This is an optimization exercise on Yosys and OpenROAD, whose aim is small area, not a production implementation. RTL that was checked went through simulation tests only; none was proved equivalent to the original. Not every run is shown, and edits may drop behaviour that the tests do not exercise. No functional check of the RTL was part of runs 4 to 9.

$ cat flow/config.mk
export PLATFORM = sky130hd
export DESIGN_NAME = top_given
export DESIGN_NICKNAME = top_given
export VERILOG_FILES = /design/flow/design.v
export SDC_FILE = /design/flow/constraint.sdc
export NUM_CORES = 4
export LEC_CHECK = 0
export CAP_MARGIN = 20
export CORE_MARGIN = 2
export CORE_UTILIZATION = 40
export PLACE_DENSITY = 0.6
export SLEW_MARGIN = 20
$ cat flow/constraint.sdc
create_clock -name core_clock -period 20.0 [get_ports {clk}]
set_input_delay 4.0000 -clock core_clock [delete_from_list [all_inputs] [get_ports {clk}]]
set_output_delay 4.0000 -clock core_clock [all_outputs]
set_load 0.01 [all_outputs]
$ cat flow/design.v
module top_given(clk, rst_n, RXD, TXD);
    input clk;
    input rst_n;
    input RXD;
    output reg TXD;
    localparam IDLE = 3'd0, RX = 3'd1, TX0 = 3'd4, TX1 = 3'd5, TX2 = 3'd6;
    reg [8:0] c;
    reg [3:0] j;
    reg [2:0] f;
    reg       cleared;
    wire tx = f[2];
    wire pulse = (c == 9'd218);
    wire restart = ((f == RX) && (j == 4'd8) && (c == 9'd227)) ||
                   (tx && (j == 4'd10) && (c == 9'd220));
    always @(posedge clk or negedge rst_n) begin
        if (!rst_n) begin
            c <= 9'd0;
            j <= 4'd15;
            f <= IDLE;
            cleared <= 1'b0;
        end else if (f == IDLE) begin
            if (!cleared) begin
                c <= c + 1'b1;
                if (c[6]) cleared <= 1'b1;
            end else if (RXD) begin
                c <= 9'd0;
            end else if (c == 9'd4) begin
                c <= 9'd0;
                f <= RX;
            end else begin
                c <= c + 1'b1;
            end
        end else if (restart) begin
            c <= 9'd0;
            j <= 4'd15;
            case (f)
                RX:  f <= TX0;
                TX0: f <= TX1;
                TX1: f <= TX2;
                default: f <= IDLE;
            endcase
        end else begin
            c <= (c == 9'd433) ? 9'd0 : c + 1'b1;
            if (pulse) j <= j + 1'b1;
        end
    end
    reg [7:0] t;
    always @(posedge clk) t <= t + 1'b1;
    wire [2:0] phi = t[2:0];
    wire       rho = t[3];
    wire [3:0] col = t[7:4];
    reg [63:0] r;
    wire chain = !cleared || ((f == RX) && (j == 4'd15) && (c[8:3] == 6'd0));
    wire ins0 = chain || ((f == RX) && (c[8:3] == 6'd26) && (phi == j[2:0]));
    integer k;
    always @(posedge clk) begin
        for (k = 0; k < 8; k = k + 1)
            r[k*8 +: 7] <= r[k*8+1 +: 7];
        r[7] <= ins0 ? (RXD & cleared) : r[0];
        for (k = 1; k < 8; k = k + 1)
            r[k*8+7] <= chain ? r[(k-1)*8] : r[k*8];
    end
    wire [3:0] tapA = {r[3*8+6], r[2*8+2], r[1*8+1], r[0*8+0]};
    wire [3:0] tapB = {r[4*8+6], r[5*8+2], r[6*8+1], r[7*8+0]};
    wire [2:0] psi = phi - col[2:0];
    reg        pres;
    reg  [1:0] q;
    reg  [2:0] s;
    reg        dneg;
    always @(*) begin
        pres = 1'b1; q = 2'd0; s = 3'd0; dneg = 1'b0;
        case ({rho, psi})
            4'b0_000: begin q = 2'd0; s = 3'd0; end
            4'b0_001: begin q = 2'd2; s = 3'd5; end
            4'b0_010: begin q = 2'd3; s = 3'd0; dneg = 1'b1; end
            4'b0_011: begin q = 2'd1; s = 3'd4; end
            4'b0_100: begin q = 2'd3; s = 3'd6; end
            4'b0_101: begin q = 2'd2; s = 3'd1; end
            4'b0_110: begin q = 2'd0; s = 3'd2; end
            4'b0_111: begin q = 2'd1; s = 3'd0; end
            4'b1_011: begin q = 2'd2; s = 3'd3; end
            4'b1_110: begin q = 2'd2; s = 3'd0; end
            default: pres = 1'b0;
        endcase
    end
    wire [4:0] bidx = {1'b0, col} - {2'b0, s};
    wire valid = pres && !bidx[4] && !bidx[3];
    wire neg = dneg ^ (bidx[2:0] == 3'd7);
    wire [1:0] pairsum = {1'b0, tapA[q]} + {1'b0, tapB[q]};
    wire [5:0] delta = !valid ? 6'd0 : (neg ? -{4'd0, pairsum} : {4'd0, pairsum});
    reg  [5:0] a;
    wire [5:0] v = a + delta;
    wire colend = rho && (phi == 3'd7);
    always @(posedge clk) begin
        if (colend)
            a <= (col == 4'd15) ? 6'd0 : {v[5], v[5:1]};
        else
            a <= v;
    end
    wire [3:0] target = {f != TX2, (f == TX0) ? 3'd7 : j[2:0]};
    reg ybit;
    always @(posedge clk) begin
        if (colend && (col == target) && (c[8:6] != 3'd3))
            ybit <= v[0];
    end
    always @(posedge clk or negedge rst_n) begin
        if (!rst_n)
            TXD <= 1'b1;
        else if (tx && pulse)
            TXD <= (j == 4'd15) ? 1'b0 : (j[3] ? 1'b1 : ybit);
    end
endmodule
$ cat flow/run.sh
#!/bin/bash
# synth_recipe.tcl (not shown) runs the flow's synth.tcl, then flattens the netlist and writes it again
# the make line also repeats each setting of config.mk as NAME=value (left out here)
make -C /OpenROAD-flow-scripts/flow DESIGN_CONFIG=/design/flow/config.mk WORK_HOME=/design/flow/orfs CLKGATE_MAP_FILE= SYNTH_SCRIPT=/design/flow/synth_recipe.tcl finish
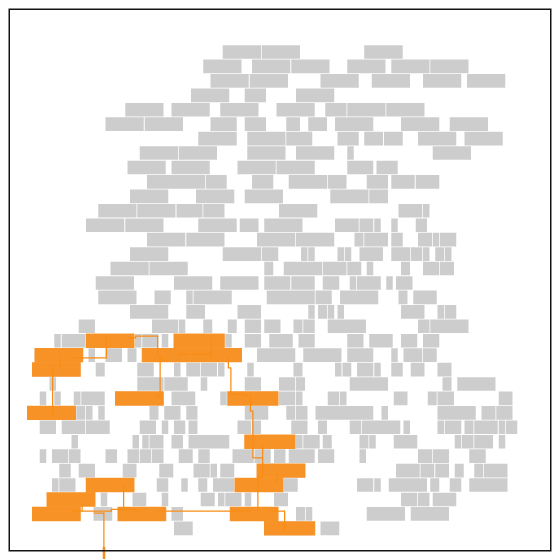
*Wires at chosen ports, followed through buffers, run 1*
legend:
  orange:
    port: `rst_n`
    direction: input
    edge: south
    end_cells: 18
    buffers: 1
    wire: 143 um
IO Pins: 4
# port buffers: 3

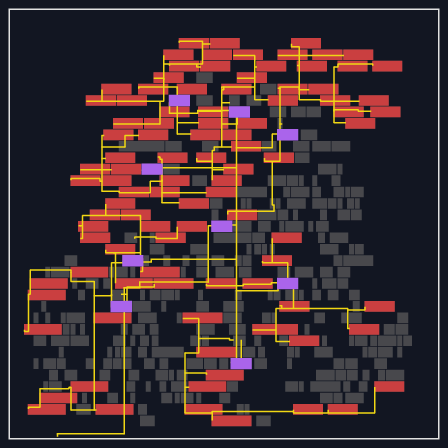
*Clock distribution, run 1*
legend:
  red:
    item: flip-flops
    count: 97
  yellow:
    item: clock wires
    length: 1040 um
  purple:
    item: cells driving clock nets
    count: 9
routed clock nets: 10
clock latency on the worst-skew pair: 0.36 ns
clk_skew: 0.0125 ns

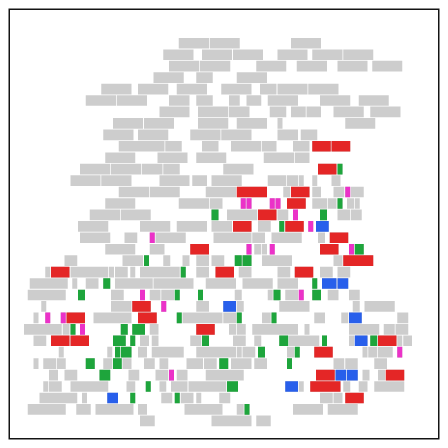
*Logic cells by family, run 1*
legend:
  red:
    family: adder and majority cells
    cells: 28
    most_used: ha_1
  magenta:
    family: inverters
    cells: 19
    most_used: inv_1
  blue:
    family: AND-OR and OR-AND gates
    cells: 10
    most_used: a21o_1
    where: south-east
  green:
    family: NAND gates
    cells: 43
    most_used: nand2_1

==> run 1: cells in the final DEF (no fill, tap or decap), types with 2 or more instances in the layout <==
cell	synthesis	routed
a211oi_1	3	3
a21o_1	3	3
a21oi_1	5	5
a22o_1	2	2
and2_1	2	2
and3_1	2	2
clkbuf_8	0	9
clkdlybuf4s50_1	0	3
dfrtp_1	13	13
dfstp_2	5	5
dfxtp_1	78	78
fa_1	3	3
ha_1	25	25
inv_1	19	19
inv_6	0	3
mux2_2	11	11
mux2i_1	8	8
nand2_1	21	21
nand2b_1	2	2
nand3_1	10	10
nand3b_1	3	3
nand4_1	5	5
nand4b_1	2	2
nor2_1	23	23
nor2b_1	4	4
nor3_1	8	8
nor3b_1	5	5
nor4_1	5	5
o2111ai_1	2	2
o211ai_1	4	4
o21ai_0	6	6
o22ai_1	2	2
o31a_1	2	2
or2_2	2	2
or3_1	2	2
or4_1	2	2
xnor2_1	16	16
xor2_1	9	9
==> run 1: cell type report <==
cell class / instances / area, um2
inverter: 19 / 71.3
sequential: 97 / 2050
clock buffer: 10 / 128
tap: 129 / 161
fill: 874 / 5080
clock inverter: 6 / 72.6
multi-input combinational: 215 / 1650
timing repair buffer: 3 / 30.0
==> run 1: sequential cells by signal (all words and copies together) (netlist names), 2 cells and up, named ones only <==
signal and cells:
f 2, t 8, j 4, c 9
r 64, a 6
==> run 1: cell families (layout without fill, tap and decap cells) <==
kind of cell / count (synthesis) / after routing / synth area share, %
AND/OR/NAND/NOR: 100 / 100 / 13.5
flip-flops: 97 / 97 / 53.6
AO/OA/AOI/OAI: 42 / 42 / 8.25
buffers and inverters: 29 / 38 / 3.17
adder cells (fa/ha/maj): 28 / 28 / 9.75
XOR/XNOR: 26 / 26 / 6.38
multiplexers: 19 / 19 / 5.34
==> run 1: worst min-delay path by stage <==
stage / start / endpoint / slack (ns) / cells past startpoint
3_3_place_gp: r[31] / r[30] / 0.31 / 0
6_report: r[55] / r[54] / 0.32 / 0
5_1_grt: r[55] / r[54] / 0.33 / 0
4_1_cts: r[55] / r[54] / 0.32 / 0
3_5_place_dp: r[31] / r[30] / 0.31 / 0
2_1_floorplan: r[1] / r[0] / 0.31 / 0
==> run 1: per-stage QoR <==
step	setup slack (ns)	cells	area, um2
final	14.58	479	4160
after global routing	14.17	479	4160
after CTS	14.55	479	4160
after detailed placement	14.51	463	3960
after global placement	14.60	463	3960
after floorplan	15.07	341	3820
==> run 1: metal layers <==
layer | vias up | track usage, % | share of wire [%]
li1 | 1193 | - | -
met2 | 14 | 20.2 | 45
met4 | 0 | 5.61 | 1.6
met3 | 9 | 3.73 | 2.3
met5 | - | 0 | 0
met1 | 1102 | 17.5 | 51
==> out/metrics.cfg, run 1 <==
[run_status]
status=complete, no violations

[routing]
ant_nets=0
post_drt_wl_per_cell_um=12.6
routed_wl_um=6050
vias=2318
drt_first_pass_iters=4
drt-initial-drc-count=72

[grt]
grt_max_degree=19
grtUsageTotal_pct=13.2
grt_pass1_wl_um=10500
antenna_found_initial=0

[sta]
max_freq_ghz=0.185
rsz0062_at_grt=false
final.setup.tns_ns=0
slew_headroom_pct=35.0
period_needed_ns=5.42
setup_viol=0

[cells_and_area]
drive_gt1_share_pct=10.9
n_antenna_cell=0

[setup_path]
crit_start=TXD
crit_end=TXD
critical_path.cell_chain=clkdlybuf4s50_1
worst-path-buf-inv=1
critPathLaunchType=flop
worstReg2RegEnd=a[4]
crit-reg2reg-launch=t[4]
required_ns=16.00
crit_path_max_fanout=2
critPathSlowestCell=dfstp_2
r2r_slack_ns=14.60

[clock_network]
cts_max_level=3
post_cts_buffers=0
cts.clk_slew.worst_paths_ns=0.10
clkSinkCount=97
post_cts_resize_count=0

[floorplanning]
row_count=35
initial_utilization_pct=41.4
dieArea_mm2=0.0104

[synthesis]
ys_seq_area_share_pct=53.6
ys.flop_type=dfxtp_1
synthCells=341
netlist_top_cells_count=78 x dfxtp_1, 25 x ha_1, 23 x nor2_1, 21 x nand2_1, 19 x inv_1
netlist_area_mm2=0.00382
synth.largest_area_cell=dfxtp_1
synth_top_cell_area_share_pct=40.9
synth_seq_cells=97
netlist_top_cells_area=dfxtp_1 41%, dfrtp_1 8.5%, ha_1 8.2%

[run]
maxCapViolCount=0

[placed_design]
dp_hpwl_um=4330
gp_congestion=0.813

==> run 1 -> run 2 <==
--- a/flow/design.v
+++ b/flow/design.v
@@ -11,5 +11,5 @@
     wire tx = f[2];
-    wire pulse = (c == 9'd218);
-    wire restart = ((f == RX) && (j == 4'd8) && (c == 9'd227)) ||
-                   (tx && (j == 4'd10) && (c == 9'd220));
+    wire pulse = c[8] & c[7] & c[5] & c[4] & c[0];     
+    wire restart = ((f == RX) && (j == 4'd8) && c[3]) ||   
+                   (tx && (j == 4'd10) && c[0]);           
     always @(posedge clk or negedge rst_n) begin
@@ -25,11 +25,9 @@
             end else if (RXD) begin
-                c <= 9'd0;
-            end else if (c == 9'd4) begin
-                c <= 9'd0;
-                f <= RX;
+                c <= 9'd210;
             end else begin
                 c <= c + 1'b1;
+                if (c[2] & c[1]) f <= RX;    
             end
         end else if (restart) begin
-            c <= 9'd0;
+            c <= 9'd215;
             j <= 4'd15;
@@ -42,3 +40,3 @@
         end else begin
-            c <= (c == 9'd433) ? 9'd0 : c + 1'b1;
+            c <= pulse ? 9'd0 : c + 1'b1;
             if (pulse) j <= j + 1'b1;
@@ -46,10 +44,7 @@
     end
-    reg [7:0] t;
-    always @(posedge clk) t <= t + 1'b1;
-    wire [2:0] phi = t[2:0];
-    wire       rho = t[3];
-    wire [3:0] col = t[7:4];
+    reg [2:0] phi;
+    always @(posedge clk) phi <= phi + 1'b1;
     reg [63:0] r;
-    wire chain = !cleared || ((f == RX) && (j == 4'd15) && (c[8:3] == 6'd0));
-    wire ins0 = chain || ((f == RX) && (c[8:3] == 6'd26) && (phi == j[2:0]));
+    wire chain = !cleared || ((f == RX) && (j == 4'd15) && (c[8:3] == 6'd27));
+    wire ins0 = chain || ((f == RX) && (c[8:3] == 6'd53) && (phi == j[2:0]));
     integer k;
@@ -64,2 +59,4 @@
     wire [3:0] tapB = {r[4*8+6], r[5*8+2], r[6*8+1], r[7*8+0]};
+    wire [3:0] col = c[7:4];
+    wire       rho = c[3];
     wire [2:0] psi = phi - col[2:0];
@@ -92,6 +89,8 @@
     wire [5:0] v = a + delta;
-    wire colend = rho && (phi == 3'd7);
+    wire colend = (c[3:0] == 4'd15);
     always @(posedge clk) begin
-        if (colend)
-            a <= (col == 4'd15) ? 6'd0 : {v[5], v[5:1]};
+        if (c[8])
+            a <= 6'd0;
+        else if (colend)
+            a <= {v[5], v[5:1]};
         else
@@ -102,3 +101,3 @@
     always @(posedge clk) begin
-        if (colend && (col == target) && (c[8:6] != 3'd3))
+        if (!c[8] && colend && (col == target))
             ybit <= v[0];
==> run 2 against run 1 <==
Net effect: synthesized cell count is 7.6% lower; clock-buffer cell count is 1 lower; fmax shrank 0.16%; largest cell class unchanged; critical endpoint unchanged; design area decreased by 6.0%; register-to-register slack improved by 0.37 ns; die area fell by 6.2%; hold slack gained 0.0018 ns; global-route usage rose by 0.54 points; non-clock buffer count did not move; first-iteration DRC count is 51% higher; via count down 4.5%; sequential cell count is 5 lower; still clean on timing, DRC and antenna.
==> out/metrics.cfg, run 2 <==
[run_status]
status=complete, no violations

[placed_design]
dp_hpwl_um=4270
numPlacedInstances=418
portBuffers=3

[run]
maxCapViolCount=0

[cells_and_area]
n_antenna_cell=0
max_flop_register=r
drive_gt1_share_pct=12.9
fin_cells=434
final_cell_mix=73 x dfxtp_1, 22 x inv_1, 21 x ha_1, 18 x nand2_1, 15 x nor2_1

[floorplanning]
ios=4

[synthesis]
synth.area.mux_share_pct=5.67
synth.largest_area_cell=dfxtp_1
synth_top_cell_area_share_pct=40.9
ys.flop_type=dfxtp_1
ys_seq_area_share_pct=54.5
netlist_area_mm2=0.00358
netlist_top_cells_area=dfxtp_1 41%, dfrtp_1 9.1%, ha_1 7.3%

[routing]
post_drt_wl_per_cell_um=13.8
wl_met2_um=2560

[sta]
period_needed_ns=5.43

[setup_path]
critPathLaunchType=flop
critPathSlowestCell=dfstp_2
crit_start=TXD

[clock_network]
post_cts_buffers=0
cts.clk_slew.worst_paths_ns=0.10
post_cts_resize_count=0

[min_path]
hp-start=r[58]

run 2: worst max-delay path by stage:
stage | endpoint | cells past startpoint
floorplan | c[3] | 4
global placement | c[8] | 5
detailed placement | c[8] | 5
CTS | TXD | 1
global route | a[5] | 19
finish | TXD | 1
run 2: final cells by class:
| type | count | area [um2] |
|---|---|---|
| well taps | 108 | 135 |
| inverters | 22 | 82.6 |
| clock buffers | 9 | 124 |
| repair buffers | 3 | 30.0 |
| fillers | 830 | 4770 |
| clock inverters | 7 | 80.1 |
| flip-flops and latches | 92 | 1950 |
| multi-input cells | 193 | 1510 |
run 2: routing by layer:
metal,vias to the layer above,track usage (%)
li1,1117,-
met1,1064,19.6
met2,24,20.0
met3,9,4.47
met4,0,4.00
met5,-,0
run 2: cell families after synthesis:
group / after synthesis
buffers and inverters: 30
and+or+nand+nor: 80
DFF: 92
xor gates and xnor gates: 17
AOI/OAI and AO/OA: 53
muxes: 19
adders and majority gates: 24
run 2: through the flow:
step,setup WS (ns),utilization [%]
2_1_floorplan,15.34,-
3_3_place_gp,14.83,42.7
3_5_place_dp,14.79,42.7
4_1_cts,14.55,45.0
5_1_grt,14.52,45.1
6_report,14.57,45.1
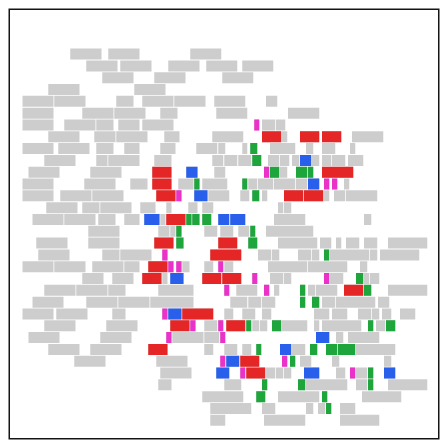
*Logic cells by family, run 2*
legend:
  blue:
    family: AND-OR and OR-AND gates
    cells: 15
    most_used: o21a_1
  red:
    family: adder and majority cells
    cells: 24
    most_used: ha_1
  green:
    family: NAND gates
    cells: 37
    most_used: nand2_1
  magenta:
    family: inverters
    cells: 22
    most_used: inv_1

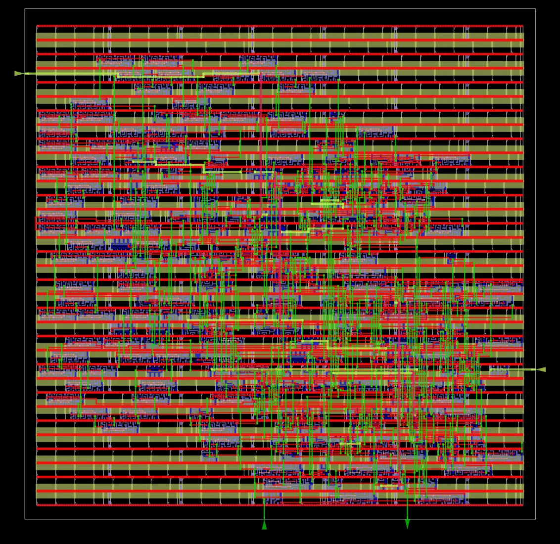
*Signal routing as the flow saved it, run 2*
GR Util All Layers: 13.8%
via count: 2214

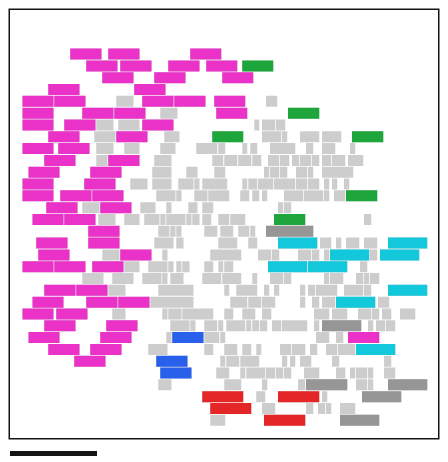
*Register map, names as in the netlist, run 2*
Bar = 20 um.
legend:
  red:
    signal: `j`
    flops: 4
    where: south
  cyan:
    signal: `c`
    flops: 9
    where: east
  blue:
    signal: `phi`
    flops: 3
  green:
    signal: `a`
    flops: 6
  magenta:
    signal: `r`
    flops: 64
Seq. cell area: 0.00195 mm2
fraction of area in registers: 49.8%

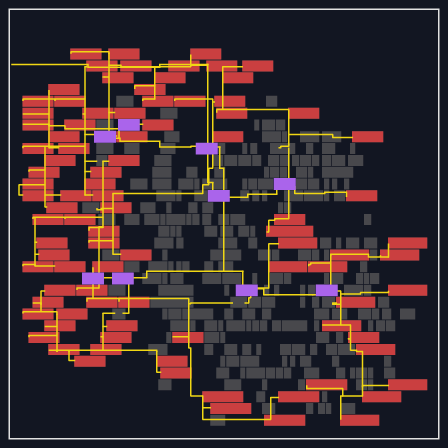
*Clock distribution, run 2*
legend:
  red:
    item: flip-flops
    count: 92
  yellow:
    item: clock wires
    length: 1040 um
  purple:
    item: cells driving clock nets
    count: 9
routed clock nets: 10
flops lie: spread over the die

==> run 2 -> run 3 <==
--- a/flow/design.v
+++ b/flow/design.v
@@ -57,4 +57,4 @@
     end
-    wire [3:0] tapA = {r[3*8+6], r[2*8+2], r[1*8+1], r[0*8+0]};
-    wire [3:0] tapB = {r[4*8+6], r[5*8+2], r[6*8+1], r[7*8+0]};
+    wire [3:0] tapA = {r[3*8+1], r[2*8+3], r[1*8+1], r[0*8+0]};
+    wire [3:0] tapB = {r[4*8+1], r[5*8+3], r[6*8+1], r[7*8+0]};
     wire [3:0] col = c[7:4];
@@ -65,17 +65,20 @@
     reg  [2:0] s;
-    reg        dneg;
     always @(*) begin
-        pres = 1'b1; q = 2'd0; s = 3'd0; dneg = 1'b0;
+        pres = 1'b0; q = 2'd0; s = 3'd0;
         case ({rho, psi})
-            4'b0_000: begin q = 2'd0; s = 3'd0; end
-            4'b0_001: begin q = 2'd2; s = 3'd5; end
-            4'b0_010: begin q = 2'd3; s = 3'd0; dneg = 1'b1; end
-            4'b0_011: begin q = 2'd1; s = 3'd4; end
-            4'b0_100: begin q = 2'd3; s = 3'd6; end
-            4'b0_101: begin q = 2'd2; s = 3'd1; end
-            4'b0_110: begin q = 2'd0; s = 3'd2; end
-            4'b0_111: begin q = 2'd1; s = 3'd0; end
-            4'b1_011: begin q = 2'd2; s = 3'd3; end
-            4'b1_110: begin q = 2'd2; s = 3'd0; end
-            default: pres = 1'b0;
+            4'b0_000: begin pres = 1'b1; q = 2'd0; s = 3'd0; end
+            4'b1_000: begin pres = 1'b1; q = 2'd2; s = 3'd5; end
+            4'b0_010: begin pres = 1'b1; q = 2'd2; s = 3'd3; end
+            4'b1_010: begin pres = 1'b1; q = 2'd3; s = 3'd5; end
+            4'b0_011: begin pres = 1'b1; q = 2'd1; s = 3'd4; end
+            4'b1_011: begin pres = 1'b1; q = 2'd3; s = 3'd4; end
+            4'b0_100: begin pres = 1'b1; q = 2'd2; s = 3'd1; end
+            4'b1_100: begin pres = 1'b1; q = 2'd3; s = 3'd3; end
+            4'b0_101: begin pres = 1'b1; q = 2'd2; s = 3'd0; end
+            4'b1_101: begin pres = 1'b1; q = 2'd3; s = 3'd2; end
+            4'b0_110: begin pres = 1'b1; q = 2'd0; s = 3'd2; end
+            4'b1_110: begin pres = 1'b1; q = 2'd3; s = 3'd1; end
+            4'b0_111: begin pres = 1'b1; q = 2'd1; s = 3'd0; end
+            4'b1_111: begin pres = 1'b1; q = 2'd3; s = 3'd0; end
+            default: ;
         endcase
@@ -84,7 +87,7 @@
     wire valid = pres && !bidx[4] && !bidx[3];
-    wire neg = dneg ^ (bidx[2:0] == 3'd7);
-    wire [1:0] pairsum = {1'b0, tapA[q]} + {1'b0, tapB[q]};
-    wire [5:0] delta = !valid ? 6'd0 : (neg ? -{4'd0, pairsum} : {4'd0, pairsum});
+    wire inv = (bidx[2:0] == 3'd7);
+    wire bA = valid & (tapA[q] ^ inv);
+    wire bB = valid & (tapB[q] ^ inv);
     reg  [5:0] a;
-    wire [5:0] v = a + delta;
+    wire [5:0] v = a + bA + bB;
     wire colend = (c[3:0] == 4'd15);
@@ -94,3 +97,3 @@
         else if (colend)
-            a <= {v[5], v[5:1]};
+            a <= {1'b0, v[5:1]};
         else
@@ -102,3 +105,3 @@
         if (!c[8] && colend && (col == target))
-            ybit <= v[0];
+            ybit <= v[0] ^ (&col);
     end
==> run 3 against run 2 <==
Net effect: still clean on timing, DRC and antenna; critical path depth unchanged; sequential share of layout area increased by 4.6 points; worst setup slack improved by 0.019 ns; global-route usage is 0.20 points lower; fmax increased by 0.36%; synthesized area is 8.6% lower; hold slack gained 0.0039 ns; clock-buffer cell count did not move; sequential cell count is the same; critical endpoint unchanged; highest routed layer unchanged.
==> out/metrics.cfg, run 3 <==
[run_status]
status=complete, no violations

[min_path]
hp-start=r[37]
hold_path_end=r[36]
hold_path_depth=0

[sta]
rsz0062_at_grt=false
skew_ns=0.0106

[grt]
antenna_found_initial=0
grt_max_degree=19
met2_usage_pct=19.6

[setup_path]
worst-path-buf-inv=1
critPathLaunchType=flop
required_ns=16.00
crit-reg2reg-launch=c[4]
critical_path.cell_chain=clkdlybuf4s50_1
worstReg2RegEnd=a[3]
r2r_slack_ns=15.60
crit_path_max_fanout=2

[floorplanning]
initial_utilization_pct=41.9
ios=4

[placed_design]
gp_congestion=0.795
numPlacedInstances=371
portBuffers=3

[clock_network]
cts_max_level=3
cts.clk_slew.worst_paths_ns=0.10

[synthesis]
netlist_top_cells_count=73 x dfxtp_1, 14 x xnor2_1, 13 x dfrtp_1, 13 x nand2_1, 13 x nor2_1
synth_top_cell_area_share_pct=44.7
ys_seq_area_share_pct=59.6
netlist_area_mm2=0.00327
ys.flop_type=dfxtp_1

[cells_and_area]
drive_gt1_share_pct=13.0
max_flop_register=r
fin_cells=387
top_regs=r x64, c x9, a x6
final_util_pct=45.9
design_area_mm2=0.00358

[run 3: cell types whose count changed after synthesis, sizes merged, moves of 4 or more]
cell,before,now
nand2,18,13
inv,22,12
ha,21,11
xor2,4,8
nor3,6,12
nor2b,7,2
[run 3: worst register-to-register path, stage by stage (launching register included)]
cell,delay [ns]
dfrtp_1,0.51
ha_1,0.27
fa_1,0.37
xnor3_2,0.33
xnor2_1,0.17
o21a_1,0.17
ha_1,0.20
fa_1,0.40
xor2_1,0.17
o311ai_0,0.38
mux2i_1,0.19
fa_1,0.44
ha_1,0.22
nand3_1,0.11
xnor2_1,0.14
nor2_1,0.06
a211oi_1,0.21
[run 3: worst max path at each step]
stage                end  slack, ns  cells after the start
finish               TXD      14.59                      1
global route         TXD      14.53                      1
floorplan           c[3]      15.34                      4
CTS                  TXD      14.57                      1
detailed placement  c[8]      14.84                      5
global placement    c[5]      14.81                      5
[run 3: layout make-up]
class | count | area [um2]
fillers | 744 | 4230
clock buffers | 9 | 124
flip-flops and latches | 92 | 1950
inverters | 12 | 45.0
multi-input cells | 161 | 1230
well taps | 102 | 128
clock inverters | 7 | 70.1
repair buffers | 4 | 37.5
[run 3: cell families (layout without fill, tap and decap cells)]
group / after synthesis / after routing / synth area share [%]
muxes: 17 / 17 / 5.51
and+or+nand+nor: 71 / 71 / 11.3
DFF: 92 / 92 / 59.6
buffers and inverters: 23 / 32 / 2.83
AOI/OAI and AO/OA: 36 / 36 / 8.15
adders and majority gates: 14 / 14 / 6.05
xor gates and xnor gates: 23 / 23 / 6.62
[run 3: stage by stage]
stage          setup slack (ns)  hold WS, ns
2_1_floorplan             15.34        0.310
3_3_place_gp              14.81        0.310
3_5_place_dp              14.84        0.312
4_1_cts                   14.57        0.326
5_1_grt                   14.53        0.339
6_report                  14.59        0.327
[run 3: routing by layer]
| layer | up-vias | part of all wire, % | wire [um] |
|---|---|---|---|
| li1 | 954 | - | - |
| met1 | 907 | 52 | 2690 |
| met2 | 16 | 44 | 2280 |
| met3 | 9 | 2.2 | 114 |
| met4 | 0 | 2.5 | 130 |
| met5 | - | 0 | 0 |
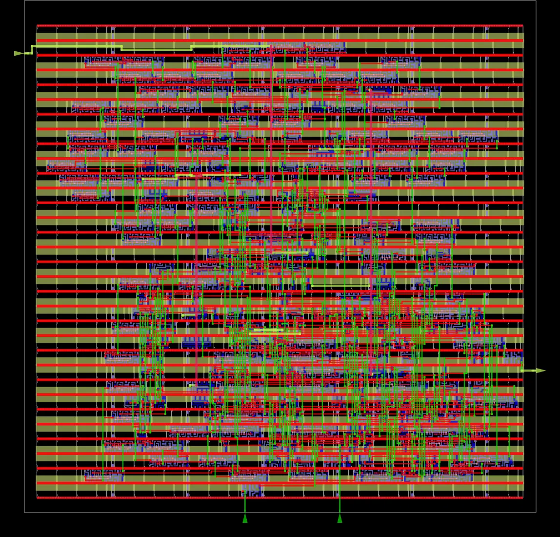
*Signal routing as the flow saved it, run 3*
via count: 1886
drt wl/cell: 13.5 um
DRT Wirelength: 5220 um

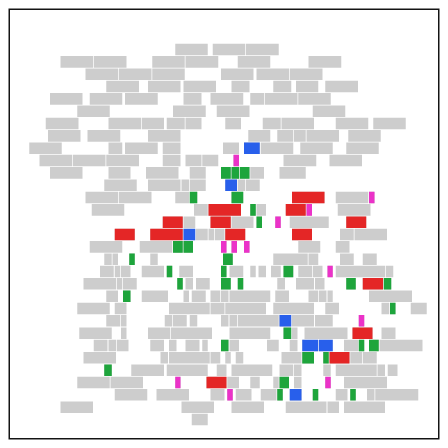
*Logic cells by family, run 3*
legend:
  red:
    family: adder and majority cells
    cells: 14
    most_used: ha_1
  magenta:
    family: inverters
    cells: 12
    most_used: inv_1
  blue:
    family: AND-OR and OR-AND gates
    cells: 7
    most_used: o21a_1
  green:
    family: NAND gates
    cells: 32
    most_used: nand2_1

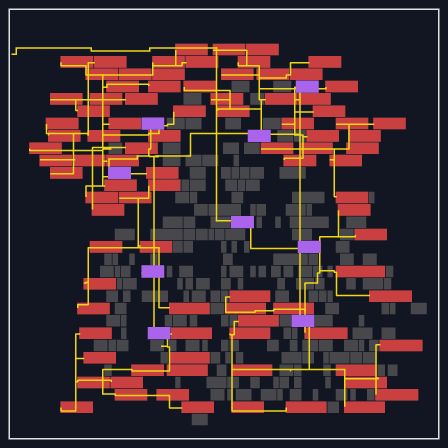
*Clock distribution, run 3*
legend:
  yellow:
    item: clock wires
    length: 1000 um
  red:
    item: flip-flops
    count: 92
  purple:
    item: cells driving clock nets
    count: 9
routed clock nets: 10
flops lie: spread over the die

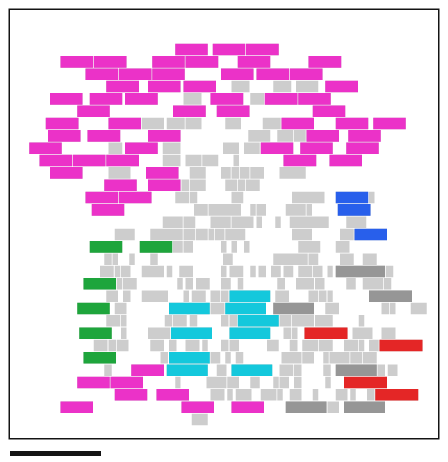
*Register map, names as in the netlist, run 3*
Bar = 20 um.
legend:
  magenta:
    signal: `r`
    flops: 64
  red:
    signal: `j`
    flops: 4
    where: south-east
  blue:
    signal: `phi`
    flops: 3
  green:
    signal: `a`
    flops: 6
  cyan:
    signal: `c`
    flops: 9
    where: south
not coloured: 6

==> run 3 -> run 4 <==
==> flow/design.v (replaced) <==
module top_given(clk, rst_n, RXD, TXD);
    input clk;
    input rst_n;
    input RXD;
    output reg TXD;
    localparam RX = 2'd0, TX0 = 2'd1, TX2 = 2'd3;
    reg [8:0] c;
    reg [3:0] j;
    reg [1:0] f;
    wire tx = |f;
    wire j15 = (j == 4'd15);
    wire pulse = c[8] & c[7] & c[5] & c[4] & c[0];     
    wire restart = ((f == RX) && (j == 4'd8) && c[4] && c[2] && c[1]) ||   
                   (tx && (j == 4'd10) && c[0]);                           
    wire hold = (f == RX) && j15 && c[7] && c[6] && c[5] && RXD;
    always @(posedge clk or negedge rst_n) begin
        if (!rst_n) begin
            c <= 9'd0;
            j <= 4'd15;
            f <= RX;
        end else if (restart) begin
            c <= 9'd215;
            j <= 4'd15;
            f <= f + 1'b1;
        end else if (!hold) begin
            c <= pulse ? 9'd0 : c + 1'b1;
            if (pulse) j <= j + 1'b1;
        end
    end
    reg [2:0] phi;
    always @(posedge clk) phi <= phi + 1'b1;
    reg [63:0] r;
    wire clr = (f == RX) && j15 && (c[8:6] == 3'd0);
    wire chain = clr || ((f == RX) && j15 && (c[8:3] == 6'd27));
    wire ins0 = chain || ((f == RX) && (c[8:3] == 6'd53) && (phi == j[2:0]));
    integer k;
    always @(posedge clk) begin
        for (k = 0; k < 8; k = k + 1)
            r[k*8 +: 7] <= r[k*8+1 +: 7];
        r[7] <= ins0 ? (RXD & !chain) : r[0];
        for (k = 1; k < 8; k = k + 1)
            r[k*8+7] <= chain ? r[(k-1)*8] : r[k*8];
    end
    wire [3:0] tapA = {r[3*8+1], r[2*8+6], r[1*8+4], r[0*8+0]};
    wire [3:0] tapB = {r[4*8+1], r[5*8+6], r[6*8+4], r[7*8+0]};
    wire [3:0] col = c[7:4];
    wire       rho = c[3];
    wire [2:0] psi = phi - col[2:0];
    reg        pres;
    reg  [1:0] q;
    reg  [2:0] s;
    always @(*) begin
        pres = 1'b0; q = 2'd0; s = 3'd0;
        case ({rho, psi})
            4'b0_000: begin pres = 1'b1; q = 2'd0; s = 3'd0; end
            4'b1_000: begin pres = 1'b1; q = 2'd1; s = 3'd4; end
            4'b0_001: begin pres = 1'b1; q = 2'd2; s = 3'd1; end
            4'b0_010: begin pres = 1'b1; q = 2'd2; s = 3'd0; end
            4'b1_010: begin pres = 1'b1; q = 2'd3; s = 3'd5; end
            4'b0_011: begin pres = 1'b1; q = 2'd3; s = 3'd4; end
            4'b0_100: begin pres = 1'b1; q = 2'd1; s = 3'd0; end
            4'b1_100: begin pres = 1'b1; q = 2'd3; s = 3'd3; end
            4'b0_101: begin pres = 1'b1; q = 2'd2; s = 3'd5; end
            4'b1_101: begin pres = 1'b1; q = 2'd3; s = 3'd2; end
            4'b0_110: begin pres = 1'b1; q = 2'd0; s = 3'd2; end
            4'b1_110: begin pres = 1'b1; q = 2'd3; s = 3'd1; end
            4'b0_111: begin pres = 1'b1; q = 2'd2; s = 3'd3; end
            4'b1_111: begin pres = 1'b1; q = 2'd3; s = 3'd0; end
            default: ;
        endcase
    end
    wire [4:0] bidx = {1'b0, col} - {2'b0, s};
    wire valid = pres && !bidx[4] && !bidx[3];
    wire inv = (bidx[2:0] == 3'd7);
    wire bA = valid & (tapA[q] ^ inv);
    wire bB = valid & (tapB[q] ^ inv);
    reg  [5:0] a;
    wire [5:0] v = a + bA + bB;
    wire colend = (c[3:0] == 4'd15);
    always @(posedge clk) begin
        if (c[8])
            a <= 6'd0;
        else if (colend)
            a <= {1'b0, v[5:1]};
        else
            a <= v;
    end
    wire [3:0] target = {f != TX2, (f == TX0) ? 3'd7 : j[2:0]};
    reg ybit;
    always @(posedge clk) begin
        if (!c[8] && colend && (col == target))
            ybit <= v[0] ^ (&col);
    end
    always @(posedge clk or negedge rst_n) begin
        if (!rst_n)
            TXD <= 1'b1;
        else if (tx && pulse)
            TXD <= (j == 4'd15) ? 1'b0 : (j[3] ? 1'b1 : ybit);
    end
endmodule
==> flow/flow/run.sh (new file) <==
#!/bin/bash
# Standard ORFS layout, with clock tree synthesis told not to add dummy
# load cells and to cluster the sinks into larger groups.
set -euo pipefail
export CTS_ARGS="-sink_clustering_enable -repair_clock_nets -dont_use_dummy_load -sink_clustering_size 100 -sink_clustering_max_diameter 500"
bash standard.sh > standard.log 2>&1
==> flow/standard.sh (new file) <==
#!/bin/bash
# synth_recipe.tcl (not shown) runs the flow's synth.tcl, then flattens the netlist and writes it again
# the make line also repeats each setting of config.mk as NAME=value (left out here)
make -C /OpenROAD-flow-scripts/flow DESIGN_CONFIG=/design/flow/config.mk WORK_HOME=/design/flow/orfs CLKGATE_MAP_FILE= SYNTH_SCRIPT=/design/flow/synth_recipe.tcl "${@:-finish}"
removed: flow/run.sh
==> run 4 against run 3 <==
Net effect: highest routed layer unchanged; critical path type is now in2reg; still clean; synthesized area is 0.23% higher; clock-buffer cell count is the same; critical path depth up 5.
==> out/metrics.cfg, run 4 <==
[run_status]
status=complete, no violations

[grt]
grtUsageTotal_pct=13.8
grt_max_degree=18
grt_pass1_wl_um=9380

[clock_network]
post_cts_buffers=0
cts_max_level=3
cts.clk_slew.worst_paths_ns=0.09
clkLatencyLatePin_ns=0.35

[placed_design]
placed_area_mm2=0.00339
gp_congestion=0.824
dp_hpwl_um=3770

[setup_path]
critical_path.cell_chain=clkdlybuf4s50_1 > nand4_1 > nor2_1 > nor2_1 > nand4_1 > xnor2_1
crit_path_max_fanout=12
required_ns=20.27

[synthesis]
ys.flop_type=dfxtp_1
synthCells=286
netlist_area_mm2=0.00328
synth.largest_area_cell=dfxtp_1
netlist_top_cells_count=73 x dfxtp_1, 15 x nor2_1, 13 x ha_1

[min_path]
hold_path_depth=0

[cells_and_area]
n_antenna_cell=0
top_regs=r x64, c x9, a x6
largest_reg_flops=64
drive_gt1_share_pct=10.1
final_cell_mix=73 x dfxtp_1, 15 x nor2_1, 13 x ha_1
max_flop_register=r
final_common_cell=dfxtp_1

[floorplanning]
dieArea_mm2=0.00893
ios=4
initial_utilization_pct=40.5

[sta]
max_freq_ghz=0.185
skew_ns=0.0291
final.setup.tns_ns=0
period_needed_ns=5.42
setup_viol=0
rsz0062_at_grt=false
slew_headroom_pct=48.3
fin_hold_ws_ns=0.307

[routing]
post_drt_wl_per_cell_um=14.0
drt-initial-drc-count=81
drt_first_pass_iters=4

==> run 4: cell count changes after synthesis, moves of 4 or more <==
cell,previous run,this run
a21oi_1,5,10
mux2i_1,9,4
nand2b_1,4,0
nor3_1,12,7
o22ai_1,2,6
xnor2_1,14,7
xor2_1,8,12
==> run 4: final timing paths <==
check / from / slack, ns / end
hold / removal: r[42] / 0.31 / r[41]
setup / recovery: RXD / 14.58 / j[3]
max in group asynchronous: rst_n / 15.43 / c[2]
setup reg to reg: c[4] / 15.65 / a[3]
hold reg to reg: r[42] / 0.31 / r[41]
min in group asynchronous: rst_n / 4.09 / c[4]
==> run 4: worst register-to-register path: stages, from the launching register on <==
cell      delay, ns
dfrtp_1        0.52
ha_1           0.28
fa_1           0.58
xnor2_1        0.15
a22oi_1        0.12
ha_1           0.23
fa_1           0.41
xor2_1         0.16
nor3_1         0.33
xnor2_1        0.16
nand3_1        0.11
fa_1           0.40
inv_1          0.08
ha_1           0.18
nand3_1        0.10
xnor2_1        0.19
nor2_1         0.06
a211oi_1       0.21
==> run 4: layout make-up <==
class / instances / area [um2]
clock buffer: 9 / 124
tap: 105 / 131
sequential: 90 / 1900
fill: 815 / 4580
inverter: 12 / 45.0
timing repair buffer: 3 / 30.0
multi-input combinational: 173 / 1280
==> run 4: cell families after synthesis <==
kind of cell	Yosys count	share of synthesized area (%)
simple gates	77	12.6
flops	90	57.9
fa+ha+maj	16	6.80
xor+xnor	20	5.80
buf+inv	23	2.90
mux	14	5.00
compound gates	46	8.97
==> run 4: layer usage <==
metal | part of all wire [%] | track usage [%]
met5 | 0 | 0
met4 | 1.8 | 5.56
met3 | 4.9 | 3.83
met2 | 45 | 21.1
met1 | 48 | 18.4
==> run 4: through the flow <==
stage	setup WS (ns)	instances
floorplan	15.04	286
global placement	14.27	383
detailed placement	14.25	383
CTS	14.58	392
global route	14.42	392
finish	14.58	392
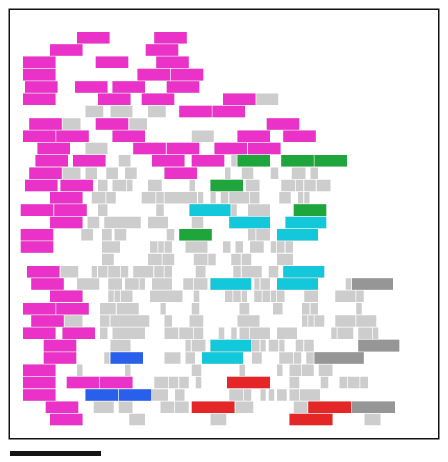
*Register map, names as in the netlist, run 4*
Bar = 20 um.
legend:
  magenta:
    signal: `r`
    flops: 64
  blue:
    signal: `phi`
    flops: 3
  red:
    signal: `j`
    flops: 4
  green:
    signal: `a`
    flops: 6
  cyan:
    signal: `c`
    flops: 9
fraction of area in registers: 54.0%
final core occ: 43.4%

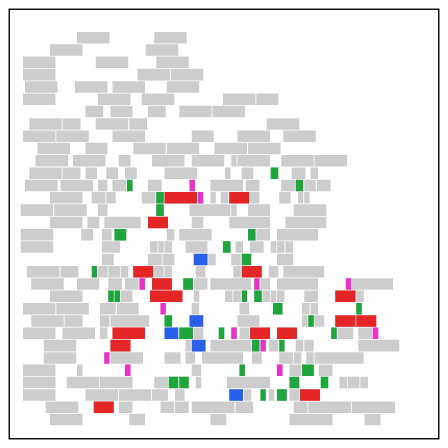
*Logic cells by family, run 4*
legend:
  blue:
    family: AND-OR and OR-AND gates
    cells: 5
    most_used: o22a_1
    where: south
  magenta:
    family: inverters
    cells: 12
    most_used: inv_1
  red:
    family: adder and majority cells
    cells: 16
    most_used: ha_1
  green:
    family: NAND gates
    cells: 32
    most_used: nand2_1

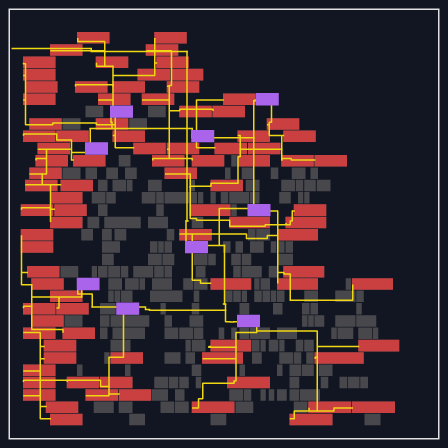
*Clock distribution, run 4*
legend:
  red:
    item: flip-flops
    count: 90
  purple:
    item: cells driving clock nets
    count: 9
  yellow:
    item: clock wires
    length: 941 um
routed clock nets: 10

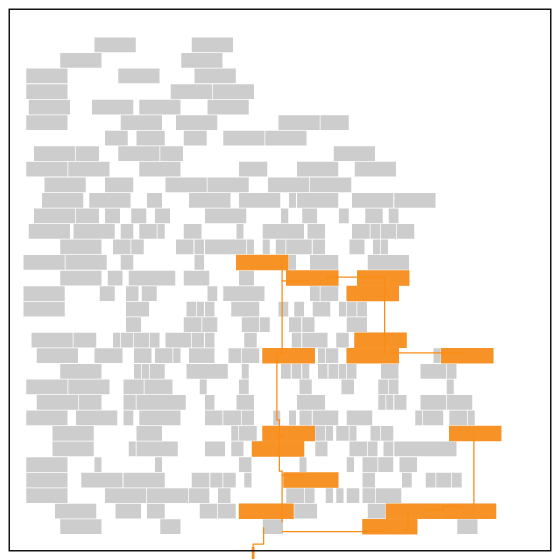
*Wires at chosen ports, followed through buffers, run 4*
legend:
  orange:
    port: `rst_n`
    direction: input
    edge: south
    end_cells: 16
    buffers: 1
    wire: 144 um

==> run 4 -> run 5 <==
==> flow/run.sh (new file) <==
#!/bin/bash
# synth_recipe.tcl (not shown) runs the flow's synth.tcl, then flattens the netlist and writes it again
# the make line also repeats each setting of config.mk as NAME=value (left out here)
make -C /OpenROAD-flow-scripts/flow DESIGN_CONFIG=/design/flow/config.mk WORK_HOME=/design/flow/orfs CLKGATE_MAP_FILE= SYNTH_SCRIPT=/design/flow/synth_recipe.tcl finish
--- a/flow/config.mk
+++ b/flow/config.mk
@@ -10,2 +10,4 @@
 export CORE_UTILIZATION = 40
+export CTS_CLUSTER_DIAMETER = 500
+export CTS_CLUSTER_SIZE = 100
 export PLACE_DENSITY = 0.6
removed: flow/flow/run.sh
removed: flow/standard.sh
==> run 5 against run 4 <==
Net effect: critical endpoint is now TXD; global-route usage is 0.14 points higher; still clean; synthesized cell count is the same.
==> out/metrics.cfg, run 5 <==
[grt]
antenna_found_initial=0
grtUsageTotal_pct=13.9
grt_max_degree=18

[clock_network]
clkLatencyLatePin_ns=0.35
clkSinkCount=90

[synthesis]
netlist_top_cells_area=dfxtp_1 45%, dfrtp_1 8.4%, ha_1 5.0%
ys.flop_type=dfxtp_1
synth_seq_cells=90
netlist_top_cells_count=73 x dfxtp_1, 15 x nor2_1, 13 x ha_1

[floorplanning]
dieArea_mm2=0.00893

[setup_path]
required_ns=16.00
critPathLaunchType=flop
critPathSlowestCell=dfstp_2

[routing]
post_drt_wl_per_cell_um=13.8
vias=2017
ant_nets=0

[cells_and_area]
final_cell_mix=73 x dfxtp_1, 15 x nor2_1, 13 x ha_1
max_flop_register=r
final_util_pct=44.7

[placed_design]
placed_area_mm2=0.00339

[sta]
setup_viol=0
skew_ns=0.00797
rsz0062_at_grt=false

[run_status]
status=complete, no violations

[run]
maxCapViolCount=0

==> run 5: cell counts after synthesis <==
Identical to the previous run, type by type.
==> run 5: final timing paths <==
check / from / end / cells after the start
hold reg to reg: r[42] / r[41] / 0
setup / recovery: TXD / TXD / 1
setup reg to reg: c[4] / a[3] / 17
hold / removal: r[42] / r[41] / 0
min in group asynchronous: rst_n / f[0] / 1
max in group asynchronous: rst_n / c[2] / 1
==> run 5: final cells by class <==
type	instances	area, um2	area share [%]
clock inverter	6	80.1	2.21
tap	105	131	3.63
timing repair buffer	3	30.0	0.830
clock buffer	10	149	4.12
multi-input combinational	173	1280	35.5
sequential	90	1900	52.5
inverter	12	45.0	1.25
==> run 5: cell families (layout without fill, tap and decap cells) <==
kind of cell	count (synthesis)	count (layout)	synth area share [%]
flops	90	90	57.9
simple gates	77	77	12.6
compound gates	46	46	8.97
buf+inv	23	31	2.90
xor+xnor	20	20	5.80
fa+ha+maj	16	16	6.80
mux	14	14	5.00
==> run 5: metrics by stage <==
step	setup slack, ns	hold WS [ns]	std cells
after floorplan	15.04	0.310	286
after global placement	14.27	0.311	383
after detailed placement	14.25	0.312	383
after CTS	14.55	0.329	399
after global routing	14.44	0.328	399
final	14.57	0.328	399
==> run 5: per-layer routing <==
metal	GRT usage, %	routed length [um]	part of all wire, %	vias up
met5	0	0	0	-
met4	7.37	140	2.5	0
met1	18.3	2720	49	971
met3	2.87	191	3.5	12
met2	21.5	2470	45	30
li1	-	-	-	1004
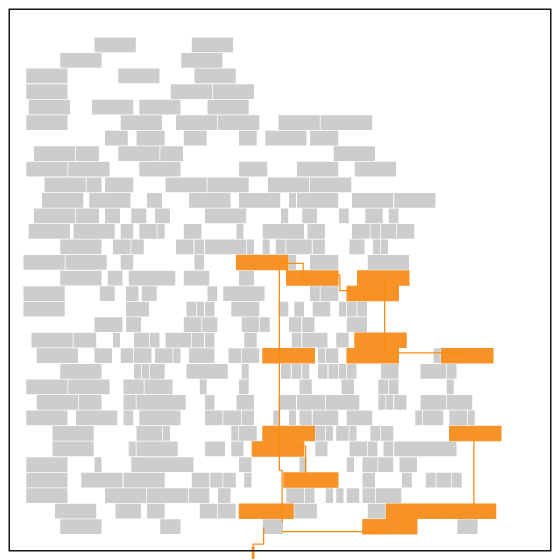
*Wires at chosen ports, followed through buffers, run 5*
legend:
  orange:
    port: `rst_n`
    direction: input
    edge: south
    end_cells: 16
    buffers: 1
    wire: 149 um

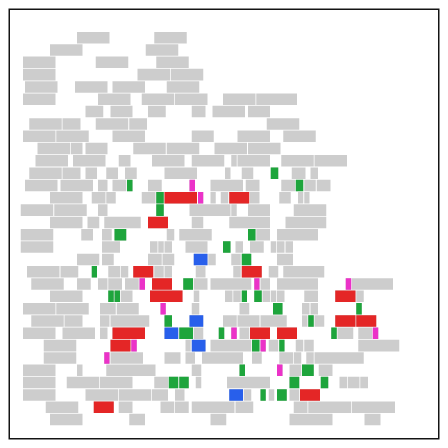
*Logic cells by family, run 5*
legend:
  green:
    family: NAND gates
    cells: 32
    most_used: nand2_1
  red:
    family: adder and majority cells
    cells: 16
    most_used: ha_1
  blue:
    family: AND-OR and OR-AND gates
    cells: 5
    most_used: o22a_1
    where: south
  magenta:
    family: inverters
    cells: 12
    most_used: inv_1

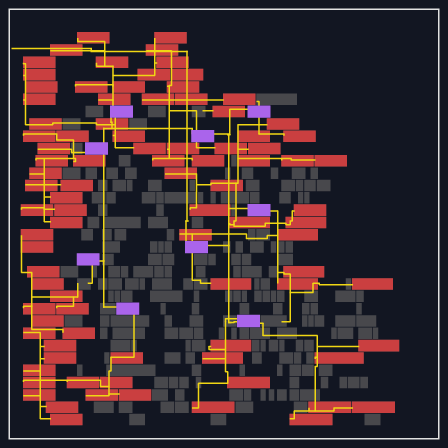
*Clock distribution, run 5*
legend:
  purple:
    item: cells driving clock nets
    count: 9
  red:
    item: flip-flops
    count: 90
  yellow:
    item: clock wires
    length: 965 um
routed clock nets: 10
flops lie: spread over the die

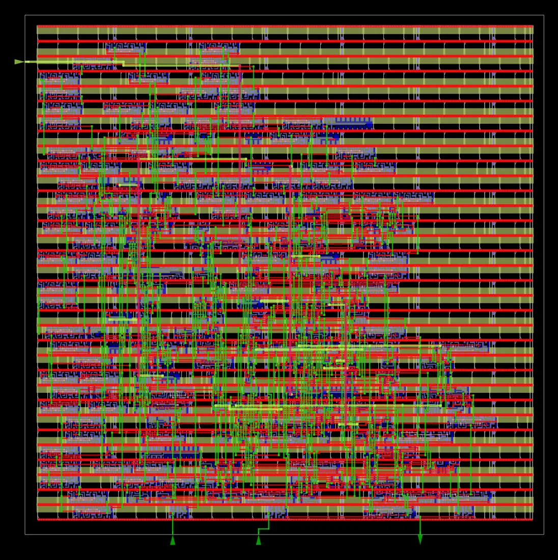
*Signal routing as the flow saved it, run 5*
Top Metal Used: met4
wire length on met2: 2470 um
M1 wire length: 2720 um

==> run 5 -> run 6 <==
==> flow/flow/run.sh (new file) <==
#!/bin/bash
# Standard ORFS layout, with clock tree synthesis told not to add dummy
# load cells.
set -euo pipefail
export CTS_ARGS="-sink_clustering_enable -repair_clock_nets -dont_use_dummy_load -sink_clustering_levels 1 -sink_clustering_size 50 -sink_clustering_max_diameter 200"
bash standard.sh > standard.log 2>&1
==> flow/standard.sh (new file) <==
#!/bin/bash
# synth_recipe.tcl (not shown) runs the flow's synth.tcl, then flattens the netlist and writes it again
# the make line also repeats each setting of config.mk as NAME=value (left out here)
make -C /OpenROAD-flow-scripts/flow DESIGN_CONFIG=/design/flow/config.mk WORK_HOME=/design/flow/orfs CLKGATE_MAP_FILE= SYNTH_SCRIPT=/design/flow/synth_recipe.tcl "${@:-finish}"
--- a/flow/config.mk
+++ b/flow/config.mk
@@ -10,4 +10,2 @@
 export CORE_UTILIZATION = 40
-export CTS_CLUSTER_DIAMETER = 500
-export CTS_CLUSTER_SIZE = 100
 export PLACE_DENSITY = 0.6
removed: flow/run.sh
==> run 6 against run 5 <==
Net effect: non-clock buffer count did not move; design area fell by 2.9%; worst setup slack improved by 0.0065 ns; first-iteration DRC count rose by 21%; sequential cell count did not move; hold slack got worse by 0.021 ns; clock skew rose by 0.021 ns; core utilization fell by 1.3 points; critical path depth rose by 5; fmax rose by 0.12%; critical path type is now in2reg.
==> out/metrics.cfg, run 6 <==
[sta]
final.setup.tns_ns=0
setup_viol=0
period_needed_ns=5.42

[synthesis]
ys_seq_area_share_pct=57.9
synthCells=286
netlist_area_mm2=0.00328
synthXorXnorAreaFrac_pct=5.80
synth_seq_cells=90
synth.largest_area_cell=dfxtp_1
synth-compound-area-share_pct=8.97
netlist_top_cells_count=73 x dfxtp_1, 15 x nor2_1, 13 x ha_1
synth-simple-area-share_pct=12.6
synth_top_cell_area_share_pct=44.6
netlist_top_cells_area=dfxtp_1 45%, dfrtp_1 8.4%, ha_1 5.0%

[min_path]
hold_path_depth=0
hp-start=r[42]

[setup_path]
crit-reg2reg-launch=c[4]
worstReg2RegEnd=a[3]
r2r_slack_ns=15.65
worst-path-buf-inv=1
required_ns=20.27
reg2regPathDepth=17
crit_path_max_fanout=12
critical_path.cell_chain=clkdlybuf4s50_1 > nand4_1 > nor2_1 > nor2_1 > nand4_1 > xnor2_1
critPathSlowestCell=nor2_1

[floorplanning]
ios=4
row_count=33
initial_utilization_pct=40.5
dieArea_mm2=0.00893

[cells_and_area]
final_common_cell=dfxtp_1
n_antenna_cell=0
largest_reg_flops=64
filler_cell_count=815
max_flop_register=r

[clock_network]
post_cts_resize_count=0
clkSinkCount=90
cts.clk_slew.worst_paths_ns=0.09

[placed_design]
gp_congestion=0.824

[routing]
ant_nets=0
drt_first_pass_iters=4
drt-initial-drc-count=81

[run_status]
status=complete, no violations

[run]
maxCapViolCount=0

-- run 6: cell types whose count changed in the layout (fill, tap and decap cells not counted) --
cell / previous run / this run
bufinv_16: 1 / 0
clkbuf_16: 1 / 0
clkinv_8: 1 / 0
clkinvlp_4: 1 / 0
clkinv_4: 1 / 0
inv_6: 2 / 0
-- run 6: layer usage --
metal	GRT usage [%]	share of wire, %	vias up
met4	5.56	1.8	0
li1	-	-	997
met5	0	0	-
met3	3.83	4.9	9
met2	21.1	45	40
met1	18.4	48	956
-- run 6: worst max-delay path by stage --
stage,slack [ns],cells after the start,startpoint,end
after floorplan,15.04,5,RXD,c[3]
after CTS,14.58,1,TXD,TXD
final,14.58,6,RXD,j[3]
after global placement,14.27,6,RXD,j[3]
after detailed placement,14.25,6,RXD,j[3]
after global routing,14.42,6,RXD,j[3]
-- run 6: cell families (layout without fill, tap and decap cells) --
logic type | Yosys count | in the layout
compound gates | 46 | 46
xor+xnor | 20 | 20
fa+ha+maj | 16 | 16
buf+inv | 23 | 24
flops | 90 | 90
mux | 14 | 14
simple gates | 77 | 77
-- run 6: final cells by class --
cell class              count  area (um2)  area share [%]
multi-input cells         173        1280            36.6
clock buffers               9         124            3.53
well taps                 105         131            3.74
flip-flops and latches     90        1900            54.0
repair buffers              3        30.0           0.855
inverters                  12        45.0            1.28
-- run 6: worst reg2reg max path, stage by stage (launching register included) --
cell      delay, ns
dfrtp_1        0.52
ha_1           0.28
fa_1           0.58
xnor2_1        0.15
a22oi_1        0.12
ha_1           0.23
fa_1           0.41
xor2_1         0.16
nor3_1         0.33
xnor2_1        0.16
nand3_1        0.11
fa_1           0.40
inv_1          0.08
ha_1           0.18
nand3_1        0.10
xnor2_1        0.19
nor2_1         0.06
a211oi_1       0.21
-- run 6: stage by stage --
stage | instance area (um2) | hold slack, ns | worst slack (ns) | util, %
after floorplan | 3280 | 0.310 | 15.04 | -
after global placement | 3390 | 0.311 | 14.27 | 41.9
after detailed placement | 3390 | 0.312 | 14.25 | 41.9
after CTS | 3510 | 0.311 | 14.58 | 43.4
after global routing | 3510 | 0.317 | 14.42 | 43.4
final | 3510 | 0.307 | 14.58 | 43.4
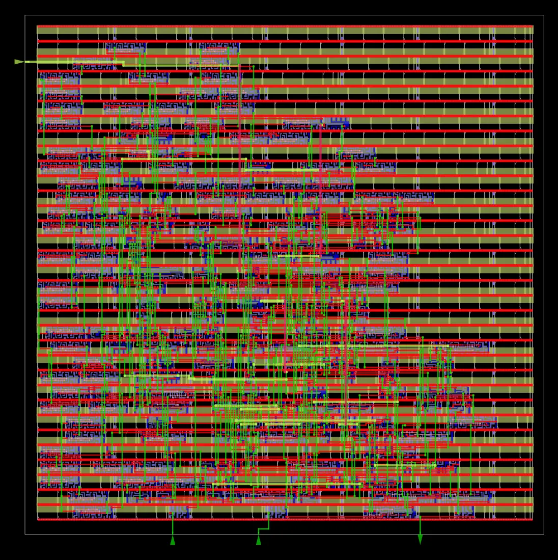
*Signal routing as the flow saved it, run 6*
drt wl/cell: 14.0 um
GR Util All Layers: 13.8%
DRT Wirelength: 5470 um
via count: 2002
M1 wire length: 2650 um

==> run 6 -> run 7 <==
==> flow/flow/run.sh (replaced) <==
#!/bin/bash
# Standard ORFS layout, with clock tree synthesis told not to add dummy
# load cells.
set -euo pipefail
export CTS_ARGS="-sink_clustering_enable -repair_clock_nets -dont_use_dummy_load -buf_list sky130_fd_sc_hd__clkbuf_16 -sink_clustering_size 100 -sink_clustering_max_diameter 500"
bash standard.sh > standard.log 2>&1
==> run 7 against run 6 <==
Net effect: synthesized area unchanged; critical path depth down 1; wire length up 1.5%; register-to-register slack about the same; via count down 0.35%; core utilization up 1.3 points; worst setup slack worse by 0.053 ns; critical endpoint is now j[0].
==> out/metrics.cfg, run 7 <==
[run_status]
status=complete, no violations

[synthesis]
ys_seq_area_share_pct=57.9
synth.largest_area_cell=dfxtp_1
netlist_area_mm2=0.00328
synthCells=286
synth_top_cell_area_share_pct=44.6
synth_seq_cells=90
ys.flop_type=dfxtp_1
netlist_top_cells_count=73 x dfxtp_1, 15 x nor2_1, 13 x ha_1

[grt]
grt_pass1_wl_um=9490
grtUsageTotal_pct=14.1
antenna_found_initial=0

[setup_path]
critPathLaunchType=input port
critical_path.cell_chain=clkdlybuf4s50_1 > nand4_1 > nor2_1 > a21oi_1 > mux2_2
crit_path_max_fanout=12
reg2regPathDepth=17

[routing]
drt_first_pass_iters=4
vias=1995
drt-initial-drc-count=101
routed_wl_um=5550

[cells_and_area]
fin_cells=392
drive_gt1_share_pct=10.1
max_flop_register=r
largest_reg_flops=64
top_regs=r x64, c x9, a x6
final_cell_mix=73 x dfxtp_1, 15 x nor2_1, 13 x ha_1

[floorplanning]
initial_utilization_pct=40.5

[placed_design]
dp_hpwl_um=3770
gp_congestion=0.824
numPlacedInstances=383

[min_path]
hold_path_depth=0

[sta]
rsz0062_at_grt=false
setup_viol=0

[clock_network]
post_cts_buffers=0
cts.clk_slew.worst_paths_ns=0.07
clkSinkCount=90

==> run 7: cell types whose count changed in the layout (fill, tap and decap cells not counted) <==
cell       before  now
clkbuf_16       0    9
clkbuf_8        9    0
==> run 7: kinds of logic (layout without fill, tap and decap cells) <==
family	after synthesis	after routing	share of synthesized area, %
adders and majority gates	16	16	6.80
AOI/OAI and AO/OA	46	46	8.97
buffers and inverters	23	24	2.90
muxes	14	14	5.00
and+or+nand+nor	77	77	12.6
xor gates and xnor gates	20	20	5.80
DFF	90	90	57.9
==> run 7: layer usage <==
layer	share of wire (%)	track usage, %	routed length (um)	vias up
met5	0	0	0	-
met4	2.4	7.00	136	0
met3	3.5	4.07	195	13
met2	45	21.2	2490	26
met1	49	18.7	2730	959
li1	-	-	-	997
==> run 7: per-stage QoR <==
step | hold slack, ns | cell area [um2] | worst slack [ns] | utilization (%)
2_1_floorplan | 0.310 | 3280 | 15.04 | -
3_3_place_gp | 0.311 | 3390 | 14.27 | 41.9
3_5_place_dp | 0.312 | 3390 | 14.25 | 41.9
4_1_cts | 0.317 | 3610 | 14.59 | 44.7
5_1_grt | 0.322 | 3610 | 14.40 | 44.7
6_report | 0.315 | 3610 | 14.53 | 44.7
==> run 7: critical path: cells and delay by family <==
kind,cells,cell delay [ns]
AND/OR/NAND/NOR,2,0.80
AO/OA/AOI/OAI,1,0.13
buffers and inverters,1,0.49
multiplexers,1,0.30
==> run 7: final cells by class <==
| type | count | area, um2 | area share, % |
|---|---|---|---|
| repair buffers | 3 | 30.0 | 0.831 |
| well taps | 105 | 131 | 3.64 |
| flip-flops and latches | 90 | 1900 | 52.5 |
| clock buffers | 9 | 225 | 6.23 |
| multi-input cells | 173 | 1280 | 35.5 |
| inverters | 12 | 45.0 | 1.25 |
==> run 7: path summary, 6_finish.rpt <==
| kind | start | to | slack, ns |
|---|---|---|---|
| max in group asynchronous | rst_n | c[0] | 15.41 |
| min | r[42] | r[41] | 0.32 |
| max | RXD | j[0] | 14.53 |
| min reg2reg | r[42] | r[41] | 0.32 |
| max reg2reg | c[4] | a[3] | 15.65 |
| min in group asynchronous | rst_n | c[5] | 4.11 |
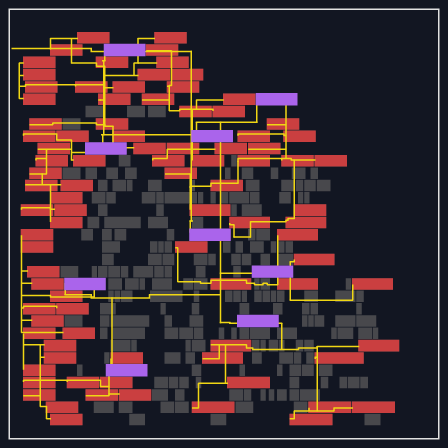
*Clock distribution, run 7*
legend:
  purple:
    item: cells driving clock nets
    count: 9
  red:
    item: flip-flops
    count: 90
  yellow:
    item: clock wires
    length: 971 um
routed clock nets: 10
clock latency on the worst-skew pair: 0.34 ns
clk_skew: 0.0200 ns

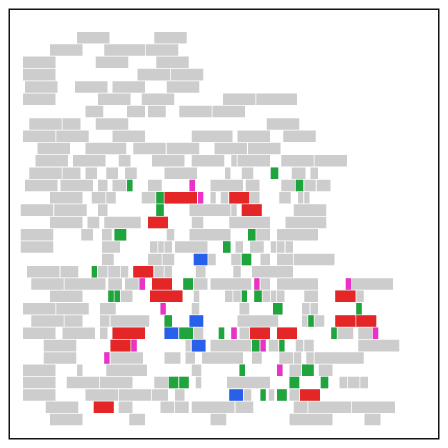
*Logic cells by family, run 7*
legend:
  blue:
    family: AND-OR and OR-AND gates
    cells: 5
    most_used: o22a_1
    where: south
  red:
    family: adder and majority cells
    cells: 16
    most_used: ha_1
  magenta:
    family: inverters
    cells: 12
    most_used: inv_1
  green:
    family: NAND gates
    cells: 32
    most_used: nand2_1

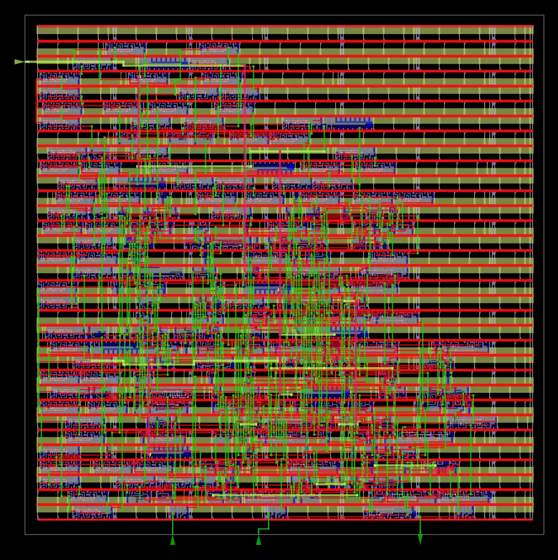
*Signal routing as the flow saved it, run 7*
wire length on met2: 2490 um
M1 wire length: 2730 um

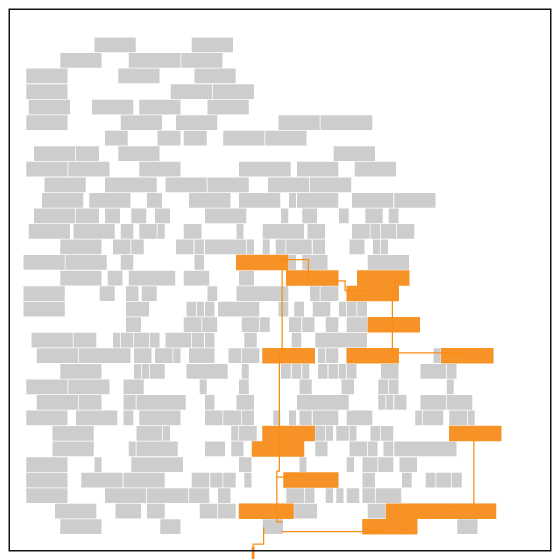
*Wires at chosen ports, followed through buffers, run 7*
legend:
  orange:
    port: `rst_n`
    direction: input
    edge: south
    end_cells: 16
    buffers: 1
    wire: 148 um

==> run 7 -> run 8 <==
--- a/flow/design.v
+++ b/flow/design.v
@@ -20,9 +20,6 @@
             f <= RX;
-        end else if (restart) begin
-            c <= 9'd215;
-            j <= 4'd15;
-            f <= f + 1'b1;
-        end else if (!hold) begin
-            c <= pulse ? 9'd0 : c + 1'b1;
-            if (pulse) j <= j + 1'b1;
+        end else begin
+            c <= restart ? 9'd215 : pulse ? 9'd0 : c + {8'd0, !hold};
+            if (restart) j <= 4'd15; else if (pulse) j <= j + 1'b1;
+            if (restart) f <= f + 1'b1;
         end
@@ -39,3 +36,3 @@
             r[k*8 +: 7] <= r[k*8+1 +: 7];
-        r[7] <= ins0 ? (RXD & !chain) : r[0];
+        r[7] <= ins0 ? ((RXD & !chain) ^ (&phi)) : r[0];
         for (k = 1; k < 8; k = k + 1)
@@ -43,4 +40,4 @@
     end
-    wire [3:0] tapA = {r[3*8+1], r[2*8+6], r[1*8+4], r[0*8+0]};
-    wire [3:0] tapB = {r[4*8+1], r[5*8+6], r[6*8+4], r[7*8+0]};
+    wire [3:0] tapA = {r[3*8+1], r[2*8+3], r[1*8+5], r[0*8+0]};
+    wire [3:0] tapB = {r[4*8+1], r[5*8+3], r[6*8+5], r[7*8+0]};
     wire [3:0] col = c[7:4];
@@ -55,10 +52,10 @@
             4'b0_000: begin pres = 1'b1; q = 2'd0; s = 3'd0; end
-            4'b1_000: begin pres = 1'b1; q = 2'd1; s = 3'd4; end
-            4'b0_001: begin pres = 1'b1; q = 2'd2; s = 3'd1; end
-            4'b0_010: begin pres = 1'b1; q = 2'd2; s = 3'd0; end
+            4'b1_000: begin pres = 1'b1; q = 2'd2; s = 3'd5; end
+            4'b0_010: begin pres = 1'b1; q = 2'd2; s = 3'd3; end
             4'b1_010: begin pres = 1'b1; q = 2'd3; s = 3'd5; end
-            4'b0_011: begin pres = 1'b1; q = 2'd3; s = 3'd4; end
-            4'b0_100: begin pres = 1'b1; q = 2'd1; s = 3'd0; end
+            4'b0_011: begin pres = 1'b1; q = 2'd1; s = 3'd0; end
+            4'b1_011: begin pres = 1'b1; q = 2'd3; s = 3'd4; end
+            4'b0_100: begin pres = 1'b1; q = 2'd2; s = 3'd1; end
             4'b1_100: begin pres = 1'b1; q = 2'd3; s = 3'd3; end
-            4'b0_101: begin pres = 1'b1; q = 2'd2; s = 3'd5; end
+            4'b0_101: begin pres = 1'b1; q = 2'd2; s = 3'd0; end
             4'b1_101: begin pres = 1'b1; q = 2'd3; s = 3'd2; end
@@ -66,3 +63,3 @@
             4'b1_110: begin pres = 1'b1; q = 2'd3; s = 3'd1; end
-            4'b0_111: begin pres = 1'b1; q = 2'd2; s = 3'd3; end
+            4'b0_111: begin pres = 1'b1; q = 2'd1; s = 3'd4; end
             4'b1_111: begin pres = 1'b1; q = 2'd3; s = 3'd0; end
@@ -71,7 +68,5 @@
     end
-    wire [4:0] bidx = {1'b0, col} - {2'b0, s};
-    wire valid = pres && !bidx[4] && !bidx[3];
-    wire inv = (bidx[2:0] == 3'd7);
-    wire bA = valid & (tapA[q] ^ inv);
-    wire bB = valid & (tapB[q] ^ inv);
+    wire valid = pres && ((col[2:0] >= s) ^ col[3]);
+    wire bA = valid & tapA[q];
+    wire bB = valid & tapB[q];
     reg  [5:0] a;
==> flow/flow/run.sh (replaced) <==
#!/bin/bash
# Standard ORFS layout, with clock tree synthesis told not to add dummy
# load cells and to use small clock buffers.
set -euo pipefail
export CTS_ARGS="-sink_clustering_enable -repair_clock_nets -dont_use_dummy_load -root_buf sky130_fd_sc_hd__clkbuf_8 -buf_list sky130_fd_sc_hd__clkbuf_4"
bash standard.sh > standard.log 2>&1
==> run 8 against run 7 <==
Net effect: sequential cell count is the same; wire length down 8.6%; die area is 3.7% lower; fmax up 1.2%; critical path depth fell by 4; still clean.
==> out/metrics.cfg, run 8 <==
[run_status]
status=complete, no violations

[floorplanning]
ios=4
dieArea_mm2=0.00860
initial_utilization_pct=41.0
row_count=32

[setup_path]
worst-path-buf-inv=1
critical_path.cell_chain=clkdlybuf4s50_1
cp_num_cells=1
critPathLaunchType=flop
crit_start=TXD
critPathSlowestCell=dfstp_2
crit_path_max_fanout=2
crit_family=flip-flops
crit-reg2reg-launch=c[4]

[placed_design]
dp_hpwl_um=3540
gp_congestion=0.843
placed_area_mm2=0.00326

[routing]
ant_nets=0
post_drt_wl_per_cell_um=14.0
drt-initial-drc-count=30
drt_first_pass_iters=6
routed_wl_um=5070

[sta]
period_needed_ns=5.41
max_freq_ghz=0.185
rsz0062_at_grt=false
final.setup.tns_ns=0
fin_hold_ws_ns=0.306
slew_headroom_pct=51.6

[synthesis]
ys_seq_area_share_pct=60.3
synthCells=259
synth_seq_cells=90
netlist_top_cells_count=73 x dfxtp_1, 16 x ha_1, 15 x xnor2_1, 12 x nand2_1, 12 x nor2_1
ys.flop_type=dfxtp_1
synth_top_cell_area_share_pct=46.4
netlist_area_mm2=0.00315
netlist_top_cells_area=dfxtp_1 46%, dfrtp_1 8.7%, ha_1 6.4%
synth.largest_area_cell=dfxtp_1

[cells_and_area]
final_util_pct=44.1
final_cell_mix=73 x dfxtp_1, 16 x ha_1, 15 x xnor2_1, 12 x nor2_1, 12 x nand2_1
largest_reg_flops=64
drive_gt1_share_pct=9.20
n_antenna_cell=0

[clock_network]
clkSinkCount=90
cts_max_level=3
post_cts_resize_count=0

[grt]
antenna_found_initial=0
grtUsageTotal_pct=13.4

[run]
maxCapViolCount=0

[min_path]
hold_path_depth=0

-- run 8: cell types whose count changed in the layout (fill, tap and decap cells not counted), moves of 3 or more --
cell | before | now
mux2i_1 | 4 | 8
nor3_1 | 7 | 4
clkbuf_16 | 9 | 0
ha_1 | 13 | 16
a21oi_1 | 10 | 2
xnor2_1 | 7 | 15
xor2_1 | 12 | 8
o22ai_1 | 6 | 1
o22a_1 | 3 | 0
clkbuf_8 | 0 | 9
nor2_1 | 15 | 12
-- run 8: cell families (layout without fill, tap and decap cells) --
family / Yosys count / after routing / share of synthesized area [%]
flops: 90 / 90 / 60.3
compound gates: 28 / 28 / 6.64
fa+ha+maj: 18 / 18 / 7.63
simple gates: 62 / 62 / 10.2
buf+inv: 21 / 23 / 2.66
xor+xnor: 24 / 24 / 7.15
mux: 16 / 16 / 5.40
-- run 8: metrics by stage --
| stage | std cells | setup slack, ns |
|---|---|---|
| 5_1_grt | 363 | 14.49 |
| 3_5_place_dp | 354 | 14.24 |
| 4_1_cts | 363 | 14.57 |
| 6_report | 363 | 14.59 |
| 3_3_place_gp | 354 | 14.31 |
| 2_1_floorplan | 259 | 14.93 |
-- run 8: layout make-up --
class / count / area [um2]
Tap cell: 102 / 128
Sequential cell: 90 / 1900
Fill cell: 722 / 4300
Timing Repair Buffer: 3 / 30.0
Clock buffer: 9 / 124
Multi-Input combinational cell: 148 / 1170
Inverter: 11 / 41.3
-- run 8: worst min path at each step --
stage	startpoint	to	slack [ns]
global route	r[34]	r[33]	0.32
CTS	r[34]	r[33]	0.31
global placement	r[15]	r[14]	0.31
detailed placement	r[34]	r[33]	0.31
finish	r[34]	r[33]	0.31
floorplan	r[1]	r[0]	0.31
-- run 8: metal layers --
metal  up-vias  GRT usage (%)  routed length [um]
met4         0           7.72                 145
li1        887              -                   -
met3         8           3.42                 153
met2        25           20.1                2220
met1       854           17.7                2560
met5         -              0                   0
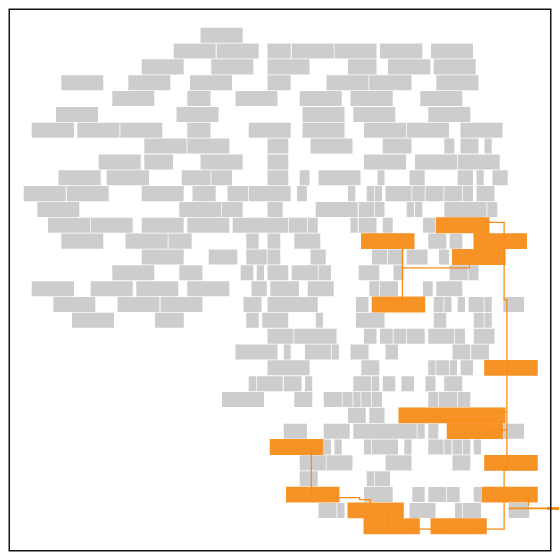
*Wires at chosen ports, followed through buffers, run 8*
legend:
  orange:
    port: `rst_n`
    direction: input
    edge: east
    end_cells: 16
    buffers: 1
    wire: 148 um

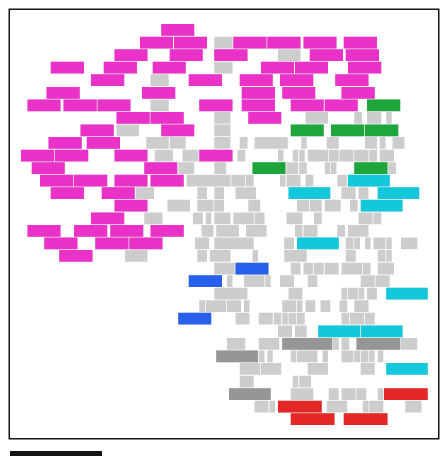
*Register map, names as in the netlist, run 8*
Bar = 20 um.
legend:
  green:
    signal: `a`
    flops: 6
    where: north-east
  cyan:
    signal: `c`
    flops: 9
    where: east
  red:
    signal: `j`
    flops: 4
    where: south-east
  blue:
    signal: `phi`
    flops: 3
  magenta:
    signal: `r`
    flops: 64
not coloured: 4

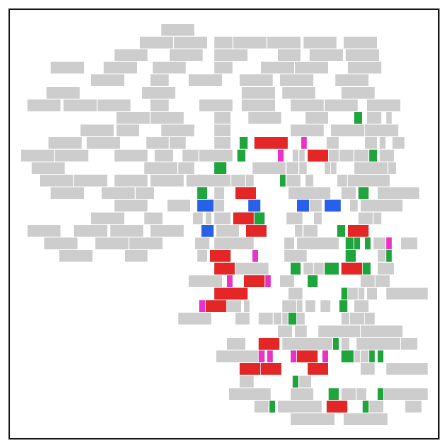
*Logic cells by family, run 8*
legend:
  green:
    family: NAND gates
    cells: 31
    most_used: nand2_1
  red:
    family: adder and majority cells
    cells: 18
    most_used: ha_1
  magenta:
    family: inverters
    cells: 11
    most_used: inv_1
  blue:
    family: AND-OR and OR-AND gates
    cells: 5
    most_used: o21a_1
    where: centre

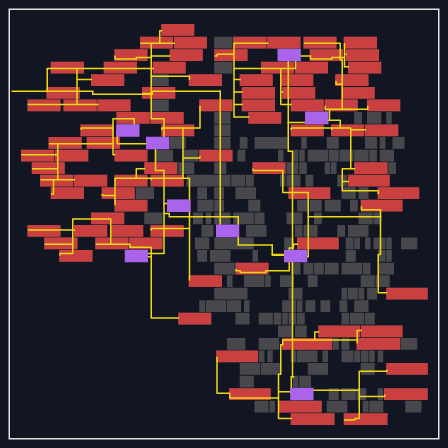
*Clock distribution, run 8*
legend:
  yellow:
    item: clock wires
    length: 971 um
  red:
    item: flip-flops
    count: 90
  purple:
    item: cells driving clock nets
    count: 9
flops lie: spread over the die
clock latency on the worst-skew pair: 0.35 ns
clk_skew: 0.0232 ns

==> run 8 -> run 9 <==
--- a/flow/config.mk
+++ b/flow/config.mk
@@ -9,4 +9,4 @@
 export CORE_MARGIN = 2
-export CORE_UTILIZATION = 40
-export PLACE_DENSITY = 0.6
+export CORE_UTILIZATION = 70
+export PLACE_DENSITY = 0.85
 export SLEW_MARGIN = 20
==> run 9 against run 8 <==
Net effect: non-clock buffer count did not move; largest cell class unchanged; highest routed layer unchanged; sequential share of layout area rose by 1.1 points; synthesized cell count is the same; wire length is 1.3% lower; critical path depth up 7.
==> out/metrics.cfg, run 9 <==
[grt]
grt_pass1_wl_um=8200
grt_max_degree=17
antenna_found_initial=0

[clock_network]
post_cts_buffers=0
cts_max_level=3
clkSinkCount=90
cts.clk_slew.worst_paths_ns=0.08
post_cts_resize_count=0
clkLatencyLatePin_ns=0.35

[floorplanning]
ios=4
row_count=24
initial_utilization_pct=72.3
dieArea_mm2=0.00505

[cells_and_area]
max_flop_register=r
drive_gt1_share_pct=9.20
n_antenna_cell=0
top_regs=r x64, c x9, a x6
final_util_pct=76.4

[synthesis]
netlist_top_cells_area=dfxtp_1 46%, dfrtp_1 8.7%, ha_1 6.4%
synth_seq_cells=90
synth.largest_area_cell=dfxtp_1
ys.flop_type=dfxtp_1
synth_top_cell_area_share_pct=46.4
synthCells=259

[placed_design]
dp_hpwl_um=3360
portBuffers=3

[routing]
drt-initial-drc-count=203
routed_wl_um=5010

[setup_path]
crit_path_max_fanout=3
required_ns=20.18
critical_path.cell_chain=clkdlybuf4s50_1 > nand4_1 > ha_1 > ha_1 > nand3_1 > nor3_1 > xnor2_1 > o21ai_0
critPathLaunchType=input port

[sta]
slew_headroom_pct=52.7
setup_viol=0
final.setup.tns_ns=0
max_freq_ghz=0.186

[run_status]
status=complete, no violations

[run]
maxCapViolCount=0

[run 9: cell counts in the layout (fill, tap and decap cells not counted)]
Identical to the previous run, type by type.
[run 9: final cells by class]
class | instances | area (um2)
Sequential cell | 90 | 1900
Timing Repair Buffer | 3 | 30.0
Inverter | 11 | 41.3
Multi-Input combinational cell | 148 | 1170
Tap cell | 52 | 65.1
Clock buffer | 9 | 124
Fill cell | 273 | 1030
[run 9: final timing paths]
check	start	endpoint	slack [ns]	depth (start not counted)
worst max-delay path	RXD	c[6]	14.61	8
worst min-delay path	r[42]	r[41]	0.31	0
worst max register to register	c[4]	a[4]	15.85	18
worst min register to register	r[42]	r[41]	0.31	0
max in group asynchronous	rst_n	c[4]	15.46	1
min in group asynchronous	rst_n	c[0]	4.07	1
[run 9: logic make-up (layout without fill, tap and decap cells)]
family	after synthesis	after routing	share of synthesized area (%)
flip-flops	90	90	60.3
AND/OR/NAND/NOR	62	62	10.2
AO/OA/AOI/OAI	28	28	6.64
XOR/XNOR	24	24	7.15
buffers and inverters	21	23	2.66
adder cells (fa/ha/maj)	18	18	7.63
multiplexers	16	16	5.40
[run 9: per-layer routing]
layer	global-route usage [%]	part of all wire (%)	vias up
met4	9.64	1.9	0
met2	33.0	46	48
met5	0	0	-
met1	29.9	47	851
li1	-	-	888
met3	6.27	4.8	12
[run 9: stage by stage]
step	std cells	hold slack, ns	setup slack, ns	instance area [um2]
after floorplan	259	0.310	14.93	3150
after global placement	304	0.310	14.33	3200
after detailed placement	304	0.312	14.25	3200
after CTS	313	0.313	14.61	3330
after global routing	313	0.317	14.41	3330
final	313	0.308	14.61	3330
[run 9: critical path: cells and delay by family]
kind / cells / cell delay, ns
AND/OR/NAND/NOR: 3 / 0.49
buffers and inverters: 1 / 0.45
AO/OA/AOI/OAI: 1 / 0.08
XOR/XNOR: 1 / 0.14
adder cells (fa/ha/maj): 2 / 0.39
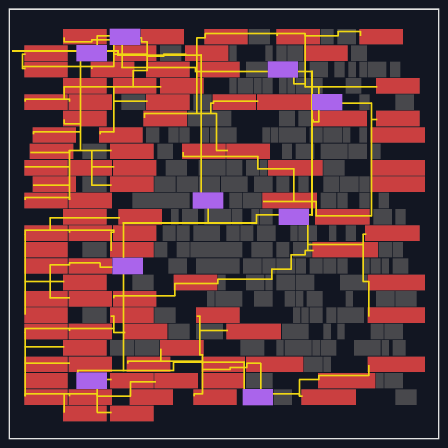
*Clock distribution, run 9*
legend:
  red:
    item: flip-flops
    count: 90
  purple:
    item: cells driving clock nets
    count: 9
  yellow:
    item: clock wires
    length: 900 um
routed clock nets: 10
flops lie: spread over the die
clk_skew: 0.0252 ns

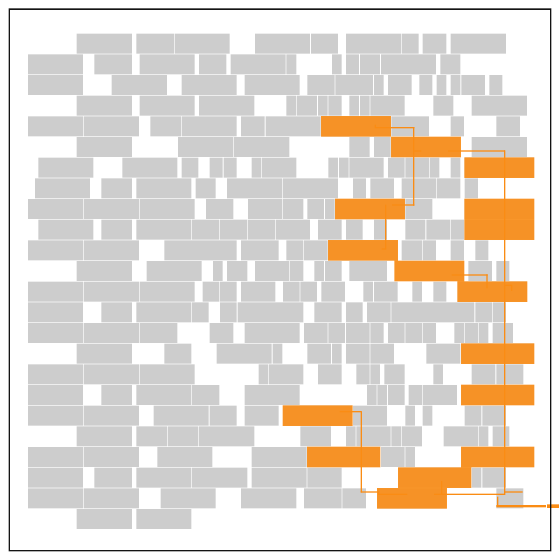
*Wires at chosen ports, followed through buffers, run 9*
legend:
  orange:
    port: `rst_n`
    direction: input
    edge: east
    end_cells: 16
    buffers: 1
    wire: 126 um

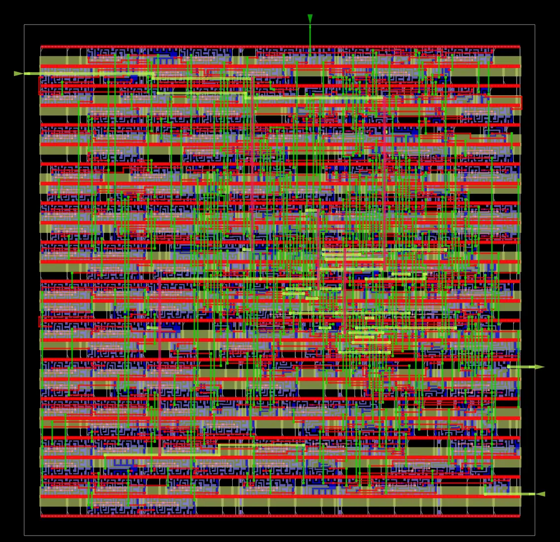
*Signal routing as the flow saved it, run 9*
GR Util All Layers: 22.0%
met3 WL: 242 um
via count: 1799
M1 wire length: 2370 um
drt wl/cell: 16.0 um

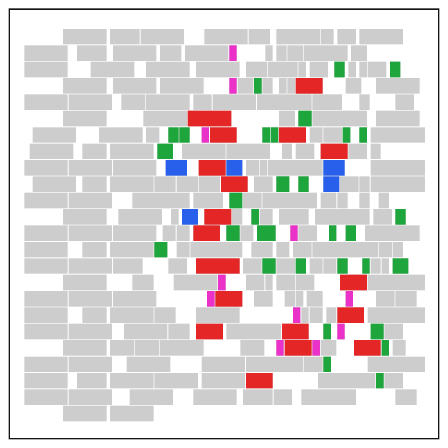
*Logic cells by family, run 9*
legend:
  green:
    family: NAND gates
    cells: 31
    most_used: nand2_1
  red:
    family: adder and majority cells
    cells: 18
    most_used: ha_1
  magenta:
    family: inverters
    cells: 11
    most_used: inv_1
  blue:
    family: AND-OR and OR-AND gates
    cells: 5
    most_used: o21a_1
Finished Layout Cells: 313
commonest non-fill, non-tap cell in the layout: dfxtp_1
fraction of area in multi-input gates: 35.1%

==> run 9 -> run 10 <==
--- a/flow/design.v
+++ b/flow/design.v
@@ -12,4 +12,3 @@
     wire pulse = c[8] & c[7] & c[5] & c[4] & c[0];     
-    wire restart = ((f == RX) && (j == 4'd8) && c[4] && c[2] && c[1]) ||   
-                   (tx && (j == 4'd10) && c[0]);                           
+    wire last = tx ? (j == 4'd9) : (j == 4'd7);
     wire hold = (f == RX) && j15 && c[7] && c[6] && c[5] && RXD;
@@ -21,5 +20,5 @@
         end else begin
-            c <= restart ? 9'd215 : pulse ? 9'd0 : c + {8'd0, !hold};
-            if (restart) j <= 4'd15; else if (pulse) j <= j + 1'b1;
-            if (restart) f <= f + 1'b1;
+            c <= pulse ? (last ? (tx ? 9'd213 : 9'd192) : 9'd0) : c + {8'd0, !hold};
+            if (pulse) j <= last ? 4'd15 : j + 1'b1;
+            if (pulse && last) f <= f + 1'b1;
         end
==> flow/flow/run.sh (replaced) <==
#!/bin/bash
set -euo pipefail
export CTS_ARGS="-sink_clustering_enable -dont_use_dummy_load -root_buf sky130_fd_sc_hd__clkbuf_8 -buf_list sky130_fd_sc_hd__clkbuf_4"
bash standard.sh > standard.log 2>&1
--- a/flow/config.mk
+++ b/flow/config.mk
@@ -9,4 +9,4 @@
 export CORE_MARGIN = 2
-export CORE_UTILIZATION = 70
-export PLACE_DENSITY = 0.85
+export CORE_UTILIZATION = 40
+export PLACE_DENSITY = 0.6
 export SLEW_MARGIN = 20
==> run 10 against run 9 <==
Net effect: critical path type unchanged; critical endpoint unchanged; sequential share of layout area down 0.17 points; synthesized cell count down 3.1%; largest cell class unchanged; clock-buffer cell count unchanged; synthesized area down 1.7%; hold slack about the same.
==> out/metrics.cfg, run 10 <==
[run_status]
status=complete, no violations

[synthesis]
netlist_top_cells_area=dfxtp_1 47%, dfrtp_1 8.9%, ha_1 5.7%
netlist_area_mm2=0.00309
ys.flop_type=dfxtp_1
synth_seq_cells=90
netlist_top_cells_count=73 x dfxtp_1, 14 x ha_1, 13 x nor2_1, 12 x xnor2_1, 11 x dfrtp_1
synth.largest_area_cell=dfxtp_1

[routing]
vias=1721
drt_first_pass_iters=4
ant_nets=0
drt-initial-drc-count=84

[grt]
grt_max_degree=17

[sta]
slew_headroom_pct=49.8
max_freq_ghz=0.180
final.setup.tns_ns=0
period_needed_ns=5.56
setup_viol=0
rsz0062_at_grt=false

[floorplanning]
ios=4
dieArea_mm2=0.00845
initial_utilization_pct=40.7
row_count=32

[placed_design]
gp_congestion=0.768
portBuffers=3

[clock_network]
clkSinkCount=90
cts.clk_slew.worst_paths_ns=0.09
clkLatencyLatePin_ns=0.35
post_cts_resize_count=0

[setup_path]
crit_path_max_fanout=4
crit-reg2reg-launch=c[4]
r2r_slack_ns=15.72
critical_path.cell_chain=clkdlybuf4s50_1 > nand4_1 > or2_2 > ha_1 > ha_1 > nand3_1 > nor3_1 > xnor2_1 > o21ai_0
critPathSlowestCell=clkdlybuf4s50_1
critPathLaunchType=input port

[cells_and_area]
seq_area_mm2=0.00190
final_cell_mix=73 x dfxtp_1, 14 x ha_1, 13 x nor2_1, 12 x xnor2_1, 11 x dfrtp_1
filler_cell_count=731
max_flop_register=r
n_antenna_cell=0
largest_reg_flops=64
multiInputGateArea_mm2=0.00112
drive_gt1_share_pct=10.6
final_util_pct=43.8

[min_path]
hp-start=r[9]
hold_path_end=r[8]
hold_path_depth=0

## run 10: critical path: cells and delay by family
kind / cells / cell delay [ns]
simple gates: 4 / 0.62
buf+inv: 1 / 0.50
fa+ha+maj: 2 / 0.42
xor+xnor: 1 / 0.13
compound gates: 1 / 0.08
## run 10: metrics by stage
stage / worst slack (ns) / instance area (um2) / instances / hold WS, ns
floorplan: 14.73 / 3090 / 251 / 0.310
global placement: 14.09 / 3210 / 348 / 0.311
detailed placement: 14.08 / 3210 / 348 / 0.312
CTS: 14.45 / 3340 / 357 / 0.310
global route: 14.30 / 3340 / 357 / 0.322
finish: 14.44 / 3340 / 357 / 0.308
## run 10: worst max path at each step
| stage | startpoint | endpoint | slack (ns) | cells past startpoint |
|---|---|---|---|---|
| after floorplan | RXD | c[6] | 14.73 | 8 |
| after global placement | RXD | c[6] | 14.09 | 9 |
| after detailed placement | RXD | c[6] | 14.08 | 9 |
| after CTS | RXD | c[6] | 14.45 | 9 |
| after global routing | RXD | c[6] | 14.30 | 9 |
| final | RXD | c[6] | 14.44 | 9 |
## run 10: cell families after synthesis
group	synth area share, %
flip-flops	61.3
XOR/XNOR	6.71
multiplexers	5.86
adder cells (fa/ha/maj)	6.96
AO/OA/AOI/OAI	6.07
buffers and inverters	2.39
AND/OR/NAND/NOR	10.7
## run 10: layer usage
| metal | up-vias | part of all wire [%] | track usage [%] | routed length [um] |
|---|---|---|---|---|
| li1 | 876 | - | - | - |
| met1 | 824 | 50 | 17.0 | 2410 |
| met2 | 15 | 45 | 19.9 | 2180 |
| met3 | 6 | 3.3 | 5.67 | 159 |
| met4 | 0 | 1.6 | 5.22 | 75 |
| met5 | - | 0 | 0 | 0 |
## run 10: final cells by class
cell class                 instances  share of cell area (%)
inverter                           9                    1.01
tap                              102                    3.83
sequential                        90                    56.9
clock buffer                       9                    3.71
multi-input combinational        144                    33.6
timing repair buffer               3                   0.900
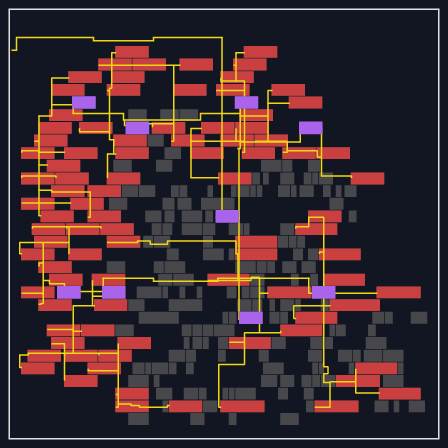
*Clock distribution, run 10*
legend:
  yellow:
    item: clock wires
    length: 925 um
  red:
    item: flip-flops
    count: 90
  purple:
    item: cells driving clock nets
    count: 9
flops lie: spread over the die
clk_skew: 0.0281 ns

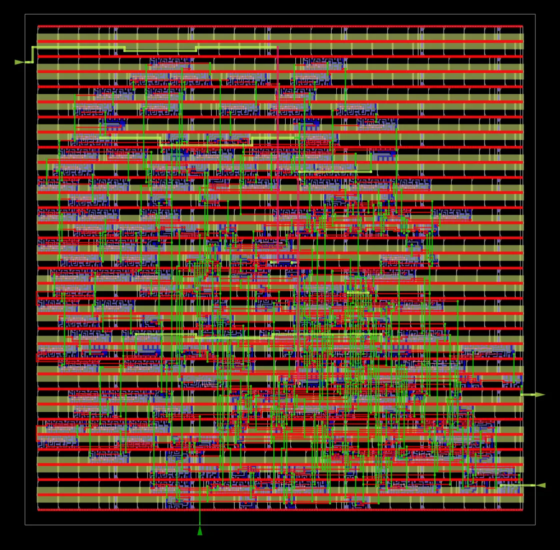
*Signal routing as the flow saved it, run 10*
DRT Wirelength: 4830 um
M1 wire length: 2410 um
met3 WL: 159 um
GR Util All Layers: 13.3%
wire length on met2: 2180 um

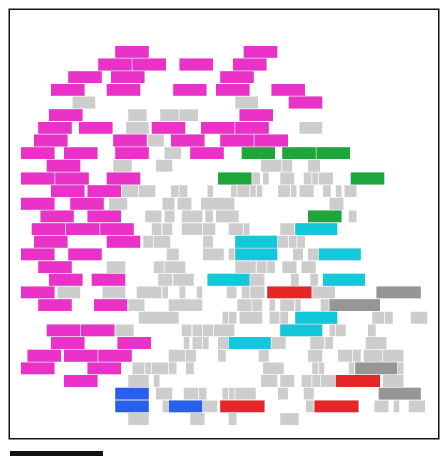
*Register map, names as in the netlist, run 10*
Bar = 20 um.
legend:
  blue:
    signal: `phi`
    flops: 3
  magenta:
    signal: `r`
    flops: 64
  red:
    signal: `j`
    flops: 4
  green:
    signal: `a`
    flops: 6
  cyan:
    signal: `c`
    flops: 9
not coloured: 4

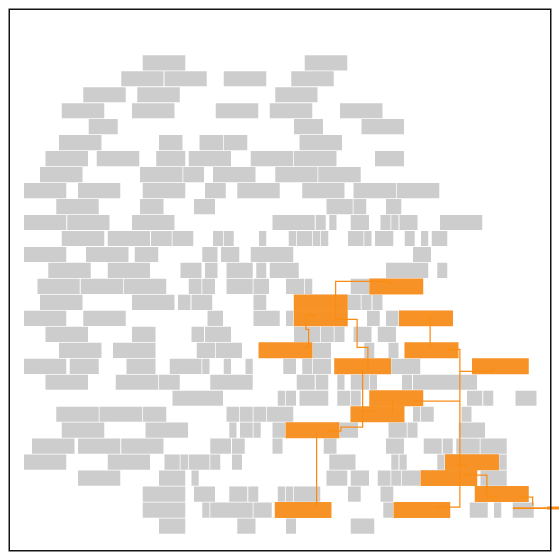
*Wires at chosen ports, followed through buffers, run 10*
legend:
  orange:
    port: `rst_n`
    direction: input
    edge: east
    end_cells: 16
    buffers: 1
    wire: 147 um

==> run 10 -> run 11 <==
==> flow/flow/run.sh (replaced) <==
#!/bin/bash
set -euo pipefail
export CTS_ARGS="-dont_use_dummy_load -root_buf sky130_fd_sc_hd__clkbuf_8 -buf_list sky130_fd_sc_hd__clkbuf_4"
bash standard.sh > standard.log 2>&1
==> run 11 against run 10 <==
Net effect: design area is the same; synthesized cell count is the same; core utilization is the same; sequential share of layout area is the same; critical path depth is the same; clock-buffer cell count is the same; register-to-register slack is essentially flat; final cell count is the same; hold slack is the same; worst setup slack is the same; sequential cell count is the same; highest routed layer unchanged.
==> out/metrics.cfg, run 11 <==
[grt]
grt_pass1_wl_um=8400
grtUsageTotal_pct=13.3
antenna_found_initial=0
grt_max_degree=17

[synthesis]
synth_top_cell_area_share_pct=47.2
netlist_top_cells_area=dfxtp_1 47%, dfrtp_1 8.9%, ha_1 5.7%
netlist_area_mm2=0.00309
netlist_top_cells_count=73 x dfxtp_1, 14 x ha_1, 13 x nor2_1, 12 x xnor2_1, 11 x dfrtp_1
synth_seq_cells=90
synthCells=251
synth.largest_area_cell=dfxtp_1
ys_seq_area_share_pct=61.3
ys.flop_type=dfxtp_1

[sta]
final.setup.tns_ns=0
rsz0062_at_grt=false
slew_headroom_pct=49.8
period_needed_ns=5.56
skew_ns=0.0281
setup_viol=0
max_freq_ghz=0.180

[floorplanning]
dieArea_mm2=0.00845
ios=4
row_count=32
initial_utilization_pct=40.7

[setup_path]
required_ns=20.20
r2r_slack_ns=15.72
reg2regPathDepth=18
crit_path_max_fanout=4
critPathLaunchType=input port

[routing]
drt-initial-drc-count=84
vias=1721
drt_first_pass_iters=4
post_drt_wl_per_cell_um=13.5
ant_nets=0

[cells_and_area]
max_flop_register=r
top_regs=r x64, c x9, a x6
drive_gt1_share_pct=10.6
n_antenna_cell=0
final_util_pct=43.8
filler_cell_count=731
largest_reg_flops=64
final_cell_mix=73 x dfxtp_1, 14 x ha_1, 13 x nor2_1, 12 x xnor2_1, 11 x dfrtp_1

[clock_network]
cts_max_level=3
post_cts_buffers=0
cts_root_buf=clkbuf_8
clkSinkCount=90
post_cts_resize_count=0
clkLatencyLatePin_ns=0.35

[placed_design]
numPlacedInstances=348
dp_hpwl_um=3270
portBuffers=3

[run_status]
status=complete, no violations

[min_path]
hold_path_depth=0

[run]
maxCapViolCount=0

==> run 11: cells by family after synthesis <==
kind of cell / after synthesis / synth area share, %
xor gates and xnor gates: 22 / 6.71
muxes: 17 / 5.86
DFF: 90 / 61.3
AOI/OAI and AO/OA: 28 / 6.07
buffers and inverters: 17 / 2.39
adders and majority gates: 16 / 6.96
and+or+nand+nor: 61 / 10.7
==> run 11: worst max-delay path, stage by stage <==
cell	delay (ns)
clkdlybuf4s50_1	0.50
nand4_1	0.09
or2_2	0.30
ha_1	0.21
ha_1	0.21
nand3_1	0.15
nor3_1	0.08
xnor2_1	0.13
o21ai_0	0.08
==> run 11: layout make-up <==
| class | instances | area [um2] | area share (%) |
|---|---|---|---|
| Sequential cell | 90 | 1900 | 56.9 |
| Multi-Input combinational cell | 144 | 1120 | 33.6 |
| Tap cell | 102 | 128 | 3.83 |
| Clock buffer | 9 | 124 | 3.71 |
| Inverter | 9 | 33.8 | 1.01 |
| Timing Repair Buffer | 3 | 30.0 | 0.900 |
==> run 11: final timing paths <==
path	from	to
max reg2reg	c[4]	a[4]
max	RXD	c[6]
max in group asynchronous	rst_n	c[1]
min	r[9]	r[8]
min in group asynchronous	rst_n	f[0]
min reg2reg	r[9]	r[8]
==> run 11: stage by stage <==
stage	area (um2)	setup slack (ns)	hold slack, ns
final	3340	14.44	0.308
after global routing	3340	14.30	0.322
after CTS	3340	14.45	0.310
after detailed placement	3210	14.08	0.312
after global placement	3210	14.09	0.311
after floorplan	3090	14.73	0.310
==> run 11: per-layer routing <==
metal,up-vias,track usage (%),share of wire [%],wire [um]
li1,876,-,-,-
met1,824,17.0,50,2410
met2,15,19.9,45,2180
met3,6,5.67,3.3,159
met4,0,5.22,1.6,75
met5,-,0,0,0
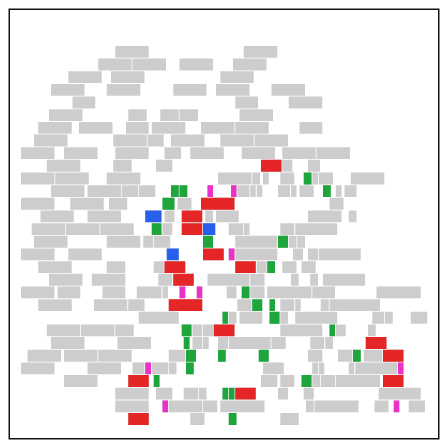
*Logic cells by family, run 11*
legend:
  magenta:
    family: inverters
    cells: 9
    most_used: inv_1
  red:
    family: adder and majority cells
    cells: 16
    most_used: ha_1
  blue:
    family: AND-OR and OR-AND gates
    cells: 3
  green:
    family: NAND gates
    cells: 27
    most_used: nand3_1
Finished Layout Cells: 357
fraction of area in multi-input gates: 33.6%

==> run 11 -> run 12 <==
==> flow/flow/run.sh (replaced) <==
#!/bin/bash
set -euo pipefail
export CTS_ARGS="-sink_clustering_enable -dont_use_dummy_load -root_buf sky130_fd_sc_hd__clkbuf_8 -tree_buf sky130_fd_sc_hd__clkbuf_4 -buf_list sky130_fd_sc_hd__clkbuf_4"
bash standard.sh > standard.log 2>&1
==> run 12 against run 11 <==
Net effect: highest routed layer unchanged; via count stayed put; synthesized area stayed put; die area stayed put; non-clock buffer count stayed put; core utilization stayed put; still clean.
==> out/metrics.cfg, run 12 <==
[run_status]
status=complete, no violations

[routing]
drt-initial-drc-count=84
ant_nets=0
vias=1721
drt_first_pass_iters=4
routed_wl_um=4830

[setup_path]
crit_path_max_fanout=4
required_ns=20.20
crit_start=RXD
critPathLaunchType=input port

[cells_and_area]
final_common_cell=dfxtp_1
top_regs=r x64, c x9, a x6
n_antenna_cell=0
largest_reg_flops=64
max_flop_register=r
fin_cells=357
design_area_mm2=0.00334

[sta]
period_needed_ns=5.56
rsz0062_at_grt=false

[clock_network]
post_cts_buffers=0
cts.clk_slew.worst_paths_ns=0.09
post_cts_resize_count=0
cts_max_level=3

[synthesis]
ys_seq_area_share_pct=61.3
synth_top_cell_area_share_pct=47.2
synth_seq_cells=90
ys.flop_type=dfxtp_1
netlist_area_mm2=0.00309
synth.largest_area_cell=dfxtp_1

[grt]
antenna_found_initial=0
grt_pass1_wl_um=8400
grt_max_degree=17
grtUsageTotal_pct=13.3

[floorplanning]
initial_utilization_pct=40.7
row_count=32

[placed_design]
dp_hpwl_um=3270
placed_area_mm2=0.00321

[run]
maxCapViolCount=0

[min_path]
hp-start=r[9]

## run 12: critical path: stages
cell and delay [ns]:
clkdlybuf4s50_1 0.50, nand4_1 0.09, or2_2 0.30, ha_1 0.21
ha_1 0.21, nand3_1 0.15, nor3_1 0.08, xnor2_1 0.13
o21ai_0 0.08
## run 12: metrics by stage
stage / setup WS (ns) / hold slack (ns) / util (%)
final: 14.44 / 0.308 / 43.8
after global placement: 14.09 / 0.311 / 42.2
after detailed placement: 14.08 / 0.312 / 42.2
after floorplan: 14.73 / 0.310 / -
after CTS: 14.45 / 0.310 / 43.8
after global routing: 14.30 / 0.322 / 43.8
## run 12: cell families after synthesis
logic type / share of synthesized area [%]
AOI/OAI and AO/OA: 6.07
and+or+nand+nor: 10.7
xor gates and xnor gates: 6.71
adders and majority gates: 6.96
muxes: 5.86
DFF: 61.3
buffers and inverters: 2.39
## run 12: cell type report
cell class / count / area (um2) / area share, %
flip-flops and latches: 90 / 1900 / 56.9
multi-input cells: 144 / 1120 / 33.6
well taps: 102 / 128 / 3.83
clock buffers: 9 / 124 / 3.71
inverters: 9 / 33.8 / 1.01
repair buffers: 3 / 30.0 / 0.900
## run 12: worst paths after layout
path,endpoint,slack (ns),depth (start not counted)
worst max-delay path,c[6],14.44,9
worst min-delay path,r[8],0.31,0
worst max register to register,a[4],15.72,18
worst min register to register,r[8],0.31,0
max in group asynchronous,c[1],15.42,1
min in group asynchronous,f[0],4.10,1
## run 12: routing by layer
layer	track usage (%)	vias to the layer above	share of wire, %	wire length, um
met5	0	-	0	0
met4	5.22	0	1.6	75
met2	19.9	15	45	2180
met1	17.0	824	50	2410
li1	-	876	-	-
met3	5.67	6	3.3	159
==> run 12 -> run 13 <==
==> flow/flow/run.sh (replaced) <==
#!/bin/bash
# The standard ORFS layout (standard.sh, standard synthesis unchanged), with
# clock tree synthesis told not to add dummy load cells for skew balancing.
# standard.sh's full output goes to standard.log; ORFS keeps each step's log
# under orfs/logs/.
set -euo pipefail
export CTS_ARGS="-sink_clustering_enable -repair_clock_nets -dont_use_dummy_load"
bash standard.sh > standard.log 2>&1
==> run 13 against run 12 <==
Net effect: critical path depth is the same; wire length is the same; design area is the same; register-to-register slack is essentially flat.
==> out/metrics.cfg, run 13 <==
[routing]
ant_nets=0
drt_first_pass_iters=4
routed_wl_um=4830
drt-initial-drc-count=84
vias=1721

[clock_network]
post_cts_resize_count=0
cts.clk_slew.worst_paths_ns=0.09
clkSinkCount=90
cts_max_level=3
cts_root_buf=clkbuf_8

[grt]
grt_pass1_wl_um=8400
antenna_found_initial=0
grt_max_degree=17
grtUsageTotal_pct=13.3

[run]
maxCapViolCount=0

[cells_and_area]
max_flop_register=r
final_cell_mix=73 x dfxtp_1, 14 x ha_1, 13 x nor2_1, 12 x xnor2_1, 11 x dfrtp_1
fin_cells=357
design_area_mm2=0.00334
largest_reg_flops=64
multiInputGateArea_mm2=0.00112
top_regs=r x64, c x9, a x6
filler_cell_count=731

[setup_path]
required_ns=20.20
critPathLaunchType=input port
r2r_slack_ns=15.72
crit_path_max_fanout=4

[synthesis]
ys_seq_area_share_pct=61.3
netlist_top_cells_count=73 x dfxtp_1, 14 x ha_1, 13 x nor2_1, 12 x xnor2_1, 11 x dfrtp_1
netlist_top_cells_area=dfxtp_1 47%, dfrtp_1 8.9%, ha_1 5.7%
synthCells=251
ys.flop_type=dfxtp_1
synth.largest_area_cell=dfxtp_1

[sta]
final.setup.tns_ns=0
max_freq_ghz=0.180
skew_ns=0.0281
rsz0062_at_grt=false
worst_slack_ns=14.44
setup_viol=0

[run_status]
status=complete, no violations

[floorplanning]
row_count=32
dieArea_mm2=0.00845
initial_utilization_pct=40.7
ios=4

[placed_design]
placed_area_mm2=0.00321
gp_congestion=0.768

[run 13: cell counts after synthesis]
Identical to the previous run, type by type.
[run 13: path summary, 6_finish.rpt]
path	start	endpoint	cells past startpoint
hold reg to reg	r[9]	r[8]	0
setup / recovery	RXD	c[6]	9
min in group asynchronous	rst_n	f[0]	1
max in group asynchronous	rst_n	c[1]	1
setup reg to reg	c[4]	a[4]	18
hold / removal	r[9]	r[8]	0
[run 13: cell type report]
cell class	count	share of cell area (%)
Multi-Input combinational cell	144	33.6
Inverter	9	1.01
Timing Repair Buffer	3	0.900
Clock buffer	9	3.71
Tap cell	102	3.83
Sequential cell	90	56.9
[run 13: metrics by stage]
step / util (%) / hold WS [ns]
finish: 43.8 / 0.308
global route: 43.8 / 0.322
CTS: 43.8 / 0.310
detailed placement: 42.2 / 0.312
global placement: 42.2 / 0.311
floorplan: - / 0.310
[run 13: logic make-up after synthesis]
kind of cell / after synthesis / synth area share, %
mux: 17 / 5.86
xor+xnor: 22 / 6.71
flops: 90 / 61.3
buf+inv: 17 / 2.39
fa+ha+maj: 16 / 6.96
compound gates: 28 / 6.07
simple gates: 61 / 10.7
[run 13: per-layer routing]
metal	global-route usage, %	vias to the layer above	share of wire [%]
met3	5.67	6	3.3
met4	5.22	0	1.6
li1	-	876	-
met1	17.0	824	50
met2	19.9	15	45
met5	0	-	0
[run 13: worst max-delay path, cell delays in order]
cell and delay (ns):
clkdlybuf4s50_1 0.50, nand4_1 0.09, or2_2 0.30, ha_1 0.21
ha_1 0.21, nand3_1 0.15, nor3_1 0.08, xnor2_1 0.13
o21ai_0 0.08
==> run 13 -> run 14 <==
==> flow/flow/run.sh (replaced) <==
#!/bin/bash
# The standard ORFS layout with two changes:
#  - after the standard synthesis (unchanged), OpenROAD's restructure remaps
#    the combinational logic for area (flow/restructure.tcl);
#  - clock tree synthesis adds no dummy load cells.
# Each step's full output goes to its own log in this folder.
set -euo pipefail
export CTS_ARGS="-sink_clustering_enable -repair_clock_nets -dont_use_dummy_load"
bash standard.sh synth > synth.log 2>&1
bash standard.sh run RUN_SCRIPT="$PWD/flow/restructure.tcl" RUN_LOG_NAME_STEM=1_4_restructure > restructure.log 2>&1
bash standard.sh > standard.log 2>&1
==> flow/flow/filter_lib.py (new file) <==
#!/usr/bin/env python3
"""Copy a Liberty file without the cells whose names match any of the given
patterns (the platform's don't-use list), so that restructure cannot map to
them. usage: filter_lib.py IN OUT PATTERN..."""
import fnmatch
import re
import sys

src, dst, pats = sys.argv[1], sys.argv[2], sys.argv[3:]
text = open(src).read()
out = []
pos = 0
cell_re = re.compile(r'^\s*cell\s*\(\s*"?([A-Za-z0-9_]+)"?\s*\)\s*\{', re.M)
dropped = []
for m in cell_re.finditer(text):
    if m.start() < pos:
        continue
    name = m.group(1)
    if not any(fnmatch.fnmatchcase(name, p) for p in pats):
        continue
    # find the matching closing brace of this cell group
    depth = 0
    i = m.end() - 1
    while True:
        ch = text[i]
        if ch == '{':
            depth += 1
        elif ch == '}':
            depth -= 1
            if depth == 0:
                break
        i += 1
    out.append(text[pos:m.start()])
    pos = i + 1
    dropped.append(name)
out.append(text[pos:])
open(dst, 'w').write(''.join(out))
print(f"dropped {len(dropped)} cells: {' '.join(dropped)}")
==> flow/flow/restructure.tcl (new file) <==
# Area recovery on the standard synthesis netlist: OpenROAD's restructure
# (ABC with an area target) remaps the combinational logic between the
# registers. Registers, their names and cell types are left as they are.
source $::env(SCRIPTS_DIR)/load.tcl
load_design 1_synth.odb 1_synth.sdc
set_dont_use $::env(DONT_USE_CELLS)
puts "before restructure:"
report_design_area
file mkdir $::env(RESULTS_DIR)/rmp
# restructure hands ABC the whole Liberty file; drop the don't-use cells first
set lib $::env(RESULTS_DIR)/rmp/restructure.lib
puts [exec python3 [file dirname [info script]]/filter_lib.py [lindex $::env(LIB_FILES) 0] $lib {*}$::env(DONT_USE_CELLS)]
restructure -target area \
  -liberty_file $lib \
  -tielo_port sky130_fd_sc_hd__conb_1/LO \
  -tiehi_port sky130_fd_sc_hd__conb_1/HI \
  -work_dir $::env(RESULTS_DIR)/rmp
puts "after restructure:"
report_design_area
write_db $::env(RESULTS_DIR)/1_synth.odb
==> run 14 against run 13 <==
Net effect: clock skew rose by 0.0049 ns; non-clock buffer count stayed put; hold slack improved by 0.0074 ns; register-to-register slack worse by 0.52 ns; highest routed layer unchanged; critical endpoint is now c[7].
==> out/metrics.cfg, run 14 <==
[setup_path]
crit_family=simple AND/OR/NAND/NOR gates
crit-reg2reg-launch=c[4]
required_ns=20.25
critPathMaxStageDelay_ns=0.46
crit_path_max_fanout=3
worst-path-buf-inv=1

[placed_design]
dp_hpwl_um=3360
placed_area_mm2=0.00303

[sta]
period_needed_ns=5.52
setup_viol=0
rsz0062_at_grt=false
final.setup.tns_ns=0
max_freq_ghz=0.181
slew_headroom_pct=40.3

[clock_network]
cts_max_level=3
post_cts_buffers=0
clkLatencyLatePin_ns=0.35

[cells_and_area]
max_flop_register=r
filler_cell_count=645
largest_reg_flops=64
final_common_cell=dfxtp_1
multiInputGateArea_um2=846

[grt]
grt_pass1_wl_um=8220
grtUsageTotal_pct=14.0

[routing]
routed_wl_um=4780
vias=1880

[run]
maxCapViolCount=0

[run_status]
status=complete, no violations

[floorplanning]
initial_utilization_pct=42.0

## run 14: cell count changes in the layout (fill, tap and decap cells not counted), moves of 9 or more
cell,delta
xor2_1,-9
ha_1,-14
mux2_2,-9
nor2_1,+15
inv_1,-9
o21ai_0,+12
xnor2_1,-9
clkinv_1,+37
## run 14: layer usage
metal	up-vias	wire length, um	track usage [%]
li1	972	-	-
met3	8	206	5.54
met5	-	0	0
met1	875	2500	19.4
met4	0	95	5.92
met2	25	1980	19.5
## run 14: metrics by stage
step | worst slack (ns) | utilization [%] | std cells | hold WS (ns)
after global routing | 14.32 | 46.0 | 374 | 0.319
after CTS | 14.52 | 46.0 | 374 | 0.317
after global placement | 14.23 | 44.2 | 365 | 0.311
final | 14.48 | 46.0 | 374 | 0.315
after floorplan | 14.87 | - | 266 | 0.310
after detailed placement | 14.17 | 44.2 | 365 | 0.312
## run 14: final cells by class
class | instances | area share, %
Inverter | 37 | 4.40
Timing Repair Buffer | 3 | 0.951
Multi-Input combinational cell | 139 | 26.8
Sequential cell | 90 | 60.1
Clock buffer | 9 | 3.92
Tap cell | 96 | 3.80
## run 14: worst register-to-register path, stage by stage (launching register included)
cell,delay (ns)
dfrtp_1,0.46
clkinv_1,0.21
nor2_1,0.23
nor2_1,0.07
nor2_1,0.12
a2bb2oi_1,0.39
clkinv_1,0.22
a221oi_1,0.34
o32a_1,0.18
a21oi_1,0.05
o21a_1,0.18
a21oi_1,0.14
xnor2_1,0.14
o21a_1,0.16
a21boi_0,0.38
and2_0,0.22
o22ai_1,0.09
or2_0,0.26
or3_1,0.40
nor2_1,0.17
a21oi_1,0.07
o21ai_0,0.15
a21oi_1,0.05
## run 14: worst paths after layout
path                          to  slack, ns  cells past startpoint
hold reg to reg            r[37]       0.32                      0
min in group asynchronous   c[4]       4.08                      1
setup reg to reg            a[4]      15.20                     22
setup / recovery            c[7]      14.48                     10
max in group asynchronous   c[1]      15.46                      1
hold / removal             r[37]       0.32                      0
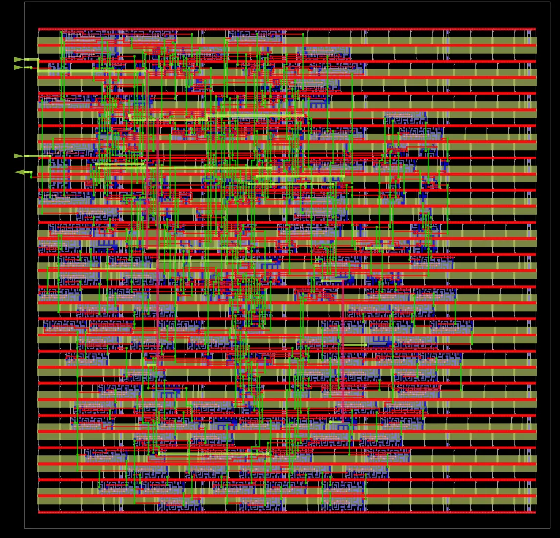
*Signal routing as the flow saved it, run 14*
wire length on met2: 1980 um
drt wl/cell: 12.8 um
met3 WL: 206 um

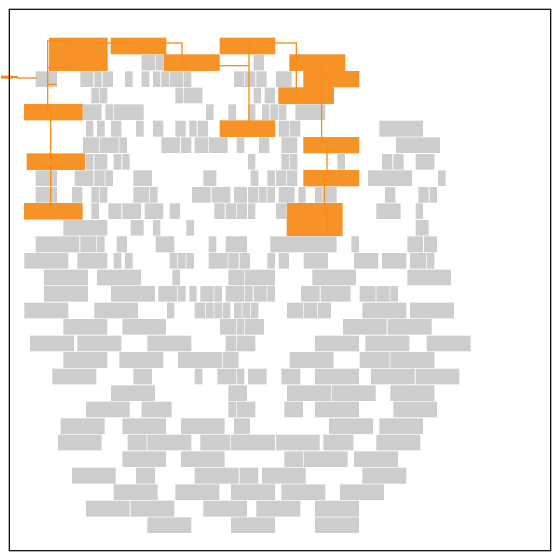
*Wires at chosen ports, followed through buffers, run 14*
legend:
  orange:
    port: `rst_n`
    direction: input
    edge: west
    end_cells: 16
    buffers: 1
    wire: 125 um

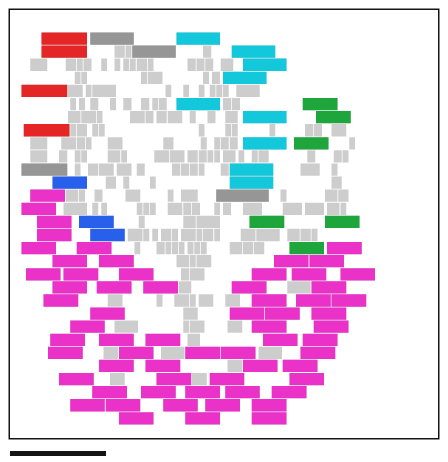
*Register map, names as in the netlist, run 14*
Bar = 20 um.
legend:
  green:
    signal: `a`
    flops: 6
  magenta:
    signal: `r`
    flops: 64
  blue:
    signal: `phi`
    flops: 3
  red:
    signal: `j`
    flops: 4
    where: north-west
  cyan:
    signal: `c`
    flops: 9
    where: north

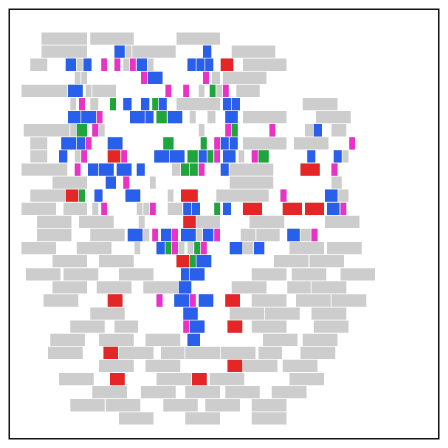
*Logic cells by family, run 14*
legend:
  green:
    family: NAND gates
    cells: 18
    most_used: nand2_1
  magenta:
    family: inverters
    cells: 37
    most_used: clkinv_1
  red:
    family: AND-OR and OR-AND gates
    cells: 17
    most_used: a22o_1
  blue:
    family: inverting AOI/OAI gates
    cells: 64
    most_used: o21ai_0


## Gallery

Register map, names as in the netlist.
Bar = 20 um.
(a)
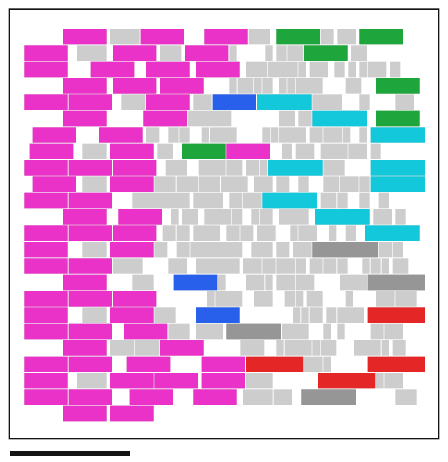
(b)
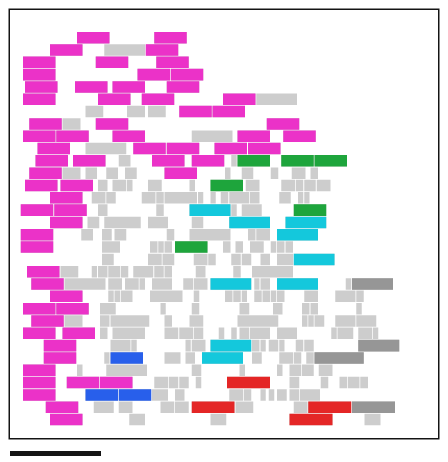
(c)
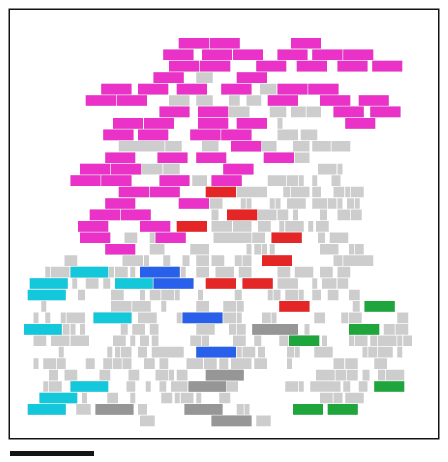
(a) comes from run 9.
(c) comes from run 1.
(b) comes from run 7.
- most cells: (c)

Key to (b):
legend:
  cyan:
    signal: `c`
    flops: 9
    where: centre
  green:
    signal: `a`
    flops: 6
  blue:
    signal: `phi`
    flops: 3
  red:
    signal: `j`
    flops: 4
  magenta:
    signal: `r`
    flops: 64
not coloured: 4

## afterwards: timing with drivers on the ports
In the flow no input, the clock included, has a driving cell. The finished layouts below were timed again as built, in two steps. Step 1 sets driving cells, clkbuf_16 on the clock port and buf_2 on the other inputs (assumed; they add their load-dependent delay and slew). Step 2 moves the port delays by t, midway between the first and last clock arrival at a register: inputs arrive t later, outputs are due t later. That takes back most of the time a late clock gives input paths. Slacks: no drivers / after step 1 / after step 2; pairs: no drivers / after step 1.
run | t, ns | setup WS [ns] | clock arrival spread, ns | slew at the worst register clock pin (ns) | worst slew at a driven data input, ns
run 1 | 0.383 | 14.581 / 14.551 / 14.564 | 0.015 / 0.014 | 0.10 / 0.10 | 0.03
run 2 | 0.381 | 14.573 / 14.543 / 14.776 | 0.015 / 0.014 | 0.10 / 0.10 | 0.03
run 3 | 0.387 | 14.592 / 14.560 / 14.814 | 0.012 / 0.011 | 0.10 / 0.10 | 0.03
run 4 | 0.368 | 14.581 / 14.573 / 14.220 | 0.029 / 0.030 | 0.09 / 0.09 | 0.03
run 5 | 0.381 | 14.574 / 14.545 / 14.227 | 0.010 / 0.010 | 0.09 / 0.09 | 0.03
run 6 | 0.368 | 14.581 / 14.573 / 14.220 | 0.029 / 0.030 | 0.09 / 0.09 | 0.03
run 7 | 0.360 | 14.528 / 14.539 / 14.179 | 0.020 / 0.020 | 0.07 / 0.07 | 0.03
run 8 | 0.372 | 14.594 / 14.563 / 14.234 | 0.024 / 0.024 | 0.09 / 0.09 | 0.03
run 9 | 0.368 | 14.612 / 14.596 / 14.251 | 0.025 / 0.025 | 0.09 / 0.09 | 0.03
run 10 | 0.366 | 14.442 / 14.447 / 14.081 | 0.028 / 0.028 | 0.09 / 0.09 | 0.03
run 11 | 0.366 | 14.442 / 14.447 / 14.081 | 0.028 / 0.028 | 0.09 / 0.09 | 0.03
run 12 | 0.366 | 14.442 / 14.447 / 14.081 | 0.028 / 0.028 | 0.09 / 0.09 | 0.03
run 13 | 0.366 | 14.442 / 14.447 / 14.081 | 0.028 / 0.028 | 0.09 / 0.09 | 0.03
run 14 | 0.366 | 14.478 / 14.487 / 14.121 | 0.033 / 0.034 | 0.09 / 0.09 | 0.03
After both steps setup and hold are still met in every run listed.
